This design comes from an exercise in tuning for a short achievable clock period and few clock cycles on the open sky130 flow, not from production work.
Function was checked by simulation only, so behaviour that the tests miss may differ from the original.
Some runs may be left out. An edit can pass the tests and still lose a function that they never use.

Fig. 1: run 1, met2 routing
Drawn at 1 px/um.
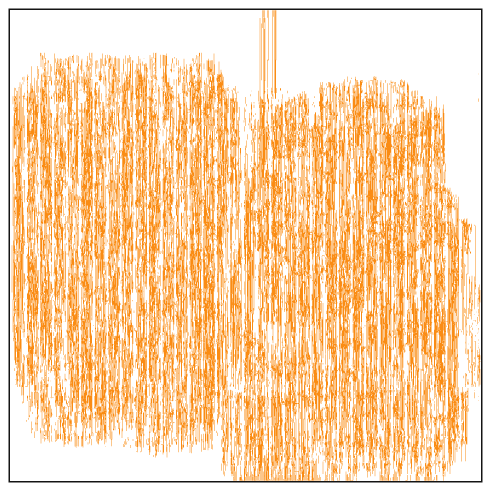
Fig. 2: run 1, signal wires on met1
Drawn at 1 px/um. Supply wires on this layer in gray. Cells faint in the background.
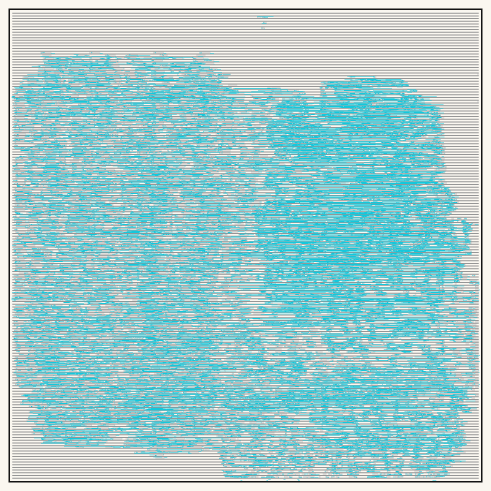
Fig. 3: run 1, metal 3
Drawn at 1 px/um. Cells faint in the background.
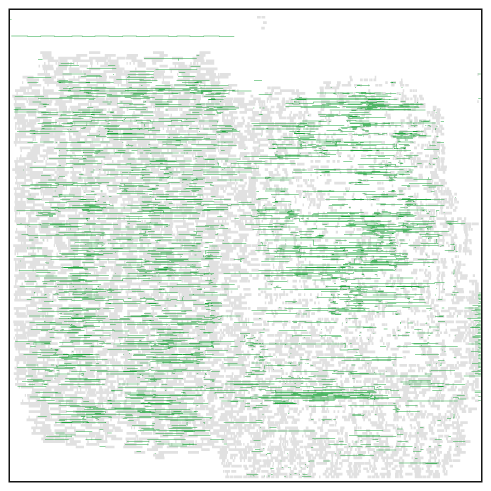
$ cat flow/run.sh
#!/bin/bash
# synth_recipe.tcl (not shown) runs the flow's synth.tcl, then flattens the netlist and writes it again
# the make line also repeats each setting of config.mk as NAME=value (left out here)
make -C /OpenROAD-flow-scripts/flow DESIGN_CONFIG=/design/flow/config.mk WORK_HOME=/design/flow/orfs CLKGATE_MAP_FILE= SYNTH_SCRIPT=/design/flow/synth_recipe.tcl finish
$ cat flow/config.mk
export PLATFORM = sky130hd
export DESIGN_NAME = riscv_pipeline
export DESIGN_NICKNAME = riscv_pipeline
export VERILOG_FILES = /design/flow/design.v
export SDC_FILE = /design/flow/constraint.sdc
export NUM_CORES = 4
export LEC_CHECK = 0
export CAP_MARGIN = 20
export CORE_MARGIN = 2
export CORE_UTILIZATION = 40
export SLEW_MARGIN = 20
$ cat flow/constraint.sdc
create_clock -name core_clock -period 10.0 [get_ports {clk}]
set_input_delay 2.0000 -clock core_clock [delete_from_list [all_inputs] [get_ports {clk}]]
set_output_delay 2.0000 -clock core_clock [all_outputs]
set_load 0.01 [all_outputs]
$ cat flow/design.v
module flopenrc 
#(parameter WIDTH = 8) (
	input logic clk,
  input logic rst_n,
  input logic en,
  input logic clear,
	input logic [WIDTH-1:0] d,
	output logic [WIDTH-1:0] q
);
always @(posedge clk) begin
  if(~rst_n) begin
    q <= 0;
  end else if(clear) begin
    q <= 0;
  end else if(en) begin
    q <= d;
  end
end
endmodule
module ram32x32 (
  input logic clk,
  input logic rst_n,
  input logic i_we,
  input logic [ 4:0] i_waddr,
  input logic [31:0] i_wdata,
  input logic [ 4:0] i_raddr1,
  input logic [ 4:0] i_raddr2,
  output logic [31:0] o_rdata1,
  output logic [31:0] o_rdata2
);
logic [31:0] data_ram_cell [0:31];
always_ff @(posedge clk) begin
  if (~rst_n) begin
    for (int i = 0; i < 32; i++) data_ram_cell[i] <= 32'b0;
  end else if (i_we) begin
    data_ram_cell[i_waddr] <= i_wdata;
  end
end
assign o_rdata1 = data_ram_cell[i_raddr1];
assign o_rdata2 = data_ram_cell[i_raddr2];
endmodule
module riscv_reg(
  input logic clk,
  input logic rst_n,
  input logic i_re1,
  input logic [4:0]  i_raddr1,
  input logic i_re2,
  input logic [4:0]  i_raddr2,
  input logic i_we,
  input logic [4:0] i_waddr,
  input logic [31:0] i_wdata,
  output logic [31:0] o_rdata1,
  output logic [31:0] o_rdata2
);
logic override1;
logic override2;
logic [31:0] or_rdata1;
logic [31:0] or_rdata2;
assign o_rdata1 = override1 ? 32'b0 : or_rdata1;
assign o_rdata2 = override2 ? 32'b0 : or_rdata2;
assign override1 = ~i_re1 || i_raddr1 == 5'b00000;
assign override2 = ~i_re2 || i_raddr2 == 5'b00000;
ram32x32 regfile(
  .clk(clk),
  .rst_n(rst_n),
  .i_we(i_we),
  .i_waddr(i_waddr),
  .i_wdata(i_wdata),
  .i_raddr1(i_raddr1),
  .i_raddr2(i_raddr2),
  .o_rdata1(or_rdata1),
  .o_rdata2(or_rdata2)
);
endmodule
module riscv_if(
  input logic clk,
  input logic rst_n,
  input logic i_ex_jmp,
  input logic i_id_jmp,
  input logic i_stall,
  input logic [31:0] i_boot_addr,
  input logic [31:0] i_ex_target,
  input logic [31:0] i_id_target, 
  output logic [31:0] o_pc,
  output logic [31:0] o_instr,
  output logic [31:0] o_imem_addr,
  input  logic [31:0] i_imem_data
);
logic [31:0] npc;
assign o_imem_addr = npc;
always_comb begin
  if (i_ex_jmp) begin
    npc = i_ex_target;
  end else if (i_id_jmp) begin
    npc = i_id_target;
  end else if (~i_stall) begin
    npc = o_pc;
  end else begin
    npc = o_pc + 4;
  end
end
always_ff @(posedge clk) begin
  if (~rst_n) begin
    o_instr <= 32'b0;
  end else if (~i_stall) begin
    o_instr <= o_instr;
  end else begin
    o_instr <= i_imem_data;
  end 
end
always_ff @(posedge clk) begin
  if (~rst_n) begin
    o_pc <= {i_boot_addr[31:2], 2'b00} - 4;
  end else begin
    o_pc <= npc;
  end
end
endmodule
module riscv_id(
  input logic [31:0] i_instr,
  output logic [6:0] o_opcode,
  output logic [6:0] o_funct7,
  output logic [2:0] o_funct3,
  output logic [31:0] o_imm_num,
  output logic o_src1_reg_en,
  output logic o_src2_reg_en,
  output logic [4:0] o_src1_reg_addr, 
  output logic [4:0] o_src2_reg_addr,
  output logic o_jal,
  output logic o_alures2reg,
  output logic o_memory2reg,
  output logic o_mem_write,
  output logic [4:0] o_dst_reg_addr
);
parameter OP_LUI    = 7'b0110111;
parameter OP_AUIPC  = 7'b0010111;
parameter OP_JAL    = 7'b1101111;
parameter OP_JALR   = 7'b1100111;
parameter OP_BRANCH = 7'b1100011;
parameter OP_LOAD   = 7'b0000011;
parameter OP_STORE  = 7'b0100011;
parameter OP_ALI    = 7'b0010011;  
parameter OP_ALR    = 7'b0110011;  
assign {o_funct7, o_src2_reg_addr, o_src1_reg_addr, o_funct3, o_dst_reg_addr, o_opcode} = i_instr;
localparam UKNOWN_TYPE = 3'd0, R_TYPE = 3'd1, I_TYPE = 3'd2, S_TYPE = 3'd3, B_TYPE = 3'd4, U_TYPE = 3'd5, J_TYPE = 3'd6;
logic [2:0] instr_type;
assign o_jal = (o_opcode == OP_JAL);
assign o_memory2reg = (o_opcode == OP_LOAD);
assign o_mem_write = (o_opcode == OP_STORE);
assign o_alures2reg = (o_opcode == OP_LUI || o_opcode == OP_AUIPC ||
                       o_opcode == OP_JAL || o_opcode == OP_JALR ||
                       o_opcode == OP_ALI || o_opcode == OP_ALR );
always_comb begin
  case(o_opcode)
    OP_LUI : instr_type = U_TYPE;
    OP_AUIPC : instr_type = U_TYPE;
    OP_JAL : instr_type = J_TYPE;
    OP_JALR : instr_type = I_TYPE;
    OP_BRANCH : instr_type = B_TYPE;
    OP_LOAD : instr_type = I_TYPE;
    OP_STORE : instr_type = S_TYPE;
    OP_ALI : instr_type = I_TYPE;
    OP_ALR : instr_type = R_TYPE;
    default : instr_type = UKNOWN_TYPE;
  endcase
end
always_comb begin
  case(instr_type)
    I_TYPE : o_imm_num = {{20{i_instr[31]}}, i_instr[31:20]};
    S_TYPE : o_imm_num = {{20{i_instr[31]}}, i_instr[31:25], i_instr[11:7]};
    B_TYPE : o_imm_num = {{20{i_instr[31]}}, i_instr[7], i_instr[30:25], i_instr[11:8], 1'b0};
    U_TYPE : o_imm_num = {i_instr[31:12], 12'h0};
    J_TYPE : o_imm_num = {{12{i_instr[31]}}, i_instr[19:12], i_instr[20], i_instr[30:21], 1'b0};
    default: o_imm_num = 0;
  endcase
end
always_comb begin
  case(instr_type)
    R_TYPE : {o_src2_reg_en, o_src1_reg_en} = 2'b11;
    I_TYPE : {o_src2_reg_en, o_src1_reg_en} = 2'b01;
    S_TYPE : {o_src2_reg_en, o_src1_reg_en} = 2'b11;
    B_TYPE : {o_src2_reg_en, o_src1_reg_en} = 2'b11;
    default: {o_src2_reg_en, o_src1_reg_en} = 2'b00;
  endcase
end
endmodule
module riscv_alu(
  input logic [6:0] i_opcode,
  input logic [6:0] i_funct7,
  input logic [2:0] i_funct3,
  input logic [31:0] i_num1,
  input logic [31:0] i_num2,
  input logic [31:0] i_imm_num,
  input logic [31:0] i_pc,
  output logic o_if_branch,
  output logic [31:0] o_num,
  output logic [31:0] o_pc
);
parameter OP_JALR   = 7'b1100111;
parameter OP_BRANCH = 7'b1100011;
parameter OP_BEQ    = 3'b000;
parameter OP_BNE    = 3'b001;
parameter OP_BLT    = 3'b100;
parameter OP_BGE    = 3'b101;
parameter OP_BLTU   = 3'b110;
parameter OP_BGEU   = 3'b111;
logic [ 4:0] shamt, shamt_rs;
logic [31:0] num1_plus_imm;
logic [31:0] pc_plus_imm;
logic signed [31:0] i_num1s, i_num2s, i_imm_nums;
assign shamt         = i_imm_num[4:0];
assign shamt_rs      = i_num2[4:0];
assign num1_plus_imm = i_num1 + i_imm_num;
assign pc_plus_imm   = i_pc + i_imm_num;
assign i_num1s       = i_num1;
assign i_num2s       = i_num2;
assign i_imm_nums    = i_imm_num;
always_comb begin : PC_handle
  case(i_opcode)
    OP_JALR: begin
      o_if_branch = 1'b1;
      o_pc        = {num1_plus_imm[31:1], 1'b0};
    end   
    OP_BRANCH: begin
      case(i_funct3)
        OP_BEQ:  o_if_branch = (i_num1  == i_num2 );
        OP_BNE:  o_if_branch = (i_num1  != i_num2 );
        OP_BLT:  o_if_branch = (i_num1s <  i_num2s);
        OP_BGE:  o_if_branch = (i_num1s >= i_num2s);
        OP_BLTU: o_if_branch = (i_num1  <  i_num2 );
        OP_BGEU: o_if_branch = (i_num1  >= i_num2 );
        default: o_if_branch = 1'b0;  
      endcase
      o_pc        = pc_plus_imm;
    end
    default: begin
      o_if_branch = 1'b0;  
      o_pc        = 32'b0;
    end
  endcase
end
always_comb begin : ONUM_handle
  casex({i_funct7,i_funct3,i_opcode})
    17'bxxxxxxx_xxx_0110111: o_num = i_imm_num;      
    17'bxxxxxxx_xxx_0010111: o_num = pc_plus_imm;    
    17'bxxxxxxx_xxx_110x111: o_num = i_pc + 4;       
    17'bxxxxxxx_000_0010011: o_num = num1_plus_imm;  
    17'bxxxxxxx_010_0010011: o_num = (i_num1s < i_imm_nums) ? 1 : 0;  
    17'bxxxxxxx_011_0010011: o_num = (i_num1 < i_imm_num) ? 1 : 0;  
    17'bxxxxxxx_100_0010011: o_num = i_num1 ^ i_imm_num;  
    17'bxxxxxxx_110_0010011: o_num = i_num1 | i_imm_num;  
    17'bxxxxxxx_111_0010011: o_num = i_num1 & i_imm_num;  
    17'b0000000_001_0010011: o_num = i_num1 << shamt;  
    17'b0000000_101_0010011: o_num = i_num1 >> shamt;  
    17'b0100000_101_0010011: o_num = i_num1s >>> shamt;  
    17'b0000000_000_0110011: o_num = i_num1 + i_num2;  
    17'b0100000_000_0110011: o_num = i_num1 - i_num2;  
    17'b0000000_001_0110011: o_num = i_num1 << shamt_rs;  
    17'b0000000_010_0110011: o_num = (i_num1s < i_num2s) ? 1 : 0;  
    17'b0000000_011_0110011: o_num = (i_num1 < i_num2) ? 1 : 0;  
    17'b0000000_100_0110011: o_num = i_num1 ^ i_num2;  
    17'b0000000_101_0110011: o_num = i_num1 >> shamt_rs;  
    17'b0100000_101_0110011: o_num = i_num1s >>> shamt_rs;  
    17'b0000000_110_0110011: o_num = i_num1 | i_num2;  
    17'b0000000_111_0110011: o_num = i_num1 & i_num2;  
    default:                 o_num = 0;  
  endcase
end
endmodule
module riscv_mem(
  input logic i_re,
  input logic i_we,
  input logic [2:0] i_funct3,
  input logic [31:0] i_addr,
  input logic [31:0] i_wdata,
  output logic [31:0] o_rdata,
  output logic [31:0] o_dmem_rd_addr,
  input  logic [31:0] i_dmem_rd_data,
  output logic o_dmem_wr_req,
  output logic [3:0] o_dmem_wr_be,
  output logic [31:0] o_dmem_wr_addr,
  output logic [31:0] o_dmem_wr_data
);
logic [31:0] addr_bus;
logic [1:0] addr_lsb;
logic [31:0] rdata;
logic [3:0] byte_enable;
logic [31:0] wdata;
assign addr_bus = {i_addr[31:2], 2'b00};
assign addr_lsb = i_addr[1:0];
assign o_dmem_rd_addr = i_re ? addr_bus : 32'b0;
assign rdata = i_dmem_rd_data;
assign o_dmem_wr_req = i_we;
assign o_dmem_wr_be = i_we ? byte_enable : 4'h0;
assign o_dmem_wr_addr = i_we ? addr_bus : 32'b0;
assign o_dmem_wr_data = i_we ? wdata : 32'b0;
always_comb begin
  casex(i_funct3)
    3'bx00: begin
      if (addr_lsb == 2'b00) begin 
        byte_enable = 4'b0001;
      end else if (addr_lsb == 2'b01) begin
        byte_enable = 4'b0010;
      end else if (addr_lsb == 2'b10) begin
        byte_enable = 4'b0100;
      end else begin
        byte_enable = 4'b1000;
      end
    end
    3'bx01: begin
      if (addr_lsb == 2'b00) begin 
        byte_enable = 4'b0011;
      end else if (addr_lsb == 2'b10) begin
        byte_enable = 4'b1100;
      end else begin
        byte_enable = 4'b0000;
      end
    end
    3'b010: begin
      if (addr_lsb == 2'b00) begin 
        byte_enable = 4'b1111;
      end else begin
        byte_enable = 4'b0000;
      end   
    end
    default: begin
      byte_enable = 4'b0000;
    end
  endcase
end
always_comb begin
  casex(i_funct3)
    3'bx00: begin
      if (addr_lsb == 2'b00) begin 
        wdata = {24'b0, i_wdata[7:0]};
      end else if (addr_lsb == 2'b01) begin
        wdata = {16'b0, i_wdata[7:0], 8'b0};
      end else if (addr_lsb == 2'b10) begin
        wdata = {8'b0, i_wdata[7:0], 16'b0};
      end else begin
        wdata = {i_wdata[7:0], 24'b0};
      end
    end
    3'bx01: begin
      if (addr_lsb == 2'b00) begin 
        wdata = {16'b0, i_wdata[15:0]};
      end else if (addr_lsb == 2'b10) begin
        wdata = {i_wdata[15:0], 16'b0};
      end else begin
        wdata = 32'b0;
      end
    end
    3'b010: begin
      if (addr_lsb == 2'b00) begin 
        wdata = i_wdata;
      end else begin
        wdata = 32'b0;
      end   
    end
    default: begin
      wdata = 32'b0;
    end
  endcase
end
always_comb begin
  if(i_re) begin
    case(i_funct3)
      3'b000: if (addr_lsb==2'b00) o_rdata = {{24{rdata[7]}}, rdata[7:0]};
              else if(addr_lsb==2'b01) o_rdata = {{24{rdata[15]}}, rdata[15:8]};
              else if(addr_lsb==2'b10) o_rdata = {{24{rdata[23]}}, rdata[23:16]};
              else o_rdata = {{24{rdata[31]}}, rdata[31:24]};
      3'b100: if (addr_lsb==2'b00) o_rdata = {24'b0, rdata[7:0]};
              else if(addr_lsb==2'b01) o_rdata = {24'b0, rdata[15: 8]};
              else if(addr_lsb==2'b10) o_rdata = {24'b0, rdata[23:16]};
              else o_rdata = {24'b0, rdata[31:24]};
      3'b001: if (addr_lsb==2'b00) o_rdata = {{16{rdata[15]}}, rdata[15:0]};
              else if(addr_lsb==2'b10) o_rdata = {{16{rdata[31]}}, rdata[31:16]};
              else o_rdata = 0;
      3'b101: if (addr_lsb==2'b00) o_rdata = {16'b0, rdata[15:0]};
              else if(addr_lsb==2'b10) o_rdata = {16'b0, rdata[31:16]};
              else o_rdata = 0;
      3'b010: if(addr_lsb==2'b00) o_rdata = rdata;
              else o_rdata = 0;
      default: o_rdata = 0;
    endcase
  end else begin
    o_rdata = 0;
  end
end
endmodule
module riscv_hazard(
  input logic clk,
  input logic rst_n,
  input logic i_src1_reg_en,
  input logic i_src2_reg_en,
  input logic [4:0] i_src1_reg_addr,
  input logic [4:0] i_src2_reg_addr,
  input logic i_dst_reg_enE,
  input logic i_dst_reg_enM,
  input logic i_dst_reg_enB,
  input logic [4:0] i_dst_reg_addrE,
  input logic [4:0] i_dst_reg_addrM,
  input logic [4:0] i_dst_reg_addrB,
  input logic i_jalD,  
  input logic i_ex_branchE,
  input logic i_bus_stallM,
  output logic o_stallFD,o_flushFD,
  output logic o_stallDE,o_flushDE,
  output logic o_stallEM,o_flushEM,
  output logic o_stallMB,o_flushMB,
  output logic o_stallF
);
logic [3:0] pipeline_stall;
logic [3:0] pipeline_flush;
logic stall_bus, stall_conflict;
assign {o_flushFD,o_flushDE,o_flushEM,o_flushMB} = pipeline_flush;
assign {o_stallFD,o_stallDE,o_stallEM,o_stallMB} = pipeline_stall;
assign o_stallF = stall_bus & stall_conflict;
always_comb begin
  if (~rst_n) begin
    pipeline_flush = 4'b0000;
    stall_conflict = 1'b1;
  end else if (i_ex_branchE) begin
    pipeline_flush = 4'b1100;
    stall_conflict = 1'b1;
  end else if (i_src1_reg_en && i_src1_reg_addr != 5'b00000) begin
    if (i_dst_reg_enE && i_dst_reg_addrE == i_src1_reg_addr) begin
      pipeline_flush = 4'b0100;
      stall_conflict = 1'b0;
    end else if (i_dst_reg_enM && i_dst_reg_addrM == i_src1_reg_addr) begin
      pipeline_flush = 4'b0100;
      stall_conflict = 1'b0;
    end else if (i_dst_reg_enB && i_dst_reg_addrB == i_src1_reg_addr) begin
      pipeline_flush = 4'b0100;
      stall_conflict = 1'b0;
    end else if (i_src2_reg_en && i_src2_reg_addr != 5'b00000) begin
      if (i_dst_reg_enE && i_dst_reg_addrE == i_src2_reg_addr) begin
        pipeline_flush = 4'b0100;
        stall_conflict = 1'b0;
      end else if (i_dst_reg_enM && i_dst_reg_addrM == i_src2_reg_addr) begin
        pipeline_flush = 4'b0100;
        stall_conflict = 1'b0;
      end else if (i_dst_reg_enB && i_dst_reg_addrB == i_src2_reg_addr) begin
        pipeline_flush = 4'b0100;
        stall_conflict = 1'b0;
      end else begin
        pipeline_flush = 4'b0000;
        stall_conflict = 1'b1;
      end
    end else begin
      pipeline_flush = 4'b0000;
      stall_conflict = 1'b1;
    end
  end else if (i_src2_reg_en && i_src2_reg_addr != 5'b00000) begin
    if (i_dst_reg_enE && i_dst_reg_addrE == i_src2_reg_addr) begin
      pipeline_flush = 4'b0100;
      stall_conflict = 1'b0;
    end else if (i_dst_reg_enM && i_dst_reg_addrM == i_src2_reg_addr) begin
      pipeline_flush = 4'b0100;
      stall_conflict = 1'b0;
    end else if (i_dst_reg_enB && i_dst_reg_addrB == i_src2_reg_addr) begin
      pipeline_flush = 4'b0100;
      stall_conflict = 1'b0;
    end else begin
      pipeline_flush = 4'b0000;
      stall_conflict = 1'b1;
    end
  end else if (i_jalD) begin
    pipeline_flush = 4'b1000;
    stall_conflict = 1'b1;
  end else begin
    pipeline_flush = 4'b0000;
    stall_conflict = 1'b1;
  end
end
always_comb begin
  stall_bus = 1;
  if (~rst_n) begin
    pipeline_stall = 4'b1111;
    stall_bus = 1;
  end else if (i_bus_stallM) begin
    pipeline_stall = 4'b0001;
    stall_bus = 0;
  end else if (i_src1_reg_en && i_src1_reg_addr != 5'b00000) begin
    if (i_dst_reg_enE && i_dst_reg_addrE == i_src1_reg_addr) begin
      pipeline_stall = 4'b0111;
    end else if (i_dst_reg_enM && i_dst_reg_addrM == i_src1_reg_addr) begin
      pipeline_stall = 4'b0111;
    end else if (i_dst_reg_enB && i_dst_reg_addrB == i_src1_reg_addr) begin
      pipeline_stall = 4'b0111;
    end else if (i_src2_reg_en && i_src2_reg_addr != 5'b00000) begin
      if (i_dst_reg_enE && i_dst_reg_addrE == i_src2_reg_addr) begin
        pipeline_stall = 4'b0111;
      end else if (i_dst_reg_enM && i_dst_reg_addrM == i_src2_reg_addr) begin
        pipeline_stall = 4'b0111;
      end else if (i_dst_reg_enB && i_dst_reg_addrB == i_src2_reg_addr) begin
        pipeline_stall = 4'b0111;
      end else begin
        pipeline_stall = 4'b1111;
      end
    end else begin
      pipeline_stall = 4'b1111;
    end
  end else if (i_src2_reg_en && i_src2_reg_addr != 5'b00000) begin
    if (i_dst_reg_enE && i_dst_reg_addrE == i_src2_reg_addr) begin
      pipeline_stall = 4'b0111;
    end else if (i_dst_reg_enM && i_dst_reg_addrM == i_src2_reg_addr) begin
      pipeline_stall = 4'b0111;
    end else if (i_dst_reg_enB && i_dst_reg_addrB == i_src2_reg_addr) begin
      pipeline_stall = 4'b0111;
    end else begin
      pipeline_stall = 4'b1111;
    end
  end else begin
    pipeline_stall = 4'b1111;
    stall_bus = 1;
  end
end
endmodule
module riscv_pipeline(
  input logic clk,
  input logic rst_n,
  input logic [31:0] i_boot_addr,
  output logic [31:0] imem_rd_addr,
  input  logic [31:0] imem_rd_data,
  output logic [31:0] dmem_rd_addr,
  input  logic [31:0] dmem_rd_data,
  output logic        dmem_wr_req,
  output logic [3:0]  dmem_wr_be,
  output logic [31:0] dmem_wr_addr,
  output logic [31:0] dmem_wr_data
);
logic stallFD,stallDE,stallEM,stallMB;
logic flushFD,flushDE,flushEM,flushMB;
logic stallF;
logic [31:0] instrF,instrD;
logic [31:0] pcF,pcD,pcE;
logic [6:0] opcodeD,opcodeE;
logic [6:0] funct7D,funct7E;
logic [2:0] funct3D,funct3E,funct3M;
logic [31:0] imm_numD,imm_numE;
logic src1_reg_enD;
logic src2_reg_enD;
logic [4:0] src1_reg_addrD;
logic [4:0] src2_reg_addrD;
logic jalD;
logic alures2regD,alures2regE,alures2regM,alures2regB;
logic memory2regD,memory2regE,memory2regM,memory2regB;
logic mem_writeD,mem_writeE,mem_writeM;
logic [4:0] dst_reg_addrD,dst_reg_addrE,dst_reg_addrM,dst_reg_addrB;
logic [31:0] rdata1D,num1E;
logic [31:0] rdata2D,num2E,num2M;
logic [31:0] jal_addrD;
logic [31:0] mem_addrE,mem_addrM;
logic if_branchE;
logic [31:0] numE,numM,numB;
logic [31:0] ex_targetE;
logic [31:0] rdataM,rdataB;
logic bus_stallM;
assign bus_stallM = 1'b0;
logic reg_weB;
logic [31:0] reg_wdataB;
riscv_if IF_if(
  .clk(clk), 
  .rst_n(rst_n), 
  .i_ex_jmp(if_branchE), 
  .i_id_jmp(jalD), 
  .i_stall(stallF),
  .i_boot_addr(i_boot_addr), 
  .i_ex_target(ex_targetE), 
  .i_id_target(jal_addrD), 
  .o_pc(pcF), 
  .o_instr(instrF), 
  .o_imem_addr(imem_rd_addr),
  .i_imem_data(imem_rd_data)
);
flopenrc #(32) instrFD(clk,rst_n,stallFD,flushFD,instrF,instrD);
flopenrc #(32) pcFD(clk,rst_n,stallFD,flushFD,pcF,pcD);
riscv_id ID_id(
  .i_instr(instrD),
  .o_opcode(opcodeD), 
  .o_funct7(funct7D), 
  .o_funct3(funct3D), 
  .o_imm_num(imm_numD), 
  .o_src1_reg_en(src1_reg_enD), 
  .o_src2_reg_en(src2_reg_enD), 
  .o_src1_reg_addr(src1_reg_addrD), 
  .o_src2_reg_addr(src2_reg_addrD), 
  .o_jal(jalD),
  .o_alures2reg(alures2regD), 
  .o_memory2reg(memory2regD), 
  .o_mem_write(mem_writeD), 
  .o_dst_reg_addr(dst_reg_addrD) 
);
riscv_reg ID_reg (
  .clk(clk), 
  .rst_n(rst_n), 
  .i_re1(src1_reg_enD), 
  .i_raddr1(src1_reg_addrD), 
  .i_re2(src2_reg_enD), 
  .i_raddr2(src2_reg_addrD), 
  .i_we(reg_weB), 
  .i_waddr(dst_reg_addrB), 
  .i_wdata(reg_wdataB), 
  .o_rdata1(rdata1D), 
  .o_rdata2(rdata2D) 
);
assign jal_addrD = imm_numD + pcD;
flopenrc #(7) opcodeDE(clk,rst_n,stallDE,flushDE,opcodeD,opcodeE);
flopenrc #(7) funct7DE(clk,rst_n,stallDE,flushDE,funct7D,funct7E);
flopenrc #(3) funct3DE(clk,rst_n,stallDE,flushDE,funct3D,funct3E);
flopenrc #(32) imm_numDE(clk,rst_n,stallDE,flushDE,imm_numD,imm_numE);
flopenrc #(32) num1DE(clk,rst_n,stallDE,flushDE,rdata1D,num1E);
flopenrc #(32) num2DE(clk,rst_n,stallDE,flushDE,rdata2D,num2E);
flopenrc #(32) pcDE(clk,rst_n,stallDE,flushDE,pcD,pcE);
flopenrc #(1) alures2regDE(clk,rst_n,stallDE,flushDE,alures2regD,alures2regE);
flopenrc #(1) memory2regDE(clk,rst_n,stallDE,flushDE,memory2regD,memory2regE);
flopenrc #(5) dst_reg_addrDE(clk,rst_n,stallDE,flushDE,dst_reg_addrD,dst_reg_addrE);
flopenrc #(1) mem_writeDE(clk,rst_n,stallDE,flushDE,mem_writeD,mem_writeE);
riscv_alu EX_alu(
  .i_opcode(opcodeE), 
  .i_funct7(funct7E), 
  .i_funct3(funct3E), 
  .i_num1(num1E), 
  .i_num2(num2E), 
  .i_imm_num(imm_numE), 
  .i_pc(pcE), 
  .o_if_branch(if_branchE), 
  .o_num(numE), 
  .o_pc(ex_targetE) 
);
assign mem_addrE = imm_numE + num1E;
flopenrc #(3) funct3EM(clk,rst_n,stallEM,flushEM,funct3E,funct3M);
flopenrc #(32) mem_addrEM(clk,rst_n,stallEM,flushEM,mem_addrE,mem_addrM);
flopenrc #(1) alures2regEM(clk,rst_n,stallEM,flushEM,alures2regE,alures2regM);
flopenrc #(1) memory2regEM(clk,rst_n,stallEM,flushEM,memory2regE,memory2regM);
flopenrc #(32) alu_numEM(clk,rst_n,stallEM,flushEM,numE,numM);
flopenrc #(5) dst_reg_addrEM(clk,rst_n,stallEM,flushEM,dst_reg_addrE,dst_reg_addrM);
flopenrc #(1) mem_writeEM(clk,rst_n,stallEM,flushEM,mem_writeE,mem_writeM);
flopenrc #(32) num2EM(clk,rst_n,stallEM,flushEM,num2E,num2M);
riscv_mem MEM_mem(
  .i_re(memory2regM), 
  .i_we(mem_writeM), 
  .i_funct3(funct3M), 
  .i_addr(mem_addrM), 
  .i_wdata(num2M), 
  .o_rdata(rdataM), 
  .o_dmem_rd_addr(dmem_rd_addr),
  .i_dmem_rd_data(dmem_rd_data),
  .o_dmem_wr_req(dmem_wr_req),
  .o_dmem_wr_be(dmem_wr_be),
  .o_dmem_wr_addr(dmem_wr_addr),
  .o_dmem_wr_data(dmem_wr_data)
);
flopenrc #(1) alures2regMB(clk,rst_n,stallMB,flushMB,alures2regM,alures2regB);
flopenrc #(1) memory2regMB(clk,rst_n,stallMB,flushMB,memory2regM,memory2regB);
flopenrc #(32) mem_rdataMB(clk,rst_n,stallMB,flushMB,rdataM,rdataB);
flopenrc #(32) alu_numMB(clk,rst_n,stallMB,flushMB,numM,numB);
flopenrc #(5) dst_reg_addrMB(clk,rst_n,stallMB,flushMB,dst_reg_addrM,dst_reg_addrB);
assign reg_weB = (alures2regB | memory2regB); 
assign reg_wdataB = memory2regB ? rdataB : numB; 
riscv_hazard pipeline_hazard(
  .clk(clk),
  .rst_n(rst_n),
  .i_src1_reg_en(src1_reg_enD),
  .i_src2_reg_en(src2_reg_enD),
  .i_src1_reg_addr(src1_reg_addrD),
  .i_src2_reg_addr(src2_reg_addrD),
  .i_dst_reg_enE(alures2regE | memory2regE),
  .i_dst_reg_enM(alures2regM | memory2regM),
  .i_dst_reg_enB(alures2regB | memory2regB),
  .i_dst_reg_addrE(dst_reg_addrE),
  .i_dst_reg_addrM(dst_reg_addrM),
  .i_dst_reg_addrB(dst_reg_addrB),
  .i_jalD(jalD),
  .i_ex_branchE(if_branchE),
  .i_bus_stallM(bus_stallM),
  .o_stallFD(stallFD),
  .o_flushFD(flushFD),
  .o_stallDE(stallDE),
  .o_flushDE(flushDE),
  .o_stallEM(stallEM),
  .o_flushEM(flushEM),
  .o_stallMB(stallMB),
  .o_flushMB(flushMB),
  .o_stallF(stallF)
);
endmodule
==> summary.md, run 1 <==
| Metric | Value |
|---|---|
| Dpl ws | 2.32 ns |
| Met1 Usage GRT | 39.5% |
| CTS Buf Count | 158 |
| Clock Path Buffers | 3 |
| Worst slew margin | 11.4% |
| Post-Synth XOR/XNOR Area | 2.41% |
| Core Region | 0.217 mm^2 |
| Gr usage total | 31.8% |
| Chip height | 471 um |
| Drt wl/cell | 33.6 um |
| GRT overflow | 0 |
| Most frequent cell after synthesis | nor2_1 |
| Layout cells sized above 1 | 17.5% |
| CP arrival | 6.57 ns |
| Ys async rst share | 0% |
| Mean Syn Cell Area | 11.2 um^2 |
| Worst-path cell chain | nor2b_1 > nand3_1 > nor2_4 > buf_4 > or2_2 > a22o_1 > ha_1 > o21a_1 > a2111oi_0 > o41ai_1 > o21ai_1 > o31a_1 > nor2_1 > a221oi_1 > xor2_1 > mux2i_1 > a21oi_1 > a21oi_1 > clkdlybuf4s50_1 |
| Highest metal used | met5 |
| CTS sink count | 1,493 |
| Worst Hold Path Cells | 1 |
| Worst Setup EP | imem_rd_addr[29] |
| R2r endpoint | num2DE.q[23]$_SDFF_PP0_ |
| Multi-input comb cells | 5,494 |
| Die area | 0.222 mm^2 |
| First-pass GRT wire length | 503,000 um |
| Worst-case clock skew | 0.0728 ns |
| Main combinational cell family by area after synthesis | multiplexers |
| Worst path top cell family by delay | compound AO/OA/AOI/OAI gates |
| 1st-iter DRT viols | 9,134 |
| Post-Synth Simple-Gate Area | 13.9% |
| PortBufs | 224 |
| DRC errors left | 0 |
| Data buffer area share | 4.75% |
| DR pass1 iterations | 9 |
| Reg-to-reg setup timing slack | 3.06 ns |
| Worst Slack Setup Final | 1.43 ns |
| # hold bufs at CTS | 0 |
| # nets final | 8,082 |
| Worst Hold Class | flop to flop |
| Largest reg by FF count | ID_reg.regfile.data_ram_cell |
| Tap Cells | 2,854 |
| Register share of the cell area | 40.7% |
| Met3 wire length | 34,000 um |
| Distinct cells, synth | 106 |
| Synth top area cells | edfxtp_1 35%, mux4_2 17%, dfxtp_1 11% |
| Mux cell area share after synthesis | 21.9% |
| DP Area | 0.0931 mm^2 |
| Post-Syn Instances | 7,801 |
| Ant diodes | 6 |
| TNS Setup | 0 ns |
| Final HPWL from detailed placement | 251,000 um |
| Dominant synthesized flop cell | edfxtp_1 |
| Post-route insts no fill | 10,800 |
| Flip-flop and latch area | 0.0402 mm^2 |
| Max cap viols | 0 |
| Max reg flops | 1,024 |
| Cell mode on critical path | a21oi_1 |
| Multi-input combinational area share | 45.1% |
| Post-cts sizing count | 0 |
| Worst Hold End | alu_numMB.q[29]$_SDFF_PN0_ |
| Synth warn | 11 |
| GRT busiest layer | met2 |
| Tmin final | 8.57 ns |
| Final hold slack | 0.392 ns |
| Antenna violations before repair | 18 |
| Routed length on met2 | 167,000 um |
| Commonest non-fill, non-tap cell in the layout | nor2_1 |
| Vias in the first global route | 66,300 |
| Synth area leader | edfxtp_1 |
| Synth Area in Compound Gates | 9.17% |
| Largest net degree at the start of global routing | 107 |
| CP max stage delay | 0.63 ns |
| H-tree Lvls | 4 |
| CTS root buffer | clkbuf_16 |
| RSZ-0062 raised after global routing | false |
| Inst Count DP | 10,500 |
| Status | complete, no violations |
| Multi-input gate area | 0.0446 mm^2 |
| Clock latency (worst-skew pair) | 0.84 ns |
| CP max FO | 46 |
| Vias per cell | 6.37 |
| CTS tree | yes |
| P&R area growth vs syn | 13.2% |
| Met2 Track Usage GR | 50.7% |
| Setup repair bufs after CTS | 0 |
| Reg clk slew, reported paths | 0.06 ns |
| ClkCell Share | 5.24% |
| Path depth of the worst reg2reg path | 15 |
| Fmax achieved | 117 MHz |
| Hold path start | alu_numEM.q[29]$_SDFF_PN0_ |
| Bufs and invs on worst path | 2 |
| Number of ordinary inverters in the final layout | 153 |
| Crit path required time | 8.00 ns |
| Cell Rows | 171 |
Testbench counts for the RTL of run 1, summed over its fixed seeds: cycles 45,842.
Back to the opening pictures, Fig. 1:
7,005 nets have wire on it. The layer holds 46% of the routed length. The layer carries 167 mm of wire. The wires run mostly vertical.

Back to the opening pictures, Fig. 2:
The wires run mostly horizontal. The longest straight run is 118 um.

Back to the opening pictures, Fig. 3:
The longest straight run is 161 um. 1,025 nets have wire on it. The wires run mostly horizontal. The layer holds 9.4% of the routed length. The layer carries 34.0 mm of wire.
total wire length: 362,000 um
Vias: 68,600
global-route met3 utilization: 6.20%

==> inputs of run 2 (changes only) <==
--- a/flow/design.v
+++ b/flow/design.v
@@ -530,159 +530,212 @@
   output logic [31:0] dmem_wr_addr,
   output logic [31:0] dmem_wr_data
 );
-logic stallFD,stallDE,stallEM,stallMB;
-logic flushFD,flushDE,flushEM,flushMB;
-logic stallF;
-logic [31:0] instrF,instrD;
-logic [31:0] pcF,pcD,pcE;
-logic [6:0] opcodeD,opcodeE;
-logic [6:0] funct7D,funct7E;
-logic [2:0] funct3D,funct3E,funct3M;
-logic [31:0] imm_numD,imm_numE;
-logic src1_reg_enD;
-logic src2_reg_enD;
-logic [4:0] src1_reg_addrD;
-logic [4:0] src2_reg_addrD;
-logic jalD;
-logic alures2regD,alures2regE,alures2regM,alures2regB;
-logic memory2regD,memory2regE,memory2regM,memory2regB;
-logic mem_writeD,mem_writeE,mem_writeM;
-logic [4:0] dst_reg_addrD,dst_reg_addrE,dst_reg_addrM,dst_reg_addrB;
-logic [31:0] rdata1D,num1E;
-logic [31:0] rdata2D,num2E,num2M;
-logic [31:0] jal_addrD;
-logic [31:0] mem_addrE,mem_addrM;
-logic if_branchE;
-logic [31:0] numE,numM,numB;
-logic [31:0] ex_targetE;
-logic [31:0] rdataM,rdataB;
-logic bus_stallM;
-assign bus_stallM = 1'b0;
-logic reg_weB;
-logic [31:0] reg_wdataB;
-riscv_if IF_if(
-  .clk(clk), 
-  .rst_n(rst_n), 
-  .i_ex_jmp(if_branchE), 
-  .i_id_jmp(jalD), 
-  .i_stall(stallF),
-  .i_boot_addr(i_boot_addr), 
-  .i_ex_target(ex_targetE), 
-  .i_id_target(jal_addrD), 
-  .o_pc(pcF), 
-  .o_instr(instrF), 
-  .o_imem_addr(imem_rd_addr),
-  .i_imem_data(imem_rd_data)
-);
-flopenrc #(32) instrFD(clk,rst_n,stallFD,flushFD,instrF,instrD);
-flopenrc #(32) pcFD(clk,rst_n,stallFD,flushFD,pcF,pcD);
-riscv_id ID_id(
-  .i_instr(instrD),
-  .o_opcode(opcodeD), 
-  .o_funct7(funct7D), 
-  .o_funct3(funct3D), 
-  .o_imm_num(imm_numD), 
-  .o_src1_reg_en(src1_reg_enD), 
-  .o_src2_reg_en(src2_reg_enD), 
-  .o_src1_reg_addr(src1_reg_addrD), 
-  .o_src2_reg_addr(src2_reg_addrD), 
-  .o_jal(jalD),
-  .o_alures2reg(alures2regD), 
-  .o_memory2reg(memory2regD), 
-  .o_mem_write(mem_writeD), 
-  .o_dst_reg_addr(dst_reg_addrD) 
-);
-riscv_reg ID_reg (
-  .clk(clk), 
-  .rst_n(rst_n), 
-  .i_re1(src1_reg_enD), 
-  .i_raddr1(src1_reg_addrD), 
-  .i_re2(src2_reg_enD), 
-  .i_raddr2(src2_reg_addrD), 
-  .i_we(reg_weB), 
-  .i_waddr(dst_reg_addrB), 
-  .i_wdata(reg_wdataB), 
-  .o_rdata1(rdata1D), 
-  .o_rdata2(rdata2D) 
-);
-assign jal_addrD = imm_numD + pcD;
-flopenrc #(7) opcodeDE(clk,rst_n,stallDE,flushDE,opcodeD,opcodeE);
-flopenrc #(7) funct7DE(clk,rst_n,stallDE,flushDE,funct7D,funct7E);
-flopenrc #(3) funct3DE(clk,rst_n,stallDE,flushDE,funct3D,funct3E);
-flopenrc #(32) imm_numDE(clk,rst_n,stallDE,flushDE,imm_numD,imm_numE);
-flopenrc #(32) num1DE(clk,rst_n,stallDE,flushDE,rdata1D,num1E);
-flopenrc #(32) num2DE(clk,rst_n,stallDE,flushDE,rdata2D,num2E);
-flopenrc #(32) pcDE(clk,rst_n,stallDE,flushDE,pcD,pcE);
-flopenrc #(1) alures2regDE(clk,rst_n,stallDE,flushDE,alures2regD,alures2regE);
-flopenrc #(1) memory2regDE(clk,rst_n,stallDE,flushDE,memory2regD,memory2regE);
-flopenrc #(5) dst_reg_addrDE(clk,rst_n,stallDE,flushDE,dst_reg_addrD,dst_reg_addrE);
-flopenrc #(1) mem_writeDE(clk,rst_n,stallDE,flushDE,mem_writeD,mem_writeE);
-riscv_alu EX_alu(
-  .i_opcode(opcodeE), 
-  .i_funct7(funct7E), 
-  .i_funct3(funct3E), 
-  .i_num1(num1E), 
-  .i_num2(num2E), 
-  .i_imm_num(imm_numE), 
-  .i_pc(pcE), 
-  .o_if_branch(if_branchE), 
-  .o_num(numE), 
-  .o_pc(ex_targetE) 
-);
-assign mem_addrE = imm_numE + num1E;
-flopenrc #(3) funct3EM(clk,rst_n,stallEM,flushEM,funct3E,funct3M);
-flopenrc #(32) mem_addrEM(clk,rst_n,stallEM,flushEM,mem_addrE,mem_addrM);
-flopenrc #(1) alures2regEM(clk,rst_n,stallEM,flushEM,alures2regE,alures2regM);
-flopenrc #(1) memory2regEM(clk,rst_n,stallEM,flushEM,memory2regE,memory2regM);
-flopenrc #(32) alu_numEM(clk,rst_n,stallEM,flushEM,numE,numM);
-flopenrc #(5) dst_reg_addrEM(clk,rst_n,stallEM,flushEM,dst_reg_addrE,dst_reg_addrM);
-flopenrc #(1) mem_writeEM(clk,rst_n,stallEM,flushEM,mem_writeE,mem_writeM);
-flopenrc #(32) num2EM(clk,rst_n,stallEM,flushEM,num2E,num2M);
-riscv_mem MEM_mem(
-  .i_re(memory2regM), 
-  .i_we(mem_writeM), 
-  .i_funct3(funct3M), 
-  .i_addr(mem_addrM), 
-  .i_wdata(num2M), 
-  .o_rdata(rdataM), 
-  .o_dmem_rd_addr(dmem_rd_addr),
-  .i_dmem_rd_data(dmem_rd_data),
-  .o_dmem_wr_req(dmem_wr_req),
-  .o_dmem_wr_be(dmem_wr_be),
-  .o_dmem_wr_addr(dmem_wr_addr),
-  .o_dmem_wr_data(dmem_wr_data)
-);
-flopenrc #(1) alures2regMB(clk,rst_n,stallMB,flushMB,alures2regM,alures2regB);
-flopenrc #(1) memory2regMB(clk,rst_n,stallMB,flushMB,memory2regM,memory2regB);
-flopenrc #(32) mem_rdataMB(clk,rst_n,stallMB,flushMB,rdataM,rdataB);
-flopenrc #(32) alu_numMB(clk,rst_n,stallMB,flushMB,numM,numB);
-flopenrc #(5) dst_reg_addrMB(clk,rst_n,stallMB,flushMB,dst_reg_addrM,dst_reg_addrB);
-assign reg_weB = (alures2regB | memory2regB); 
-assign reg_wdataB = memory2regB ? rdataB : numB; 
-riscv_hazard pipeline_hazard(
-  .clk(clk),
-  .rst_n(rst_n),
-  .i_src1_reg_en(src1_reg_enD),
-  .i_src2_reg_en(src2_reg_enD),
-  .i_src1_reg_addr(src1_reg_addrD),
-  .i_src2_reg_addr(src2_reg_addrD),
-  .i_dst_reg_enE(alures2regE | memory2regE),
-  .i_dst_reg_enM(alures2regM | memory2regM),
-  .i_dst_reg_enB(alures2regB | memory2regB),
-  .i_dst_reg_addrE(dst_reg_addrE),
-  .i_dst_reg_addrM(dst_reg_addrM),
-  .i_dst_reg_addrB(dst_reg_addrB),
-  .i_jalD(jalD),
-  .i_ex_branchE(if_branchE),
-  .i_bus_stallM(bus_stallM),
-  .o_stallFD(stallFD),
-  .o_flushFD(flushFD),
-  .o_stallDE(stallDE),
-  .o_flushDE(flushDE),
-  .o_stallEM(stallEM),
-  .o_flushEM(flushEM),
-  .o_stallMB(stallMB),
-  .o_flushMB(flushMB),
-  .o_stallF(stallF)
-);
+logic [31:2] pcF;
+logic        vD;
+logic [31:0] instD;
+logic [31:2] pcD;
+logic [31:0] aE, bE, sdE;
+logic [31:0] linkE;
+logic [31:2] btgtE;
+logic [4:0]  rdE;
+logic [2:0]  f3E;
+logic        wenE, loadE, storeE, brE, jalrE, predE;
+logic        subE, arithE, cmpuE;
+logic        selSumE, selLtE, selXorE, selOrE, selAndE, selSllE, selSrE, selLinkE;
+logic [31:0] resM, sdM;
+logic [3:0]  beM;
+logic [4:0]  rdM;
+logic [2:0]  f3M;
+logic        wenM, loadM, wreqM;
+logic [31:0] resW;
+logic [4:0]  rdW;
+logic        wenW;
+logic [31:0] rf [1:31];
+logic [31:1] rfv;
+assign imem_rd_addr = {pcF, 2'b00};
+wire [4:0] opD  = instD[6:2];
+wire [2:0] f3D  = instD[14:12];
+wire [4:0] rdD  = instD[11:7];
+wire [4:0] rs1D = instD[19:15];
+wire [4:0] rs2D = instD[24:20];
+wire isLuiD   = opD == 5'b01101;
+wire isAuipcD = opD == 5'b00101;
+wire isJalD   = opD == 5'b11011;
+wire isJalrD  = opD == 5'b11001;
+wire isBrD    = opD == 5'b11000;
+wire isLoadD  = opD == 5'b00000;
+wire isStoreD = opD == 5'b01000;
+wire isAluiD  = opD == 5'b00100;
+wire isAlurD  = opD == 5'b01100;
+wire isAluD   = isAluiD | isAlurD;
+wire use1D = isJalrD | isBrD | isLoadD | isStoreD | isAluD;
+wire use2D = isBrD | isStoreD | isAlurD;
+wire wrD   = (isLuiD | isAuipcD | isJalD | isJalrD | isLoadD | isAluD) & (rdD != 5'd0);
+logic [31:0] immD;
+always_comb begin
+  if (isStoreD)             immD = {{20{instD[31]}}, instD[31:25], instD[11:7]};
+  else if (isBrD)           immD = {{20{instD[31]}}, instD[7], instD[30:25], instD[11:8], 1'b0};
+  else if (isLuiD|isAuipcD) immD = {instD[31:12], 12'h0};
+  else if (isJalD)          immD = {{12{instD[31]}}, instD[19:12], instD[20], instD[30:21], 1'b0};
+  else                      immD = {{20{instD[31]}}, instD[31:20]};
+end
+wire [31:0] pcD32 = {pcD, 2'b00};
+wire [31:0] tgtD  = pcD32 + immD;
+wire [31:0] link4D = pcD32 + 32'd4;
+logic [31:0] resE;        
+logic [31:0] mresM;       
+wire [31:0] rf1 = (rs1D != 5'd0 && rfv[rs1D]) ? rf[rs1D] : 32'd0;
+wire [31:0] rf2 = (rs2D != 5'd0 && rfv[rs2D]) ? rf[rs2D] : 32'd0;
+wire e1 = wenE & (rdE == rs1D);
+wire m1 = wenM & (rdM == rs1D);
+wire w1 = wenW & (rdW == rs1D);
+wire e2 = wenE & (rdE == rs2D);
+wire m2 = wenM & (rdM == rs2D);
+wire w2 = wenW & (rdW == rs2D);
+wire [31:0] rs1v = e1 ? resE : m1 ? mresM : w1 ? resW : rf1;
+wire [31:0] rs2v = e2 ? resE : m2 ? mresM : w2 ? resW : rf2;
+logic redirE;
+logic [31:0] npcE;
+wire stallD  = vD & loadE & ((use1D & (rdE == rs1D)) | (use2D & (rdE == rs2D)));
+wire predD   = isJalD | (isBrD & instD[31]);
+wire redirD  = vD & predD & ~stallD;
+wire goD     = vD & ~stallD & ~redirE;      
+always_ff @(posedge clk) begin
+  if (~rst_n) begin
+    pcF <= i_boot_addr[31:2];
+    vD  <= 1'b0;
+  end else begin
+    if (redirE)       pcF <= npcE[31:2];
+    else if (stallD)  pcF <= pcF;
+    else if (redirD)  pcF <= tgtD[31:2];
+    else              pcF <= pcF + 30'd1;
+    if (redirE)       vD <= 1'b0;
+    else if (~stallD) vD <= ~redirD;
+  end
+end
+always_ff @(posedge clk) begin
+  if (~stallD) begin
+    instD <= imem_rd_data;
+    pcD   <= pcF;
+  end
+end
+always_ff @(posedge clk) begin
+  if (~rst_n) begin
+    wenE <= 1'b0; loadE <= 1'b0; storeE <= 1'b0; brE <= 1'b0; jalrE <= 1'b0;
+  end else begin
+    wenE   <= goD & wrD;
+    loadE  <= goD & isLoadD;
+    storeE <= goD & isStoreD;
+    brE    <= goD & isBrD;
+    jalrE  <= goD & isJalrD;
+  end
+end
+always_ff @(posedge clk) begin
+  aE    <= isLuiD ? 32'd0 : (isAuipcD ? pcD32 : rs1v);
+  bE    <= use2D & ~isStoreD ? rs2v : immD;
+  sdE   <= rs2v;
+  linkE <= link4D;
+  btgtE <= tgtD[31:2];
+  rdE   <= rdD;
+  f3E   <= f3D;
+  predE <= instD[31];
+  subE  <= isAlurD & (f3D == 3'b000) & instD[30];
+  arithE <= instD[30];
+  cmpuE <= isBrD ? f3D[1] : f3D[0];
+  selSumE  <= isLuiD | isAuipcD | isLoadD | isStoreD | (isAluD & f3D == 3'b000);
+  selLtE   <= isAluD & (f3D == 3'b010 || f3D == 3'b011);
+  selXorE  <= isAluD & f3D == 3'b100;
+  selOrE   <= isAluD & f3D == 3'b110;
+  selAndE  <= isAluD & f3D == 3'b111;
+  selSllE  <= isAluD & f3D == 3'b001;
+  selSrE   <= isAluD & f3D == 3'b101;
+  selLinkE <= isJalD | isJalrD;
+end
+wire [31:0] sumE = subE ? (aE - bE) : (aE + bE);
+wire ltuE = aE < bE;
+wire ltE  = (aE[31] ^ bE[31]) ? (cmpuE ? bE[31] : aE[31]) : ltuE;
+wire eqE  = aE == bE;
+wire [31:0] sllE = aE << bE[4:0];
+wire signed [31:0] aEs = aE;
+wire [31:0] sraE = aEs >>> bE[4:0];
+wire [31:0] srE  = arithE ? sraE : (aE >> bE[4:0]);
+assign resE = ({32{selSumE}}  & sumE)
+            | ({32{selLtE}}   & {31'd0, ltE})
+            | ({32{selXorE}}  & (aE ^ bE))
+            | ({32{selOrE}}   & (aE | bE))
+            | ({32{selAndE}}  & (aE & bE))
+            | ({32{selSllE}}  & sllE)
+            | ({32{selSrE}}   & srE)
+            | ({32{selLinkE}} & linkE);
+wire condE  = f3E[2] ? ltE : eqE;
+wire takenE = condE ^ f3E[0];
+assign redirE = (brE & (takenE ^ predE)) | jalrE;
+always_comb begin
+  if (jalrE)       npcE = {sumE[31:1], 1'b0};
+  else if (takenE) npcE = {btgtE, 2'b00};
+  else             npcE = linkE;
+end
+logic [3:0]  beE;
+logic [31:0] sdalE;
+always_comb begin
+  case (f3E[1:0])
+    2'b00:   begin beE = 4'b0001 << sumE[1:0];         sdalE = {4{sdE[7:0]}};  end
+    2'b01:   begin beE = sumE[1] ? 4'b1100 : 4'b0011;  sdalE = {2{sdE[15:0]}}; end
+    default: begin beE = 4'b1111;                      sdalE = sdE;            end
+  endcase
+end
+always_ff @(posedge clk) begin
+  if (~rst_n) begin
+    wenM <= 1'b0; loadM <= 1'b0; wreqM <= 1'b0;
+  end else begin
+    wenM  <= wenE;
+    loadM <= loadE;
+    wreqM <= storeE;
+  end
+end
+always_ff @(posedge clk) begin
+  resM <= resE;
+  sdM  <= sdalE;
+  beM  <= beE;
+  rdM  <= rdE;
+  f3M  <= f3E;
+end
+assign dmem_rd_addr = resM;
+assign dmem_wr_req  = wreqM;
+assign dmem_wr_be   = beM;
+assign dmem_wr_addr = resM;
+assign dmem_wr_data = sdM;
+logic [31:0] ldM;
+always_comb begin
+  logic [7:0]  b;
+  logic [15:0] h;
+  case (resM[1:0])
+    2'b00: b = dmem_rd_data[7:0];
+    2'b01: b = dmem_rd_data[15:8];
+    2'b10: b = dmem_rd_data[23:16];
+    default: b = dmem_rd_data[31:24];
+  endcase
+  h = resM[1] ? dmem_rd_data[31:16] : dmem_rd_data[15:0];
+  case (f3M[1:0])
+    2'b00:   ldM = {{24{b[7] & ~f3M[2]}}, b};
+    2'b01:   ldM = {{16{h[15] & ~f3M[2]}}, h};
+    default: ldM = dmem_rd_data;
+  endcase
+end
+assign mresM = loadM ? ldM : resM;
+always_ff @(posedge clk) begin
+  if (~rst_n) wenW <= 1'b0;
+  else        wenW <= wenM;
+end
+always_ff @(posedge clk) begin
+  resW <= mresM;
+  rdW  <= rdM;
+end
+always_ff @(posedge clk) begin
+  if (~rst_n) rfv <= '0;
+  else if (wenW) rfv[rdW] <= 1'b1;
+end
+always_ff @(posedge clk) begin
+  if (wenW) rf[rdW] <= resW;
+end
 endmodule
Fig. 4: run 2, metal 3
Drawn at 1 px/um. Cells faint in the background.
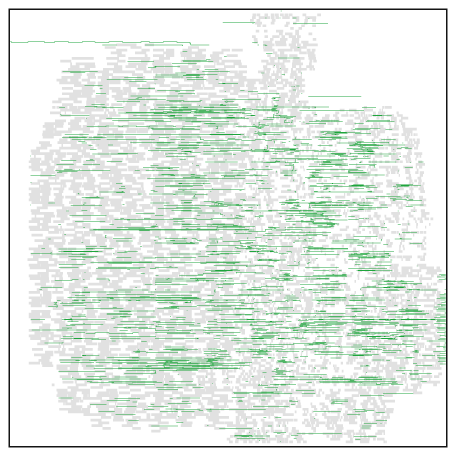
The layer carries 24.3 mm of wire. The longest straight run is 149 um. The wires run mostly horizontal. The layer holds 8.8% of the routed length.

Fig. 5: run 2, top view of the die
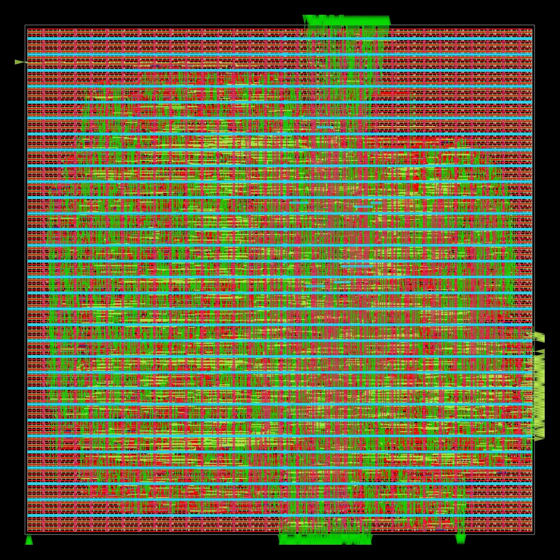
Final Instance Area: 0.0847 mm^2
# IOs: 231
Cell Rows: 158

==> run 2 against run 1 <==
Compared with the run above:
- highest routed layer unchanged
- critical endpoint is now pcF[3]$_DFFE_PP_
- clock-buffer cell count fell by 11
- sequential share of layout area is 5.8 points higher
- hold slack hardly changed
==> summary.md, run 2 <==
| Metric | Value |
|---|---|
| Synth top area cells | edfxtp_1 44%, mux4_2 20%, dfxtp_1 9.1% |
| Most frequent cell after synthesis | edfxtp_1 |
| Final ANT Viol Nets | 0 |
| Setup violators final | 0 |
| Post-cts sizing count | 0 |
| Fin crit share | 59.8% |
| First-pass GRT wire length | 384,000 um |
| Critical-path top delay cell | and3b_1 |
| DR pass1 iterations | 6 |
| Layout cells sized above 1 | 21.4% |
| Multi-input combinational area share | 39.1% |
| Chip height | 436 um |
| Clock Path Buffers | 3 |
| Setup repair bufs after CTS | 0 |
| Gr usage total | 28.4% |
| Worst-case clock skew | 0.0487 ns |
| Width of the die | 436 um |
| Most frequent cells in the layout | 1,082 x edfxtp_1, 656 x mux4_2, 409 x nor2_1 |
| Bufs and invs on worst path | 4 |
| Cell mode on critical path | buf_4 |
| Critical path depth in cells | 15 |
| Synth warn | 1 |
| Number of ordinary inverters in the final layout | 151 |
| PortBufs | 224 |
| Mean Syn Cell Area | 13.6 um^2 |
| Highest metal used | met5 |
| Seq cells post-synth | 1,422 |
| Largest reg by FF count | rf |
| Global-route met3 utilization | 5.82% |
| Synth Area in Compound Gates | 9.77% |
| Final Core Density | 45.7% |
| Post-synthesis sequential area ratio | 52.6% |
| Vias per cell | 6.40 |
| Flip-flop and latch area | 0.0394 mm^2 |
| Distinct cells, synth | 94 |
| Max cap viols | 0 |
| Filler cells | 16,400 |
| Met1 wire length | 102,000 um |
| CP max stage delay | 0.75 ns |
| Vias in the first global route | 50,400 |
| CP arrival | 6.53 ns |
| Seq_cells | 1,422 |
| Post-synthesis cell area | 0.0746 mm^2 |
| # hold bufs at CTS | 0 |
| Drt wl/cell | 33.6 um |
| Top cells by count, synth | 1,082 x edfxtp_1, 656 x mux4_2, 431 x nor2_1 |
| Status | complete, no violations |
| H-tree Lvls | 4 |
| Hold path start | rdM[3]$_DFF_P_ |
| GRT busiest layer | met2 |
| ClkCell Share | 6.06% |
| Clock latency (worst-skew pair) | 0.82 ns |
| Starting Density | 40.3% |
| Final Hold Viols | 0 |
| Synth area leader | edfxtp_1 |
| Worst Hold Class | flop to flop |
| DP Area | 0.0795 mm^2 |
| Multi-input comb cells | 3,455 |
| Mux cell area share after synthesis | 23.4% |
| Met2 Track Usage GR | 44.1% |
| CTS Buf Count | 156 |
| Reg-to-reg setup timing slack | 4.02 ns |
| CTS root buffer | clkbuf_16 |
| R2R Path Start | bE[2]$_DFF_P_ |
| Ys async rst share | 0% |
| Post-route insts no fill | 8,161 |
| Worst Slack Setup Final | 4.02 ns |
| Path depth of the worst reg2reg path | 15 |
| Buffers excl. clock | 365 |
| Critical Path Start Type | flop |
| P&R area growth vs syn | 13.4% |
| TNS Setup | 0 ns |
| Tmin final | 5.98 ns |
| Antenna violations before repair | 13 |
| Ant diodes | 6 |
| Crit path from | bE[2]$_DFF_P_ |
| Core Region | 0.185 mm^2 |
| GRT overflow | 0 |
| Worst Hold Path Cells | 0 |
| Adder-cell share of the synthesized area | 2.46% |
| Largest class | sequential cells |
| Post-Synth Simple-Gate Area | 6.71% |
| Multi-input gate area | 0.0331 mm^2 |
| R2r endpoint | pcF[3]$_DFFE_PP_ |
| Tap Cells | 2,480 |
| Register share of the cell area | 46.5% |
| Worst slew margin | 16.5% |
| Dpl ws | 4.10 ns |
| Commonest non-fill, non-tap cell in the layout | edfxtp_1 |
| CLK BUF | 195 |
| 1st-iter DRT viols | 6,564 |
| Crit path required time | 10.54 ns |
| RSZ-0062 raised after global routing | false |
| DRC errors left | 0 |
| Max reg flops | 992 |
| CP max FO | 52 |
| Data buffer area share | 3.98% |
| Worst path top cell family by delay | compound AO/OA/AOI/OAI gates |
| Die area | 0.190 mm^2 |
| Top cell type's share of synthesized area | 43.5% |
| Dominant synthesized flop cell | edfxtp_1 |
| Worst Path Class, Setup | flop to flop |
| Reg clk slew, reported paths | 0.06 ns |
| Final hold slack | 0.392 ns |
| Fmax achieved | 167 MHz |
| Post-Syn Instances | 5,469 |
| CTS tree | yes |
| RePlAce Congestion | 1.01 |
| # nets final | 5,794 |
| Number of flops mapped to enable cells by yosys | 1,082 |
| Routed length on met2 | 126,000 um |
| Worst Setup EP | pcF[3]$_DFFE_PP_ |
| CP endpoint kind | flop |
| Worst Hold End | rdW[3]$_DFF_P_ |
| Slew Viols, Final | 0 |
| Worst-path cell chain | buf_4 > inv_2 > buf_4 > ha_1 > o21bai_1 > o2111ai_2 > a211oi_2 > nor3b_2 > o21ai_4 > and3b_1 > o311ai_0 > and3_1 > buf_4 > a222oi_1 > a21oi_1 |
| Main combinational cell family by area after synthesis | multiplexers |
| Final HPWL from detailed placement | 180,000 um |
| Met3 wire length | 24,300 um |
| Inst Count DP | 7,873 |
| Worst-Margin Slew | 1.24 ns |
| Post-Synth XOR/XNOR Area | 1.72% |
| Largest net degree at the start of global routing | 122 |
| CTS sink count | 1,422 |
Testbench counts for the RTL of run 2, summed over its fixed seeds: cycles 28,789.
Fig. 6: run 2, signal wires on met1
Drawn at 1 px/um. Supply wires on this layer in gray. Cells faint in the background.
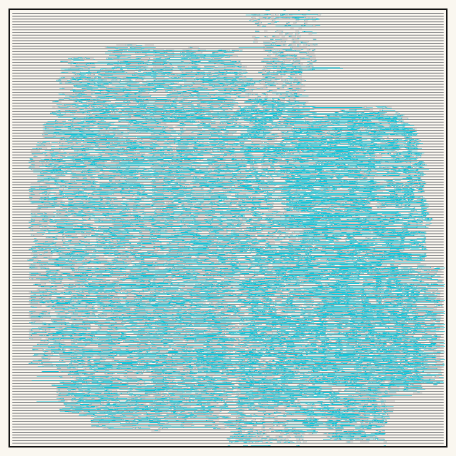
The layer carries 102 mm of wire. The layer holds 37% of the routed length. The longest straight run is 120 um. 5,468 nets have wire on it. The wires run mostly horizontal.
total wire length: 275,000 um
Vias: 52,200
met1 Usage GRT: 35.7%

==> inputs of run 3 (changes only) <==
--- a/flow/config.mk
+++ b/flow/config.mk
@@ -8,4 +8,6 @@
 export CAP_MARGIN = 20
 export CORE_MARGIN = 2
 export CORE_UTILIZATION = 40
+export GPL_TIMING_DRIVEN = 1
+export SETUP_SLACK_MARGIN = 5
 export SLEW_MARGIN = 20
Fig. 7: run 3, top view of the die
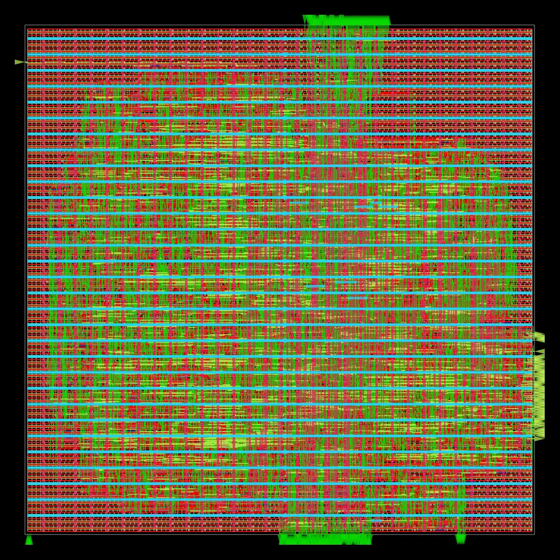
chip height: 436 um
post-route insts no fill: 8,173
Final Instance Area: 0.0851 mm^2

Fig. 8: run 3, metal 3
Drawn at 1 px/um. Cells faint in the background.
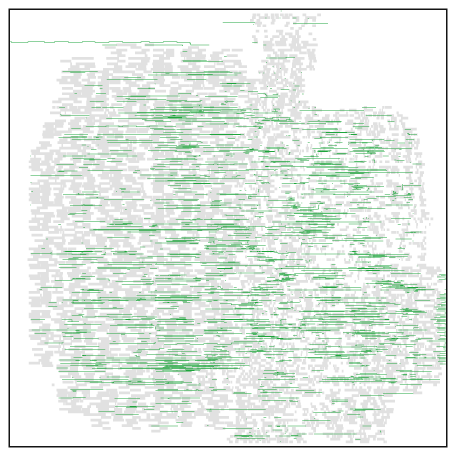
778 nets have wire on it. The layer holds 8.7% of the routed length.
total wire length: 276,000 um
global-route met3 utilization: 5.90%
Vias: 52,000

==> run 3 against run 2 <==
Compared with the run above:
- highest routed layer unchanged
- utilization up 0.22 points
- first-iteration DRC count up 1.3%
- critical endpoint is now bE[1]$_DFF_P_
- global-route usage about the same
- routed wire length up 0.39%
- synthesized area unchanged
- die area unchanged
- non-clock buffer count up 9
==> summary.md, run 3 <==
| Metric | Value |
|---|---|
| Routed length on met2 | 127,000 um |
| Multi-input comb cells | 3,456 |
| Status | complete, no violations |
| Seq_cells | 1,422 |
| Met1 wire length | 103,000 um |
| TNS Setup | 0 ns |
| Ys async rst share | 0% |
| Met1 Usage GRT | 35.7% |
| GRT busiest layer | met2 |
| DRC errors left | 0 |
| Seq cells post-synth | 1,422 |
| Largest class | sequential cells |
| Post-synthesis cell area | 0.0746 mm^2 |
| Final HPWL from detailed placement | 180,000 um |
| Post-synthesis sequential area ratio | 52.6% |
| Vias per cell | 6.36 |
| # hold bufs at CTS | 0 |
| Largest net degree at the start of global routing | 122 |
| Hold path start | rdM[3]$_DFF_P_ |
| # IOs | 231 |
| R2r endpoint | bE[1]$_DFF_P_ |
| CTS tree | yes |
| Setup violators final | 0 |
| Highest metal used | met5 |
| H-tree Lvls | 4 |
| Bufs and invs on worst path | 3 |
| Register share of the cell area | 46.3% |
| # nets final | 5,804 |
| Dominant synthesized flop cell | edfxtp_1 |
| Mean Syn Cell Area | 13.6 um^2 |
| Crit path required time | 10.56 ns |
| DR pass1 iterations | 6 |
| Critical path depth in cells | 14 |
| PortBufs | 224 |
| Clock latency (worst-skew pair) | 0.84 ns |
| Adder-cell share of the synthesized area | 2.46% |
| RSZ-0062 raised after global routing | true |
| Vias in the first global route | 50,500 |
| DP Area | 0.0795 mm^2 |
| Post-Synth Simple-Gate Area | 6.71% |
| Reg-to-reg setup timing slack | 5.09 ns |
| CTS Buf Count | 156 |
| Width of the die | 436 um |
| Dpl ws | 4.10 ns |
| Main combinational cell family by area after synthesis | multiplexers |
| Synth warn | 1 |
| Core Region | 0.185 mm^2 |
| Critical Path Start Type | flop |
| Post-cts sizing count | 30 |
| RePlAce Congestion | 1.01 |
| Worst slew margin | 15.6% |
| Post-Synth XOR/XNOR Area | 1.72% |
| ClkCell Share | 6.03% |
| Die area | 0.190 mm^2 |
| First-pass GRT wire length | 385,000 um |
| Filler cells | 16,400 |
| Worst-Margin Slew | 1.27 ns |
| Multi-input combinational area share | 39.2% |
| Setup repair bufs after CTS | 3 |
| Starting Density | 40.3% |
| CP max FO | 22 |
| Multi-input gate area | 0.0333 mm^2 |
| R2R Path Start | instD[21]$_DFFE_PN_ |
| Worst path top cell family by delay | compound AO/OA/AOI/OAI gates |
| Antenna violations before repair | 15 |
| Drt wl/cell | 33.7 um |
| Met3 wire length | 23,900 um |
| Final Hold Viols | 0 |
| Number of flops mapped to enable cells by yosys | 1,082 |
| Final ANT Viol Nets | 0 |
| Slew Viols, Final | 0 |
| Synth top area cells | edfxtp_1 44%, mux4_2 20%, dfxtp_1 9.1% |
| Inst Count DP | 7,873 |
| Reg clk slew, reported paths | 0.06 ns |
| Clock Path Buffers | 3 |
| Top cell type's share of synthesized area | 43.5% |
| Met2 Track Usage GR | 44.4% |
| Top cells by count, synth | 1,082 x edfxtp_1, 656 x mux4_2, 431 x nor2_1 |
| Worst Setup EP | bE[1]$_DFF_P_ |
| Cell Rows | 158 |
| P&R area growth vs syn | 14.0% |
| Critical-path top delay cell | a31oi_1 |
| 1st-iter DRT viols | 6,647 |
Fig. 9: run 3, metal 4
Drawn at 1 px/um. Supply wires on this layer in gray. Cells faint in the background.
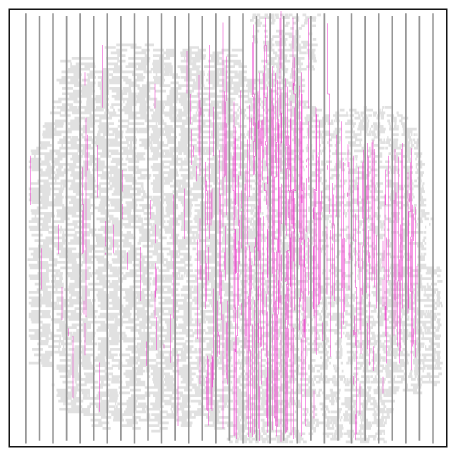
The layer carries 22.2 mm of wire. The layer holds 8.1% of the routed length. The longest straight run is 308 um.

==> inputs of run 4 (changes only) <==
--- a/flow/design.v
+++ b/flow/design.v
@@ -534,9 +534,14 @@
 logic        vD;
 logic [31:0] instD;
 logic [31:2] pcD;
+logic        ptD;         
+logic [31:2] ptgtD;       
 logic [31:0] aE, bE, sdE;
 logic [31:0] linkE;
 logic [31:2] btgtE;
+logic [31:2] pcE;
+logic [31:2] ptgtE;
+logic        ptE, jalE;
 logic [4:0]  rdE;
 logic [2:0]  f3E;
 logic        wenE, loadE, storeE, brE, jalrE, predE;
@@ -553,6 +558,52 @@
 logic [31:0] rf [1:31];
 logic [31:1] rfv;
 assign imem_rd_addr = {pcF, 2'b00};
+localparam NB = 8;
+logic [NB-1:0] bV, bPt, bUn;
+logic [31:2]   bPc [NB];
+logic [31:2]   bTg [NB];
+logic [1:0]    bCt [NB];
+logic [2:0]    bPtr;
+logic [NB-1:0] hitF;
+logic [31:2]   btbTgtF;
+always_comb begin
+  btbTgtF = '0;
+  for (int i = 0; i < NB; i++) begin
+    hitF[i] = bPt[i] & (bPc[i] == pcF);
+    btbTgtF = btbTgtF | ({30{hitF[i]}} & bTg[i]);
+  end
+end
+wire btbTakeF = |hitF;
+logic        uV, uTaken, uUn;
+logic [31:2] uPc, uTgt;
+logic [NB-1:0] um;
+always_comb for (int i = 0; i < NB; i++) um[i] = bV[i] & (bPc[i] == uPc);
+wire uHit = |um;
+always_ff @(posedge clk) begin
+  if (~rst_n) begin
+    bV <= '0; bPt <= '0; bPtr <= '0;
+  end else if (uV) begin
+    if (uHit) begin
+      for (int i = 0; i < NB; i++) if (um[i]) begin
+        logic [1:0] c;
+        c = uTaken ? ((bCt[i] == 2'b11) ? 2'b11 : bCt[i] + 2'd1)
+                   : ((bCt[i] == 2'b00) ? 2'b00 : bCt[i] - 2'd1);
+        bCt[i] <= c;
+        bTg[i] <= uTgt;
+        bUn[i] <= uUn;
+        bPt[i] <= uUn | c[1];
+      end
+    end else if (uTaken) begin
+      bV[bPtr]  <= 1'b1;
+      bPt[bPtr] <= 1'b1;
+      bPc[bPtr] <= uPc;
+      bTg[bPtr] <= uTgt;
+      bCt[bPtr] <= 2'b10;
+      bUn[bPtr] <= uUn;
+      bPtr <= bPtr + 3'd1;
+    end
+  end
+end
 wire [4:0] opD  = instD[6:2];
 wire [2:0] f3D  = instD[14:12];
 wire [4:0] rdD  = instD[11:7];
@@ -597,7 +648,7 @@
 logic redirE;
 logic [31:0] npcE;
 wire stallD  = vD & loadE & ((use1D & (rdE == rs1D)) | (use2D & (rdE == rs2D)));
-wire predD   = isJalD | (isBrD & instD[31]);
+wire predD   = ~ptD & (isJalD | (isBrD & instD[31]));    
 wire redirD  = vD & predD & ~stallD;
 wire goD     = vD & ~stallD & ~redirE;      
 always_ff @(posedge clk) begin
@@ -608,6 +659,7 @@
     if (redirE)       pcF <= npcE[31:2];
     else if (stallD)  pcF <= pcF;
     else if (redirD)  pcF <= tgtD[31:2];
+    else if (btbTakeF) pcF <= btbTgtF;
     else              pcF <= pcF + 30'd1;
     if (redirE)       vD <= 1'b0;
     else if (~stallD) vD <= ~redirD;
@@ -617,12 +669,15 @@
   if (~stallD) begin
     instD <= imem_rd_data;
     pcD   <= pcF;
+    ptD   <= btbTakeF;
+    ptgtD <= btbTgtF;
   end
 end
 always_ff @(posedge clk) begin
   if (~rst_n) begin
-    wenE <= 1'b0; loadE <= 1'b0; storeE <= 1'b0; brE <= 1'b0; jalrE <= 1'b0;
+    wenE <= 1'b0; loadE <= 1'b0; storeE <= 1'b0; brE <= 1'b0; jalrE <= 1'b0; jalE <= 1'b0;
   end else begin
+    jalE   <= goD & isJalD;
     wenE   <= goD & wrD;
     loadE  <= goD & isLoadD;
     storeE <= goD & isStoreD;
@@ -638,7 +693,10 @@
   btgtE <= tgtD[31:2];
   rdE   <= rdD;
   f3E   <= f3D;
-  predE <= instD[31];
+  predE <= ptD | instD[31];
+  ptE   <= ptD;
+  ptgtE <= ptgtD;
+  pcE   <= pcD;
   subE  <= isAlurD & (f3D == 3'b000) & instD[30];
   arithE <= instD[30];
   cmpuE <= isBrD ? f3D[1] : f3D[0];
@@ -669,7 +727,17 @@
             | ({32{selLinkE}} & linkE);
 wire condE  = f3E[2] ? ltE : eqE;
 wire takenE = condE ^ f3E[0];
-assign redirE = (brE & (takenE ^ predE)) | jalrE;
+logic jeqE;
+always_comb begin
+  logic c;
+  jeqE = 1'b1;
+  c = (aE[1] & bE[1]) | ((aE[1] ^ bE[1]) & aE[0] & bE[0]);
+  for (int i = 2; i < 32; i++) begin
+    if ((aE[i] ^ bE[i] ^ c) != ptgtE[i]) jeqE = 1'b0;
+    c = (aE[i] & bE[i]) | ((aE[i] ^ bE[i]) & ~ptgtE[i]);
+  end
+end
+assign redirE = (brE & (takenE ^ predE)) | (jalrE & ~(ptE & jeqE));
 always_comb begin
   if (jalrE)       npcE = {sumE[31:1], 1'b0};
   else if (takenE) npcE = {btgtE, 2'b00};
@@ -686,8 +754,9 @@
 end
 always_ff @(posedge clk) begin
   if (~rst_n) begin
-    wenM <= 1'b0; loadM <= 1'b0; wreqM <= 1'b0;
+    wenM <= 1'b0; loadM <= 1'b0; wreqM <= 1'b0; uV <= 1'b0;
   end else begin
+    uV    <= brE | jalrE | jalE;
     wenM  <= wenE;
     loadM <= loadE;
     wreqM <= storeE;
@@ -695,6 +764,10 @@
 end
 always_ff @(posedge clk) begin
   resM <= resE;
+  uPc    <= pcE;
+  uTgt   <= jalrE ? sumE[31:2] : btgtE;
+  uTaken <= ~brE | takenE;
+  uUn    <= ~brE;
   sdM  <= sdalE;
   beM  <= beE;
   rdM  <= rdE;
Fig. 10: run 4, met2 routing
Drawn at 1 px/um.
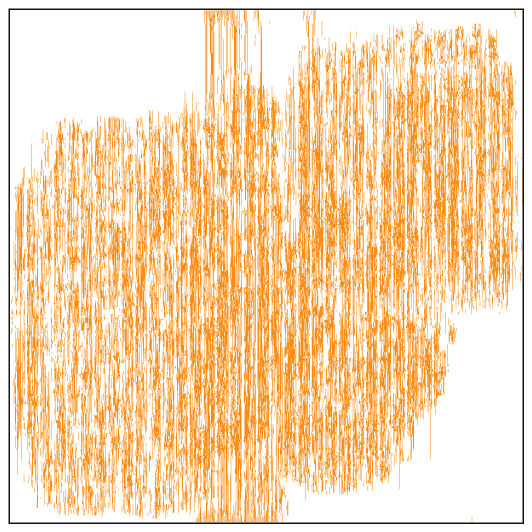
The wires run mostly vertical. The layer carries 179 mm of wire. 6,901 nets have wire on it.
Vias: 71,600
total wire length: 390,000 um
met2 Track Usage GR: 45.7%

Fig. 11: run 4, metal 4
Drawn at 1 px/um. Supply wires on this layer in gray. Cells faint in the background.
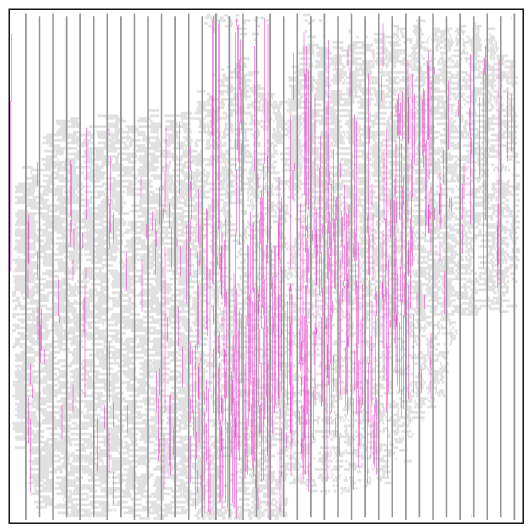
The longest straight run is 269 um. 296 nets have wire on it. The layer carries 29.3 mm of wire.

==> run 4 against run 3 <==
Compared with the run above:
- highest routed layer unchanged
- via count up 38%
- worst setup slack worse by 0.11 ns
- largest cell class unchanged
==> summary.md, run 4 <==
| Metric | Value |
|---|---|
| Adder-cell share of the synthesized area | 1.82% |
| Largest class | sequential cells |
| Buffers excl. clock | 473 |
| First-pass GRT wire length | 539,000 um |
| Synth warn | 1 |
| Clock latency (worst-skew pair) | 0.91 ns |
| Global-route met3 utilization | 5.45% |
| CP arrival | 5.81 ns |
| Final HPWL from detailed placement | 260,000 um |
| Setup repair bufs after CTS | 3 |
| Tmin final | 5.02 ns |
| Register share of the cell area | 49.3% |
| Post-synthesis cell area | 0.103 mm^2 |
| Routed length on met2 | 179,000 um |
| Vias per cell | 6.33 |
| # nets final | 7,986 |
| Critical-path top delay cell | dfxtp_1 |
| Largest reg by FF count | rf |
| Final ANT Viol Nets | 0 |
| Worst Slack Setup Final | 4.98 ns |
| Filler cells | 22,700 |
| Most frequent cell after synthesis | edfxtp_1 |
| TNS Setup | 0 ns |
| Critical path depth in cells | 12 |
| Worst Hold Path Cells | 0 |
| RSZ-0062 raised after global routing | true |
| # hold bufs at CTS | 0 |
| Data buffer area share | 3.60% |
| Crit path required time | 10.78 ns |
| CTS sink count | 2,093 |
| Commonest non-fill, non-tap cell in the layout | edfxtp_1 |
| Distinct cells, synth | 90 |
| Post-cts sizing count | 22 |
| Cell mode on critical path | a211oi_1 |
| Worst Path Class, Setup | flop to flop |
| Synth Area in Compound Gates | 8.90% |
| CTS root buffer | clkbuf_16 |
| Met1 wire length | 145,000 um |
| Cell Rows | 186 |
| Largest regs | rf (992), bPc (240), bTg (240) |
| Post-route insts no fill | 11,300 |
| RePlAce Congestion | 1.01 |
| Max cap viols | 0 |
| Main combinational cell family by area after synthesis | multiplexers |
| Multi-input gate area | 0.0429 mm^2 |
| CTS Buf Count | 215 |
| Most frequent cells in the layout | 1,593 x edfxtp_1, 655 x mux4_2, 567 x xnor2_1 |
| Final hold slack | 0.302 ns |
| Worst-path cell chain | inv_1 > ha_1 > nor3b_1 > nor3_1 > a211oi_1 > nor4_2 > o41ai_1 > a211oi_1 > xnor2_1 > o2111ai_1 > a22o_1 > mux2_2 |
| Final Core Density | 45.7% |
| CTS tree | yes |
| Worst slew margin | 19.6% |
| Reg-to-reg setup timing slack | 4.98 ns |
| Worst Hold End | uPc[12]$_DFF_P_ |
| GRT overflow | 0 |
| Seq cells post-synth | 2,093 |
| Post-Syn Instances | 7,604 |
| Seq_cells | 2,093 |
| Worst-Margin Slew | 1.21 ns |
| Layout cells sized above 1 | 19.1% |
| Max reg flops | 992 |
| Die area | 0.263 mm^2 |
| Drt wl/cell | 34.5 um |
| Fmax achieved | 199 MHz |
| Highest metal used | met5 |
| Post-Synth XOR/XNOR Area | 5.69% |
| Worst path top cell family by delay | compound AO/OA/AOI/OAI gates |
| Width of the die | 512 um |
| Final Instance Area | 0.118 mm^2 |
| Chip height | 512 um |
| Synth top area cells | edfxtp_1 46%, mux4_2 14%, dfxtp_1 9.7% |
| CP max stage delay | 0.72 ns |
| Largest net degree at the start of global routing | 117 |
| P&R area growth vs syn | 13.7% |
| Hold path start | pcE[12]$_DFF_P_ |
| Mean Syn Cell Area | 13.6 um^2 |
| DRC errors left | 0 |
| Met3 wire length | 36,500 um |
| Worst Setup EP | bE[29]$_DFF_P_ |
| Vias in the first global route | 69,500 |
| Tap Cells | 3,384 |
| CP endpoint kind | flop |
| Ant diodes | 5 |
| Synth area leader | edfxtp_1 |
| Mux cell area share after synthesis | 16.9% |
| Multi-input combinational area share | 36.5% |
| Ys async rst share | 0% |
| H-tree Lvls | 4 |
| PortBufs | 224 |
| Reg clk slew, reported paths | 0.06 ns |
| # IOs | 231 |
| Post-synthesis sequential area ratio | 55.9% |
| Clock Path Buffers | 3 |
| Dominant synthesized flop cell | edfxtp_1 |
| Dpl ws | 3.83 ns |
| Core Region | 0.257 mm^2 |
| Slew Viols, Final | 0 |
| Crit path from | aE[4]$_SDFF_PN0_ |
| Inst Count DP | 10,900 |
| Number of ordinary inverters in the final layout | 212 |
| Top cells by count, synth | 1,593 x edfxtp_1, 655 x mux4_2, 570 x xnor2_1 |
| DR pass1 iterations | 6 |
| Starting Density | 40.2% |
| Setup violators final | 0 |
| Bufs and invs on worst path | 1 |
| Path depth of the worst reg2reg path | 12 |
| Status | complete, no violations |
| Multi-input comb cells | 4,744 |
| Fin crit share | 50.2% |
| 1st-iter DRT viols | 10,300 |
| Critical Path Start Type | flop |
| Antenna violations before repair | 12 |
| Post-Synth Simple-Gate Area | 7.63% |
| Number of flops mapped to enable cells by yosys | 1,593 |
| CP max FO | 13 |
| Worst Hold Class | flop to flop |
| Gr usage total | 29.0% |
| Top cell type's share of synthesized area | 46.3% |
| R2R Path Start | aE[4]$_SDFF_PN0_ |
| Final Hold Viols | 0 |
| ClkCell Share | 6.34% |
| DP Area | 0.110 mm^2 |
| CLK BUF | 284 |
| Worst-case clock skew | 0.0931 ns |
| R2r endpoint | bE[29]$_DFF_P_ |
| Flip-flop and latch area | 0.0579 mm^2 |
| GRT busiest layer | met2 |
Testbench counts for the RTL of run 4, summed over its fixed seeds: cycles 25,300.
Fig. 12: run 4, signal wires on met1
Drawn at 1 px/um. Supply wires on this layer in gray. Cells faint in the background.
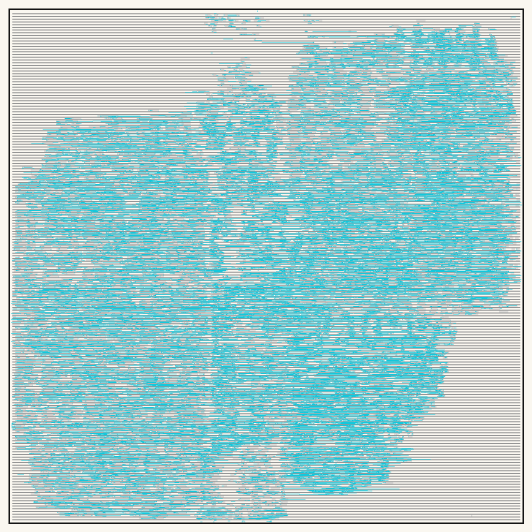
The layer holds 37% of the routed length. The wires run mostly horizontal.
met1 Usage GRT: 36.8%

==> inputs of run 5 (changes only) <==
==> flow/flow/run.sh (new file) <==
#!/bin/bash
set -euo pipefail
bash standard.sh SETUP_SLACK_MARGIN=7 GPL_TIMING_DRIVEN=1 finish > make_finish.log 2>&1
==> flow/standard.sh (new file) <==
#!/bin/bash
# synth_recipe.tcl (not shown) runs the flow's synth.tcl, then flattens the netlist and writes it again
# the make line also repeats each setting of config.mk as NAME=value (left out here)
make -C /OpenROAD-flow-scripts/flow DESIGN_CONFIG=/design/flow/config.mk WORK_HOME=/design/flow/orfs CLKGATE_MAP_FILE= SYNTH_SCRIPT=/design/flow/synth_recipe.tcl "${@:-finish}"
--- a/flow/config.mk
+++ b/flow/config.mk
@@ -8,6 +8,4 @@
 export CAP_MARGIN = 20
 export CORE_MARGIN = 2
 export CORE_UTILIZATION = 40
-export GPL_TIMING_DRIVEN = 1
-export SETUP_SLACK_MARGIN = 5
 export SLEW_MARGIN = 20
removed: flow/run.sh
Fig. 13: run 5, met2 routing
Drawn at 1 px/um.
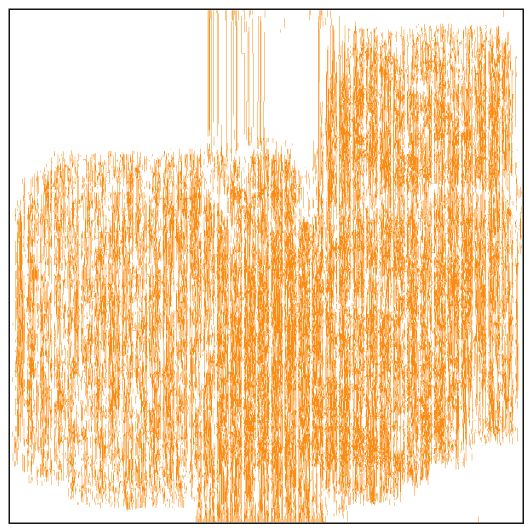
The wires run mostly vertical. The layer carries 196 mm of wire. The longest straight run is 195 um. 7,892 nets have wire on it. The layer holds 45% of the routed length.

Fig. 14: run 5, top view of the die
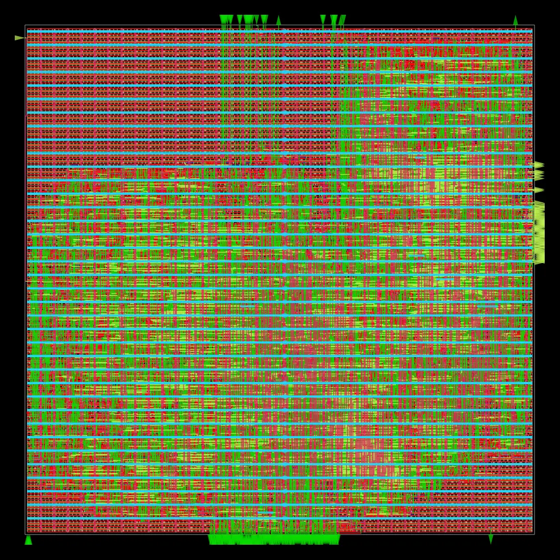
post-route insts no fill: 12,100
total wire length: 433,000 um
Final Instance Area: 0.134 mm^2
Cell Rows: 186

==> run 5 against run 4 <==
Compared with the run above:
- clock-buffer cell count is 4 lower
- clock skew is 0.0082 ns higher
- largest cell class unchanged
- synthesized cell count stayed put
- global-route usage is 2.8 points higher
- routed wire length is 11% higher
- still clean on timing, DRC and antenna
==> summary.md, run 5 <==
| Metric | Value |
|---|---|
| Synth top area cells | edfxtp_1 46%, mux4_2 14%, dfxtp_1 9.7% |
| 1st-iter DRT viols | 11,700 |
| Synth area leader | edfxtp_1 |
| Dominant synthesized flop cell | edfxtp_1 |
| Highest metal used | met5 |
| Ant diodes | 11 |
| Final ANT Viol Nets | 0 |
| Critical Path Start Type | flop |
| CP max stage delay | 0.45 ns |
| Commonest non-fill, non-tap cell in the layout | edfxtp_1 |
| Worst Slack Setup Final | 5.95 ns |
| Synth warn | 1 |
| Slew Viols, Final | 0 |
| Crit path from | aE[28]$_SDFF_PN0_ |
| First-pass GRT wire length | 589,000 um |
| Largest regs | rf (992), bPc (240), bTg (240) |
| GRT busiest layer | met2 |
| Met1 Usage GRT | 38.7% |
| Layout cells sized above 1 | 37.5% |
| Path depth of the worst reg2reg path | 16 |
| H-tree Lvls | 4 |
| Worst Hold End | uPc[15]$_DFF_P_ |
| Fin crit share | 40.5% |
| CTS root buffer | clkbuf_16 |
| Seq_cells | 2,093 |
| RSZ-0062 raised after global routing | true |
| CP endpoint kind | flop |
| Multi-input gate area | 0.0491 mm^2 |
| P&R area growth vs syn | 29.8% |
| Worst slew margin | 19.7% |
| Top cells by count, synth | 1,593 x edfxtp_1, 655 x mux4_2, 570 x xnor2_1 |
| Synth Area in Compound Gates | 8.90% |
| Reg-to-reg setup timing slack | 5.95 ns |
| Dpl ws | 4.19 ns |
| Cell mode on critical path | buf_4 |
| ClkCell Share | 5.58% |
| Drt wl/cell | 35.7 um |
| Tap Cells | 3,384 |
| Post-cts sizing count | 1,868 |
| Setup violators final | 0 |
| Status | complete, no violations |
| # hold bufs at CTS | 0 |
| Final Hold Viols | 0 |
| Gr usage total | 31.8% |
| Post-synthesis sequential area ratio | 55.9% |
| Max reg flops | 992 |
| Clock latency (worst-skew pair) | 0.91 ns |
| Data buffer area share | 10.5% |
| Antenna violations before repair | 27 |
| Crit path required time | 10.78 ns |
| Distinct cells, synth | 90 |
| Setup repair bufs after CTS | 577 |
| Vias in the first global route | 75,400 |
| Met1 wire length | 151,000 um |
| Worst-path cell chain | inv_1 > ha_4 > clkinvlp_4 > a221oi_2 > a21oi_1 > o21a_2 > mux2i_4 > buf_4 > o41ai_4 > buf_4 > o211a_4 > buf_12 > nand4_1 > buf_6 > buf_4 > a221oi_2 |
| Width of the die | 512 um |
| Post-Synth XOR/XNOR Area | 5.69% |
| Met3 wire length | 47,700 um |
| Chip height | 512 um |
| Main combinational cell family by area after synthesis | multiplexers |
| PortBufs | 224 |
| DRC errors left | 0 |
| DP Area | 0.110 mm^2 |
| Most frequent cell after synthesis | edfxtp_1 |
| Routed length on met2 | 196,000 um |
| Multi-input comb cells | 4,780 |
| Adder-cell share of the synthesized area | 1.82% |
| Top cell type's share of synthesized area | 46.3% |
| Buffers excl. clock | 1,237 |
| Worst Path Class, Setup | flop to flop |
| # IOs | 231 |
| Starting Density | 40.2% |
| Number of ordinary inverters in the final layout | 225 |
| Inst Count DP | 10,800 |
| Worst-case clock skew | 0.101 ns |
| Flip-flop and latch area | 0.0583 mm^2 |
| Number of flops mapped to enable cells by yosys | 1,593 |
| CTS sink count | 2,093 |
| Post-synthesis cell area | 0.103 mm^2 |
| # nets final | 8,800 |
Fig. 15: run 5, metal 3
Drawn at 1 px/um. Cells faint in the background.
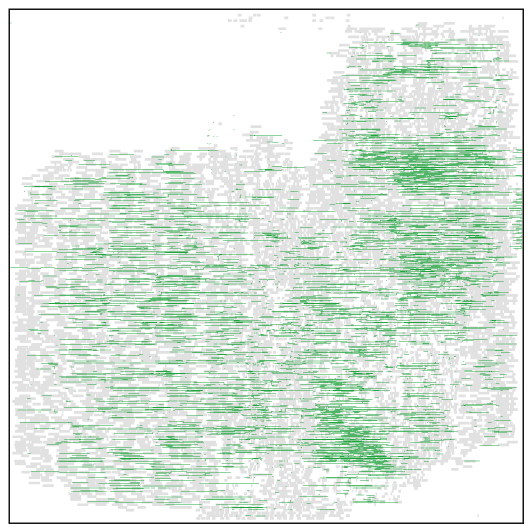
The layer holds 11% of the routed length. The longest straight run is 182 um. 1,479 nets have wire on it. The layer carries 47.7 mm of wire.

==> inputs of run 6 (changes only) <==
--- a/flow/design.v
+++ b/flow/design.v
@@ -643,26 +643,34 @@
 wire e2 = wenE & (rdE == rs2D);
 wire m2 = wenM & (rdM == rs2D);
 wire w2 = wenW & (rdW == rs2D);
-wire [31:0] rs1v = e1 ? resE : m1 ? mresM : w1 ? resW : rf1;
-wire [31:0] rs2v = e2 ? resE : m2 ? mresM : w2 ? resW : rf2;
-logic redirE;
-logic [31:0] npcE;
-wire stallD  = vD & loadE & ((use1D & (rdE == rs1D)) | (use2D & (rdE == rs2D)));
+wire [31:0] rs1n = m1 ? mresM : w1 ? resW : rf1;
+wire [31:0] rs2n = m2 ? mresM : w2 ? resW : rf2;
+wire [31:0] aEarly = isLuiD ? 32'd0 : (isAuipcD ? pcD32 : rs1n);
+wire        aFromE = e1 & ~isLuiD & ~isAuipcD;
+wire        bReg   = use2D & ~isStoreD;
+wire [31:0] bEarly = bReg ? rs2n : immD;
+wire        bFromE = e2 & bReg;
+logic redirE, misE, jmisE;
+logic killQ;
+logic [31:2] altE;
+wire vDk     = vD & ~killQ;
+wire stallD  = vDk & loadE & ((use1D & (rdE == rs1D)) | (use2D & (rdE == rs2D)));
 wire predD   = ~ptD & (isJalD | (isBrD & instD[31]));    
-wire redirD  = vD & predD & ~stallD;
-wire goD     = vD & ~stallD & ~redirE;      
+wire redirD  = vDk & predD & ~stallD;
+wire goD     = vDk & ~stallD;               
+wire [31:2] seqF  = btbTakeF ? btbTgtF : pcF + 30'd1;
+wire [31:2] nextF = stallD ? pcF : (redirD ? tgtD[31:2] : seqF);
 always_ff @(posedge clk) begin
   if (~rst_n) begin
-    pcF <= i_boot_addr[31:2];
-    vD  <= 1'b0;
+    pcF   <= i_boot_addr[31:2];
+    vD    <= 1'b0;
+    killQ <= 1'b0;
   end else begin
-    if (redirE)       pcF <= npcE[31:2];
-    else if (stallD)  pcF <= pcF;
-    else if (redirD)  pcF <= tgtD[31:2];
-    else if (btbTakeF) pcF <= btbTgtF;
-    else              pcF <= pcF + 30'd1;
-    if (redirE)       vD <= 1'b0;
-    else if (~stallD) vD <= ~redirD;
+    if (misE)         pcF <= altE;
+    else if (jmisE)   pcF <= sumE[31:2];
+    else              pcF <= nextF;
+    if (~stallD) vD <= ~redirD;
+    killQ <= redirE;
   end
 end
 always_ff @(posedge clk) begin
@@ -686,10 +694,11 @@
   end
 end
 always_ff @(posedge clk) begin
-  aE    <= isLuiD ? 32'd0 : (isAuipcD ? pcD32 : rs1v);
-  bE    <= use2D & ~isStoreD ? rs2v : immD;
-  sdE   <= rs2v;
+  aE    <= aFromE ? resE : aEarly;
+  bE    <= bFromE ? resE : bEarly;
+  sdE   <= e2 ? resE : rs2n;
   linkE <= link4D;
+  altE  <= (ptD | instD[31]) ? link4D[31:2] : tgtD[31:2];    
   btgtE <= tgtD[31:2];
   rdE   <= rdD;
   f3E   <= f3D;
@@ -737,12 +746,9 @@
     c = (aE[i] & bE[i]) | ((aE[i] ^ bE[i]) & ~ptgtE[i]);
   end
 end
-assign redirE = (brE & (takenE ^ predE)) | (jalrE & ~(ptE & jeqE));
-always_comb begin
-  if (jalrE)       npcE = {sumE[31:1], 1'b0};
-  else if (takenE) npcE = {btgtE, 2'b00};
-  else             npcE = linkE;
-end
+assign misE   = brE & ~killQ & (takenE ^ predE);
+assign jmisE  = jalrE & ~killQ & ~(ptE & jeqE);
+assign redirE = misE | jmisE;
 logic [3:0]  beE;
 logic [31:0] sdalE;
 always_comb begin
@@ -756,10 +762,10 @@
   if (~rst_n) begin
     wenM <= 1'b0; loadM <= 1'b0; wreqM <= 1'b0; uV <= 1'b0;
   end else begin
-    uV    <= brE | jalrE | jalE;
-    wenM  <= wenE;
-    loadM <= loadE;
-    wreqM <= storeE;
+    uV    <= (brE | jalrE | jalE) & ~killQ;
+    wenM  <= wenE & ~killQ;
+    loadM <= loadE & ~killQ;
+    wreqM <= storeE & ~killQ;
   end
 end
 always_ff @(posedge clk) begin
Fig. 16: run 6, signal wires on met1
Drawn at 1 px/um. Supply wires on this layer in gray. Cells faint in the background.
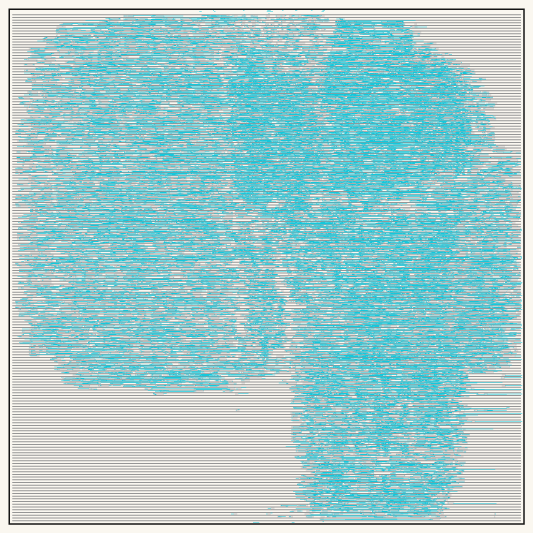
The layer holds 34% of the routed length. 8,619 nets have wire on it. The layer carries 153 mm of wire. The longest straight run is 97.1 um.
total wire length: 444,000 um
Vias: 80,300
met1 Usage GRT: 39.4%

Fig. 17: run 6, top view of the die
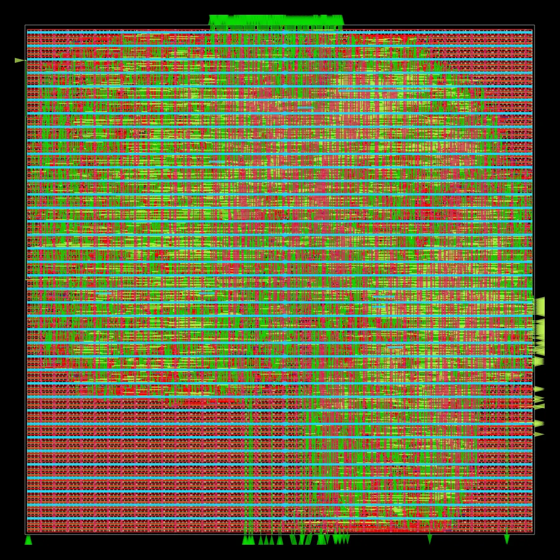
width of the die: 513 um
post-route insts no fill: 12,400

==> run 6 against run 5 <==
Compared with the run above:
- first-iteration DRC count grew 2.8%
- global-route usage grew 0.68 points
- synthesized area grew 0.36%
- via count grew 2.1%
- non-clock buffer count grew 222
==> summary.md, run 6 <==
| Metric | Value |
|---|---|
| Worst Slack Setup Final | 5.91 ns |
| Setup repair bufs after CTS | 797 |
| Slew Viols, Final | 0 |
| Distinct cells, synth | 95 |
| Highest metal used | met5 |
| 1st-iter DRT viols | 12,000 |
| Hold path start | pcE[3]$_DFF_P_ |
| Worst Hold Class | flop to flop |
| Multi-input comb cells | 4,802 |
| Cell Rows | 186 |
| TNS Setup | 0 ns |
| Post-Syn Instances | 7,647 |
| # nets final | 9,074 |
| Reg clk slew, reported paths | 0.06 ns |
| Routed length on met2 | 199,000 um |
| Crit path from | instD[6]$_DFFE_PN_ |
| Vias in the first global route | 76,900 |
| Worst path top cell family by delay | compound AO/OA/AOI/OAI gates |
| Post-cts sizing count | 2,206 |
| Max reg flops | 992 |
| Global-route met3 utilization | 8.65% |
| CTS Buf Count | 219 |
| H-tree Lvls | 4 |
| Multi-input combinational area share | 36.0% |
| Critical path depth in cells | 17 |
| Post-Synth Simple-Gate Area | 7.66% |
| CP max FO | 6 |
| Max cap viols | 0 |
| Buffers excl. clock | 1,459 |
| First-pass GRT wire length | 602,000 um |
| CP endpoint kind | flop |
| CTS root buffer | clkbuf_16 |
| Data buffer area share | 11.9% |
| Main combinational cell family by area after synthesis | multiplexers |
| DR pass1 iterations | 10 |
| Fmax achieved | 244 MHz |
| Inst Count DP | 10,900 |
| Gr usage total | 32.4% |
| Largest net degree at the start of global routing | 73 |
| Critical Path Start Type | flop |
| Filler cells | 20,600 |
| Drt wl/cell | 35.8 um |
| RePlAce Congestion | 0.989 |
| Ys async rst share | 0% |
| R2R Path Start | instD[6]$_DFFE_PN_ |
| Synth top area cells | edfxtp_1 46%, mux4_2 14%, dfxtp_1 10% |
| Most frequent cells in the layout | 1,593 x edfxtp_1, 682 x buf_4, 652 x mux4_2 |
| Number of ordinary inverters in the final layout | 221 |
| Core Region | 0.257 mm^2 |
| # hold bufs at CTS | 0 |
| Worst Path Class, Setup | flop to flop |
| Number of flops mapped to enable cells by yosys | 1,593 |
| Worst-Margin Slew | 1.18 ns |
| Top cell type's share of synthesized area | 46.1% |
| Ant diodes | 23 |
| GRT busiest layer | met2 |
| Dpl ws | 4.45 ns |
| Setup violators final | 0 |
| Final hold slack | 0.310 ns |
| Largest regs | rf (992), bPc (240), bTg (240) |
| Met1 wire length | 153,000 um |
| Starting Density | 40.3% |
| Tap Cells | 3,384 |
| CTS tree | yes |
| Met2 Track Usage GR | 50.0% |
| Post-synthesis sequential area ratio | 56.3% |
| ClkCell Share | 5.37% |
| Multi-input gate area | 0.0495 mm^2 |
| Status | complete, no violations |
| Crit path required time | 10.76 ns |
| Seq cells post-synth | 2,124 |
| Most frequent cell after synthesis | edfxtp_1 |
| Mux cell area share after synthesis | 17.0% |
| Seq_cells | 2,124 |
| Synth area leader | edfxtp_1 |
| Top cells by count, synth | 1,593 x edfxtp_1, 652 x mux4_2, 569 x nor2_1 |
| PortBufs | 224 |
| Critical-path top delay cell | edfxtp_1 |
| CP max stage delay | 0.41 ns |
| Post-synthesis cell area | 0.104 mm^2 |
| Vias per cell | 6.47 |
| Worst-case clock skew | 0.0860 ns |
| Met3 wire length | 51,400 um |
| CP arrival | 4.85 ns |
| Final ANT Viol Nets | 0 |
| Largest class | sequential cells |
| CTS sink count | 2,124 |
| Fin crit share | 40.9% |
| Adder-cell share of the synthesized area | 1.82% |
| DRC errors left | 0 |
| Clock Path Buffers | 3 |
| DP Area | 0.111 mm^2 |
| Flip-flop and latch area | 0.0589 mm^2 |
| Worst slew margin | 20.5% |
| Synth warn | 1 |
| Worst Hold Path Cells | 0 |
Testbench counts for the RTL of run 6, summed over its fixed seeds: cycles 25,300.
Fig. 18: run 6, met2 routing
Drawn at 1 px/um.
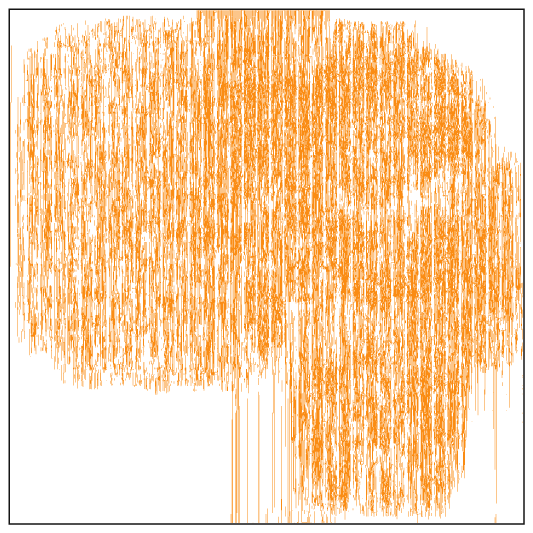
The longest straight run is 165 um. The layer carries 199 mm of wire. The layer holds 45% of the routed length. 8,172 nets have wire on it. The wires run mostly vertical.

==> inputs of run 7 (changes only) <==
==> flow/flow/run.sh (replaced) <==
#!/bin/bash
set -euo pipefail
bash standard.sh SETUP_SLACK_MARGIN=7 GPL_TIMING_DRIVEN=1 MATCH_CELL_FOOTPRINT=0 \
  'BUFFER_PORTS_ARGS=-buffer_cell sky130_fd_sc_hd__buf_4' finish > make_finish.log 2>&1
Fig. 19: run 7, signal wires on met1
Drawn at 1 px/um. Supply wires on this layer in gray. Cells faint in the background.
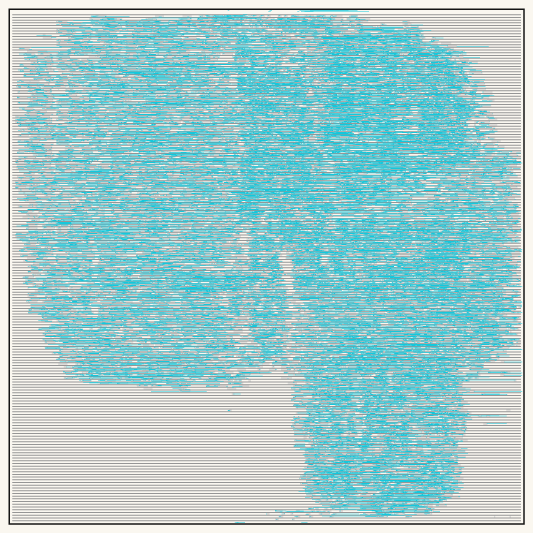
The longest straight run is 84.2 um. The layer holds 35% of the routed length. The wires run mostly horizontal. The layer carries 154 mm of wire.

Fig. 20: run 7, top view of the die
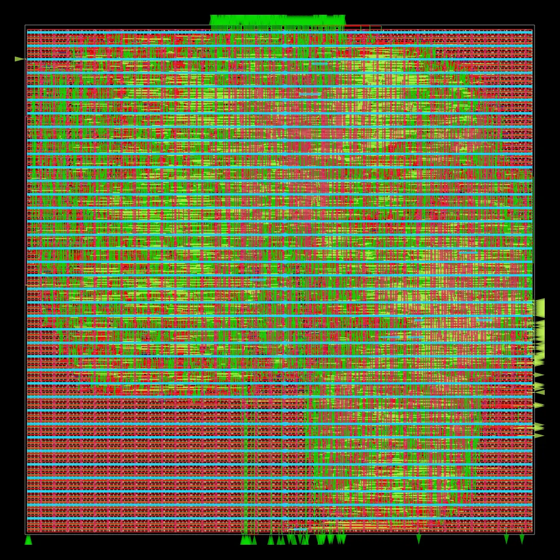
Final Core Density: 52.9%
post-route insts no fill: 12,300
die area: 0.264 mm^2
chip height: 513 um

==> run 7 against run 6 <==
Compared with the run above:
- design area shrank 0.89%
- die area unchanged
- synthesized area unchanged
- via count decreased by 0.89%
- first-iteration DRC count grew 2.4%
- sequential share of layout area up 0.41 points
- synthesized cell count unchanged
- critical path depth increased by 2
- largest cell class unchanged
- routed wire length shrank 1.7%
- critical path type unchanged
- clock skew up 0.051 ns
==> summary.md, run 7 <==
| Metric | Value |
|---|---|
| Critical path depth in cells | 19 |
| Final Hold Viols | 0 |
| Total wire length | 437,000 um |
| First-pass GRT wire length | 594,000 um |
| Distinct cells, synth | 95 |
| Status | complete, no violations |
| Highest metal used | met5 |
| Tap Cells | 3,384 |
| Final HPWL from detailed placement | 246,000 um |
| # IOs | 231 |
| Number of ordinary inverters in the final layout | 222 |
| Worst Hold End | uPc[25]$_DFF_P_ |
| Post-synthesis cell area | 0.104 mm^2 |
| Cell Rows | 186 |
| TNS Setup | 0 ns |
| Critical-path top delay cell | edfxtp_1 |
| Bufs and invs on worst path | 4 |
| Setup violators final | 0 |
| Worst-path cell chain | buf_12 > buf_12 > nand3_4 > buf_12 > nand2_2 > o21ai_4 > ha_2 > inv_2 > fa_2 > nor2b_4 > o2111ai_4 > a21boi_4 > o31ai_4 > o21ba_4 > o21ai_4 > xor2_4 > o211ai_1 > a31oi_4 > a21o_1 |
| Path depth of the worst reg2reg path | 19 |
| Met1 Usage GRT | 39.6% |
| Met1 wire length | 154,000 um |
| Crit path from | instD[4]$_DFFE_PN_ |
| Ant diodes | 21 |
| Clock latency (worst-skew pair) | 0.96 ns |
| Antenna violations before repair | 35 |
| Number of flops mapped to enable cells by yosys | 1,593 |
| Vias in the first global route | 76,000 |
| CP max FO | 5 |
| Commonest non-fill, non-tap cell in the layout | edfxtp_1 |
| Slew Viols, Final | 0 |
| Synth top area cells | edfxtp_1 46%, mux4_2 14%, dfxtp_1 10% |
| Fmax achieved | 246 MHz |
| Post-Synth Simple-Gate Area | 7.66% |
| Multi-input gate area | 0.0496 mm^2 |
| Worst Hold Path Cells | 0 |
| DR pass1 iterations | 10 |
| GRT busiest layer | met2 |
| Adder-cell share of the synthesized area | 1.82% |
| Setup repair bufs after CTS | 704 |
| CTS sink count | 2,124 |
| Largest class | sequential cells |
| Max reg flops | 992 |
| R2r endpoint | pcF[20]$_DFFE_PP_ |
| Worst Path Class, Setup | flop to flop |
| Starting Density | 40.3% |
| Buffers excl. clock | 1,342 |
| Post-Syn Instances | 7,647 |
| Main combinational cell family by area after synthesis | multiplexers |
| Largest regs | rf (992), bPc (240), bTg (240) |
| CTS root buffer | clkbuf_16 |
| Drt wl/cell | 35.5 um |
| Worst path top cell family by delay | compound AO/OA/AOI/OAI gates |
| Register share of the cell area | 43.3% |
| Gr usage total | 31.9% |
| H-tree Lvls | 4 |
| CTS tree | yes |
| Worst slew margin | 19.8% |
| Final hold slack | 0.259 ns |
| Post-Synth XOR/XNOR Area | 5.65% |
| Worst-case clock skew | 0.137 ns |
| # nets final | 8,956 |
| Worst Setup EP | pcF[20]$_DFFE_PP_ |
| Ys async rst share | 0% |
| Largest net degree at the start of global routing | 73 |
| Post-cts sizing count | 1,617 |
| Worst-Margin Slew | 1.19 ns |
| 1st-iter DRT viols | 12,300 |
| Routed length on met2 | 195,000 um |
| Cell mode on critical path | buf_12 |
| PortBufs | 224 |
| Clock Path Buffers | 3 |
| Data buffer area share | 10.7% |
| CLK BUF | 294 |
| Critical Path Start Type | flop |
| Dpl ws | 4.19 ns |
| Final Instance Area | 0.136 mm^2 |
| Seq cells post-synth | 2,124 |
| Post-synthesis sequential area ratio | 56.3% |
| Met3 wire length | 50,300 um |
| Vias per cell | 6.47 |
| Worst Hold Class | flop to flop |
| Top cells by count, synth | 1,593 x edfxtp_1, 652 x mux4_2, 569 x nor2_1 |
| Most frequent cells in the layout | 1,593 x edfxtp_1, 719 x buf_4, 652 x mux4_2 |
| Flip-flop and latch area | 0.0589 mm^2 |
| Largest reg by FF count | rf |
| Layout cells sized above 1 | 40.5% |
| GRT overflow | 0 |
| Dominant synthesized flop cell | edfxtp_1 |
| DP Area | 0.110 mm^2 |
| # hold bufs at CTS | 0 |
| RePlAce Congestion | 0.992 |
| Crit path required time | 10.71 ns |
| Core Region | 0.257 mm^2 |
| Hold path start | pcE[25]$_DFF_P_ |
| DRC errors left | 0 |
| Worst Slack Setup Final | 5.94 ns |
| Width of the die | 513 um |
| CP endpoint kind | flop |
| Synth area leader | edfxtp_1 |
| Met2 Track Usage GR | 49.0% |
| Most frequent cell after synthesis | edfxtp_1 |
| Max cap viols | 0 |
| Mean Syn Cell Area | 13.6 um^2 |
| Mux cell area share after synthesis | 17.0% |
| CP max stage delay | 0.42 ns |
| Synth Area in Compound Gates | 8.56% |
| CTS Buf Count | 219 |
| Tmin final | 4.06 ns |
| Seq_cells | 2,124 |
| Inst Count DP | 10,900 |
| CP arrival | 4.77 ns |
| Final ANT Viol Nets | 0 |
| ClkCell Share | 5.70% |
| Reg-to-reg setup timing slack | 5.94 ns |
| Synth warn | 1 |
| Filler cells | 20,700 |
| P&R area growth vs syn | 31.3% |
| R2R Path Start | instD[4]$_DFFE_PN_ |
| RSZ-0062 raised after global routing | true |
Fig. 21: run 7, metal 4
Drawn at 1 px/um. Supply wires on this layer in gray. Cells faint in the background.
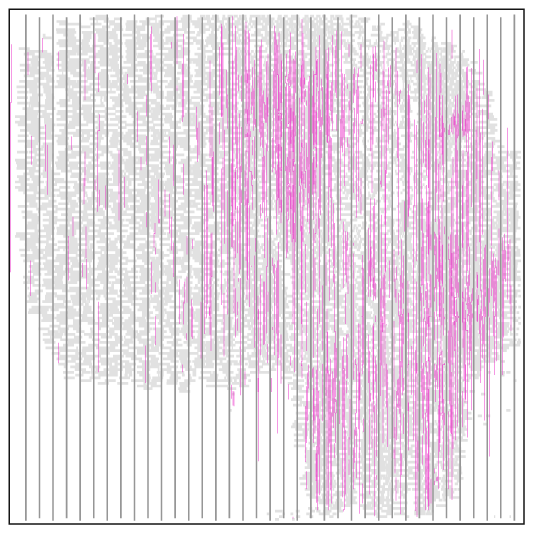
The wires run mostly vertical. 517 nets have wire on it. The layer holds 8.7% of the routed length. The longest straight run is 235 um.

==> inputs of run 8 (changes only) <==
--- a/flow/design.v
+++ b/flow/design.v
@@ -609,26 +609,28 @@
 wire [4:0] rdD  = instD[11:7];
 wire [4:0] rs1D = instD[19:15];
 wire [4:0] rs2D = instD[24:20];
-wire isLuiD   = opD == 5'b01101;
-wire isAuipcD = opD == 5'b00101;
-wire isJalD   = opD == 5'b11011;
-wire isJalrD  = opD == 5'b11001;
-wire isBrD    = opD == 5'b11000;
-wire isLoadD  = opD == 5'b00000;
-wire isStoreD = opD == 5'b01000;
-wire isAluiD  = opD == 5'b00100;
-wire isAlurD  = opD == 5'b01100;
-wire isAluD   = isAluiD | isAlurD;
-wire use1D = isJalrD | isBrD | isLoadD | isStoreD | isAluD;
-wire use2D = isBrD | isStoreD | isAlurD;
-wire wrD   = (isLuiD | isAuipcD | isJalD | isJalrD | isLoadD | isAluD) & (rdD != 5'd0);
+logic isLuiD, isAuipcD, isJalD, isJalrD, isBrD, isLoadD, isStoreD, isAluiD, isAlurD;
+logic use1D, use2D, wrD;
 logic [31:0] immD;
+wire isAluD = isAluiD | isAlurD;
+wire [31:0] iF = imem_rd_data;
+wire [4:0] opF = iF[6:2];
+wire fLui   = opF == 5'b01101;
+wire fAuipc = opF == 5'b00101;
+wire fJal   = opF == 5'b11011;
+wire fJalr  = opF == 5'b11001;
+wire fBr    = opF == 5'b11000;
+wire fLoad  = opF == 5'b00000;
+wire fStore = opF == 5'b01000;
+wire fAlui  = opF == 5'b00100;
+wire fAlur  = opF == 5'b01100;
+logic [31:0] immF;
 always_comb begin
-  if (isStoreD)             immD = {{20{instD[31]}}, instD[31:25], instD[11:7]};
-  else if (isBrD)           immD = {{20{instD[31]}}, instD[7], instD[30:25], instD[11:8], 1'b0};
-  else if (isLuiD|isAuipcD) immD = {instD[31:12], 12'h0};
-  else if (isJalD)          immD = {{12{instD[31]}}, instD[19:12], instD[20], instD[30:21], 1'b0};
-  else                      immD = {{20{instD[31]}}, instD[31:20]};
+  if (fStore)            immF = {{20{iF[31]}}, iF[31:25], iF[11:7]};
+  else if (fBr)          immF = {{20{iF[31]}}, iF[7], iF[30:25], iF[11:8], 1'b0};
+  else if (fLui|fAuipc)  immF = {iF[31:12], 12'h0};
+  else if (fJal)         immF = {{12{iF[31]}}, iF[19:12], iF[20], iF[30:21], 1'b0};
+  else                   immF = {{20{iF[31]}}, iF[31:20]};
 end
 wire [31:0] pcD32 = {pcD, 2'b00};
 wire [31:0] tgtD  = pcD32 + immD;
@@ -676,6 +678,12 @@
 always_ff @(posedge clk) begin
   if (~stallD) begin
     instD <= imem_rd_data;
+    isLuiD <= fLui; isAuipcD <= fAuipc; isJalD <= fJal; isJalrD <= fJalr; isBrD <= fBr;
+    isLoadD <= fLoad; isStoreD <= fStore; isAluiD <= fAlui; isAlurD <= fAlur;
+    use1D <= fJalr | fBr | fLoad | fStore | fAlui | fAlur;
+    use2D <= fBr | fStore | fAlur;
+    wrD   <= (fLui | fAuipc | fJal | fJalr | fLoad | fAlui | fAlur) & (iF[11:7] != 5'd0);
+    immD  <= immF;
     pcD   <= pcF;
     ptD   <= btbTakeF;
     ptgtD <= btbTgtF;
@@ -694,8 +702,8 @@
   end
 end
 always_ff @(posedge clk) begin
-  aE    <= aFromE ? resE : aEarly;
-  bE    <= bFromE ? resE : bEarly;
+  aE    <= (aFromE & selSumE) ? sumE : (aFromE ? resOE : aEarly);
+  bE    <= (bFromE & selSumE) ? sumE : (bFromE ? resOE : bEarly);
   sdE   <= e2 ? resE : rs2n;
   linkE <= link4D;
   altE  <= (ptD | instD[31]) ? link4D[31:2] : tgtD[31:2];    
@@ -726,14 +734,15 @@
 wire signed [31:0] aEs = aE;
 wire [31:0] sraE = aEs >>> bE[4:0];
 wire [31:0] srE  = arithE ? sraE : (aE >> bE[4:0]);
-assign resE = ({32{selSumE}}  & sumE)
-            | ({32{selLtE}}   & {31'd0, ltE})
+logic [31:0] resOE;      
+assign resOE = ({32{selLtE}}   & {31'd0, ltE})
             | ({32{selXorE}}  & (aE ^ bE))
             | ({32{selOrE}}   & (aE | bE))
             | ({32{selAndE}}  & (aE & bE))
             | ({32{selSllE}}  & sllE)
             | ({32{selSrE}}   & srE)
             | ({32{selLinkE}} & linkE);
+assign resE = ({32{selSumE}} & sumE) | resOE;
 wire condE  = f3E[2] ? ltE : eqE;
 wire takenE = condE ^ f3E[0];
 logic jeqE;
Fig. 22: run 8, met2 routing
Drawn at 1 px/um.
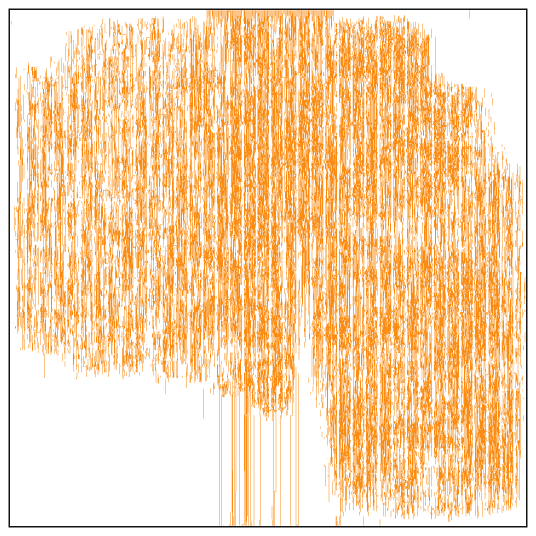
The layer holds 46% of the routed length. The wires run mostly vertical. 7,954 nets have wire on it. The layer carries 200 mm of wire.
Vias: 78,400
total wire length: 437,000 um
met2 Track Usage GR: 48.7%

Fig. 23: run 8, metal 3
Drawn at 1 px/um. Cells faint in the background.
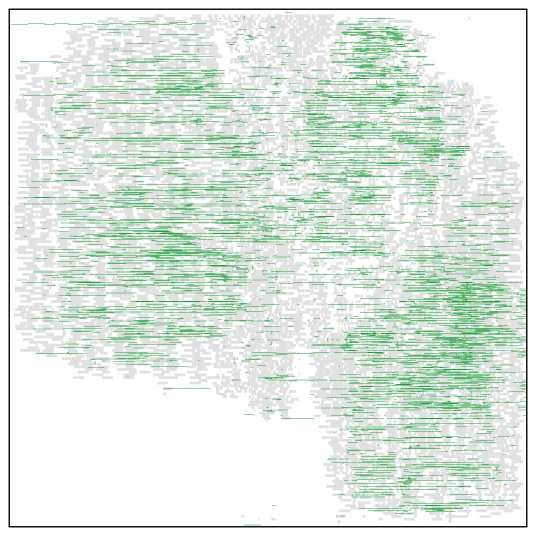
The longest straight run is 163 um. The wires run mostly horizontal. The layer carries 46.2 mm of wire.

==> run 8 against run 7 <==
Compared with the run above:
- design area is essentially flat
- still clean
- largest cell class unchanged
- hold slack better by 0.039 ns
- critical endpoint is now pcF[25]$_DFFE_PP_
- register-to-register slack improved by 0.31 ns
- non-clock buffer count down 91
- first-iteration DRC count shrank 4.7%
- final cell count grew 0.64%
==> summary.md, run 8 <==
| Metric | Value |
|---|---|
| Final hold slack | 0.298 ns |
| Met3 wire length | 46,200 um |
| Gr usage total | 31.3% |
| Reg-to-reg setup timing slack | 6.25 ns |
| Number of flops mapped to enable cells by yosys | 1,626 |
| H-tree Lvls | 4 |
| Data buffer area share | 10.4% |
| Largest class | sequential cells |
| Setup violators final | 0 |
| Hold path start | sdE[3]$_DFF_P_ |
| Final Core Density | 52.4% |
| RePlAce Congestion | 0.980 |
| Post-Synth XOR/XNOR Area | 5.72% |
| Critical path depth in cells | 13 |
| Post-Synth Simple-Gate Area | 7.47% |
| Critical-path top delay cell | or4_4 |
| Synth Area in Compound Gates | 8.41% |
| Multi-input gate area | 0.0491 mm^2 |
| CTS tree | yes |
| Final Instance Area | 0.136 mm^2 |
| Tap Cells | 3,496 |
| Drt wl/cell | 35.2 um |
| Post-cts sizing count | 1,423 |
| ClkCell Share | 5.57% |
| DR pass1 iterations | 8 |
| Max reg flops | 992 |
| Synth top area cells | edfxtp_1 47%, mux4_2 14%, dfxtp_1 10% |
| Largest regs | rf (992), bPc (240), bTg (240) |
| # hold bufs at CTS | 0 |
| Core Region | 0.260 mm^2 |
| Crit path from | pcF[10]$_DFFE_PP_ |
| Worst Hold Class | flop to flop |
| Top cell type's share of synthesized area | 46.6% |
| Cell mode on critical path | mux2i_1 |
| Worst Slack Setup Final | 6.25 ns |
| GRT overflow | 0 |
| Filler cells | 21,400 |
| Inst Count DP | 11,100 |
| # IOs | 231 |
| Chip height | 516 um |
| Largest reg by FF count | rf |
| Mux cell area share after synthesis | 16.7% |
| Crit path required time | 10.64 ns |
| GRT busiest layer | met2 |
| Number of ordinary inverters in the final layout | 230 |
| First-pass GRT wire length | 585,000 um |
| Post-Syn Instances | 7,707 |
| Status | complete, no violations |
| Multi-input combinational area share | 36.0% |
| CP max FO | 6 |
| Final HPWL from detailed placement | 255,000 um |
| Setup repair bufs after CTS | 575 |
| Width of the die | 516 um |
| Final Hold Viols | 0 |
| Clock latency (worst-skew pair) | 0.94 ns |
| Bufs and invs on worst path | 3 |
| Die area | 0.266 mm^2 |
| Most frequent cell after synthesis | edfxtp_1 |
| DRC errors left | 0 |
| Largest net degree at the start of global routing | 66 |
| Global-route met3 utilization | 6.77% |
| Cell Rows | 187 |
| Dominant synthesized flop cell | edfxtp_1 |
| # nets final | 8,924 |
| Final ANT Viol Nets | 0 |
| Ant diodes | 16 |
| CP arrival | 4.39 ns |
| RSZ-0062 raised after global routing | true |
| Synth area leader | edfxtp_1 |
| Dpl ws | 4.69 ns |
| Seq_cells | 2,157 |
| Commonest non-fill, non-tap cell in the layout | edfxtp_1 |
| Main combinational cell family by area after synthesis | multiplexers |
| Synth warn | 1 |
| CP max stage delay | 0.54 ns |
| Worst Hold End | sdM[3]$_DFF_P_ |
| Worst-case clock skew | 0.118 ns |
| Vias in the first global route | 75,400 |
| Post-route insts no fill | 12,400 |
| Critical Path Start Type | flop |
| Post-synthesis cell area | 0.105 mm^2 |
| 1st-iter DRT viols | 11,700 |
| Reg clk slew, reported paths | 0.07 ns |
| Mean Syn Cell Area | 13.6 um^2 |
| Worst path top cell family by delay | simple AND/OR/NAND/NOR gates |
| Clock Path Buffers | 3 |
| CTS sink count | 2,157 |
| Worst slew margin | 22.3% |
| Fmax achieved | 267 MHz |
| CLK BUF | 287 |
| Met1 wire length | 155,000 um |
| R2r endpoint | pcF[25]$_DFFE_PP_ |
| Worst Path Class, Setup | flop to flop |
| Path depth of the worst reg2reg path | 13 |
| PortBufs | 224 |
Testbench counts for the RTL of run 8, summed over its fixed seeds: cycles 25,300.
Fig. 24: run 8, signal wires on met1
Drawn at 1 px/um. Supply wires on this layer in gray. Cells faint in the background.
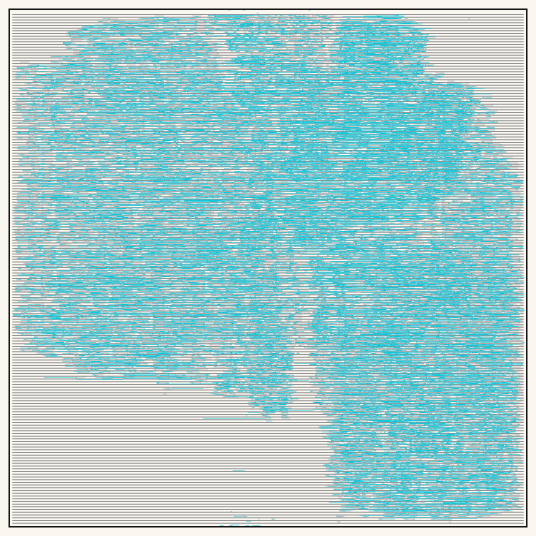
The layer carries 155 mm of wire. The layer holds 35% of the routed length.
met1 Usage GRT: 39.4%

==> inputs of run 9 (changes only) <==
--- a/flow/design.v
+++ b/flow/design.v
@@ -530,7 +530,9 @@
   output logic [31:0] dmem_wr_addr,
   output logic [31:0] dmem_wr_data
 );
-logic [31:2] pcF;
+logic [31:2] pcF;         
+logic [31:2] pcHn;        
+wire  [31:2] pcH = ~pcHn;
 logic        vD;
 logic [31:0] instD;
 logic [31:2] pcD;
@@ -569,7 +571,7 @@
 always_comb begin
   btbTgtF = '0;
   for (int i = 0; i < NB; i++) begin
-    hitF[i] = bPt[i] & (bPc[i] == pcF);
+    hitF[i] = bPt[i] & (bPc[i] == pcH);
     btbTgtF = btbTgtF | ({30{hitF[i]}} & bTg[i]);
   end
 end
@@ -660,17 +662,18 @@
 wire predD   = ~ptD & (isJalD | (isBrD & instD[31]));    
 wire redirD  = vDk & predD & ~stallD;
 wire goD     = vDk & ~stallD;               
-wire [31:2] seqF  = btbTakeF ? btbTgtF : pcF + 30'd1;
-wire [31:2] nextF = stallD ? pcF : (redirD ? tgtD[31:2] : seqF);
+wire [31:2] seqF  = btbTakeF ? btbTgtF : pcH + 30'd1;
+wire [31:2] nextF = stallD ? pcH : (redirD ? tgtD[31:2] : seqF);
+wire [31:2] newF  = misE ? altE : (jmisE ? sumE[31:2] : nextF);
 always_ff @(posedge clk) begin
   if (~rst_n) begin
     pcF   <= i_boot_addr[31:2];
+    pcHn  <= ~i_boot_addr[31:2];
     vD    <= 1'b0;
     killQ <= 1'b0;
   end else begin
-    if (misE)         pcF <= altE;
-    else if (jmisE)   pcF <= sumE[31:2];
-    else              pcF <= nextF;
+    pcF <= newF;
+    pcHn <= ~newF;
     if (~stallD) vD <= ~redirD;
     killQ <= redirE;
   end
@@ -684,7 +687,7 @@
     use2D <= fBr | fStore | fAlur;
     wrD   <= (fLui | fAuipc | fJal | fJalr | fLoad | fAlui | fAlur) & (iF[11:7] != 5'd0);
     immD  <= immF;
-    pcD   <= pcF;
+    pcD   <= pcH;
     ptD   <= btbTakeF;
     ptgtD <= btbTgtF;
   end
Fig. 25: run 9, top view of the die
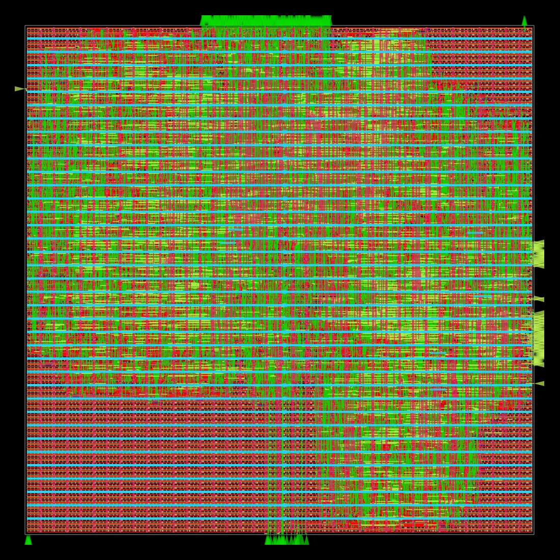
post-route insts no fill: 12,600
chip height: 519 um

Fig. 26: run 9, metal 3
Drawn at 1 px/um. Cells faint in the background.
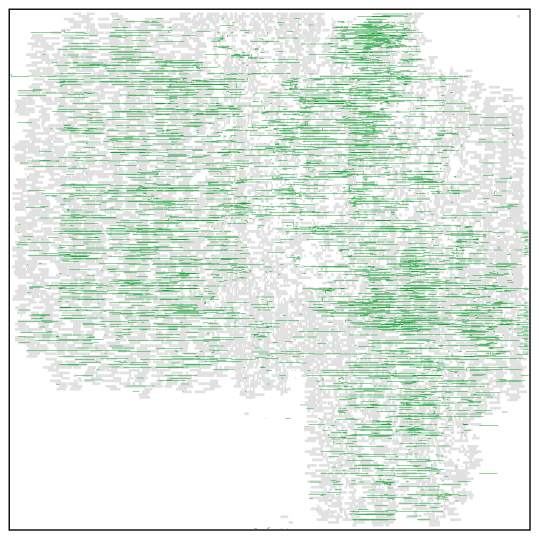
The layer holds 10% of the routed length. The longest straight run is 161 um. The wires run mostly horizontal. 1,514 nets have wire on it.
global-route met3 utilization: 5.84%
total wire length: 443,000 um

==> run 9 against run 8 <==
Compared with the run above:
- utilization down 0.61 points
- critical path type unchanged
- critical path depth up 1
- final cell count up 2.1%
- hold slack better by 0.027 ns
==> summary.md, run 9 <==
| Metric | Value |
|---|---|
| CP endpoint kind | flop |
| Setup violators final | 0 |
| Final Instance Area | 0.137 mm^2 |
| Critical-path top delay cell | dfxtp_4 |
| Ant diodes | 26 |
| Met1 Usage GRT | 40.9% |
| Synth area leader | edfxtp_1 |
| H-tree Lvls | 4 |
| # nets final | 9,138 |
| Post-Synth Simple-Gate Area | 7.88% |
| Tmin final | 3.81 ns |
| Crit path required time | 10.79 ns |
| P&R area growth vs syn | 29.0% |
| # hold bufs at CTS | 0 |
| Mux cell area share after synthesis | 16.2% |
| Max reg flops | 992 |
| Worst Setup EP | pcF[24]$_DFF_P_ |
| Cell Rows | 189 |
| Setup repair bufs after CTS | 581 |
| Status | complete, no violations |
| Filler cells | 21,900 |
| Routed length on met2 | 202,000 um |
| Worst Hold Path Cells | 0 |
| Worst Slack Setup Final | 6.19 ns |
| R2r endpoint | pcF[24]$_DFF_P_ |
| Gr usage total | 31.6% |
| Reg-to-reg setup timing slack | 6.19 ns |
| TNS Setup | 0 ns |
| GRT overflow | 0 |
| CTS sink count | 2,187 |
| Tap Cells | 3,533 |
| Path depth of the worst reg2reg path | 14 |
| Final HPWL from detailed placement | 263,000 um |
| Die area | 0.270 mm^2 |
| Worst Path Class, Setup | flop to flop |
| R2R Path Start | aE[24]$_DFF_P_ |
| Cell mode on critical path | nand4_1 |
| Worst Hold Class | flop to flop |
| Largest net degree at the start of global routing | 61 |
| DR pass1 iterations | 7 |
| Top cell type's share of synthesized area | 45.1% |
| Largest reg by FF count | rf |
| Worst-Margin Slew | 1.24 ns |
| Flip-flop and latch area | 0.0602 mm^2 |
| Core Region | 0.265 mm^2 |
| Largest class | sequential cells |
| Buffers excl. clock | 1,243 |
| Multi-input gate area | 0.0497 mm^2 |
| Width of the die | 519 um |
| Top cells by count, synth | 1,596 x edfxtp_1, 653 x mux4_2, 608 x nor2_1 |
| CLK BUF | 304 |
| CP max stage delay | 0.48 ns |
| Final Hold Viols | 0 |
| Number of ordinary inverters in the final layout | 238 |
| Critical path depth in cells | 14 |
| Worst Hold End | uPc[29]$_DFF_P_ |
| CP arrival | 4.60 ns |
| Adder-cell share of the synthesized area | 1.78% |
Testbench counts for the RTL of run 9, summed over its fixed seeds: cycles 25,300.
Fig. 27: run 9, signal wires on met1
Drawn at 1 px/um. Supply wires on this layer in gray. Cells faint in the background.
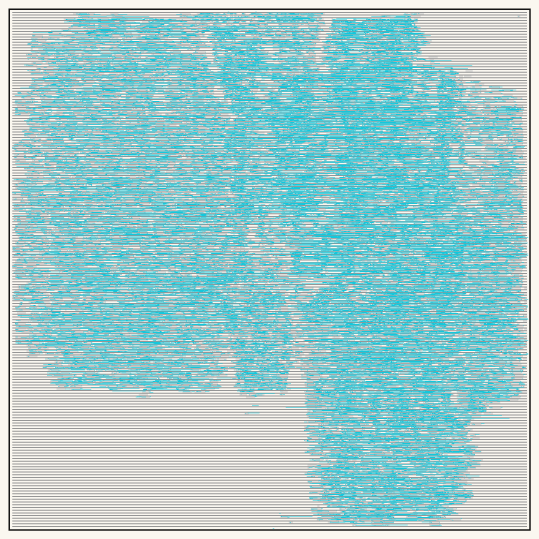
The layer holds 37% of the routed length. The wires run mostly horizontal. The longest straight run is 160 um. 8,663 nets have wire on it.

## static timing again, ports no longer ideal
In the flow no input, the clock included, has a driving cell. The finished layouts below were timed again as built, in two steps.
Step 1 sets driving cells, clkbuf_16 on the clock port and buf_2 on the other inputs (assumed; they add their load-dependent delay and slew).
Step 2 also shifts input and output timing later by t, the mid clock arrival at the registers, as if the neighbouring blocks saw the same clock.
Three values: no drivers, after step 1, after step 2; two values: the first two.
run | t (ns) | slack for setup (ns) | worst hold slack (ns)
run 1 | 0.893 | 1.428 / 1.335 / 2.227 | 0.392 / 0.392 / 0.392
run 2 | 0.877 | 4.015 / 4.015 / 4.015 | 0.392 / 0.392 / 0.392
run 3 | 0.887 | 5.087 / 5.087 / 4.349 | 0.392 / 0.392 / 0.392
run 4 | 0.956 | 4.975 / 4.975 / 4.647 | 0.302 / 0.302 / 0.302
run 5 | 0.945 | 5.946 / 5.946 / 5.491 | 0.286 / 0.286 / 0.286
run 6 | 0.977 | 5.906 / 5.906 / 5.530 | 0.310 / 0.310 / 0.310
run 7 | 0.980 | 5.943 / 5.943 / 5.492 | 0.259 / 0.259 / 0.259
run 8 | 0.999 | 6.250 / 6.160 / 5.758 | 0.298 / 0.298 / 0.298
run 9 | 0.972 | 6.188 / 6.188 / 5.530 | 0.325 / 0.325 / 0.325
After both steps setup and hold are still met in every run listed. For run 3, which loses most, drivers alone change the setup slack by 0.000 ns; drivers and shift together by -0.738 ns.
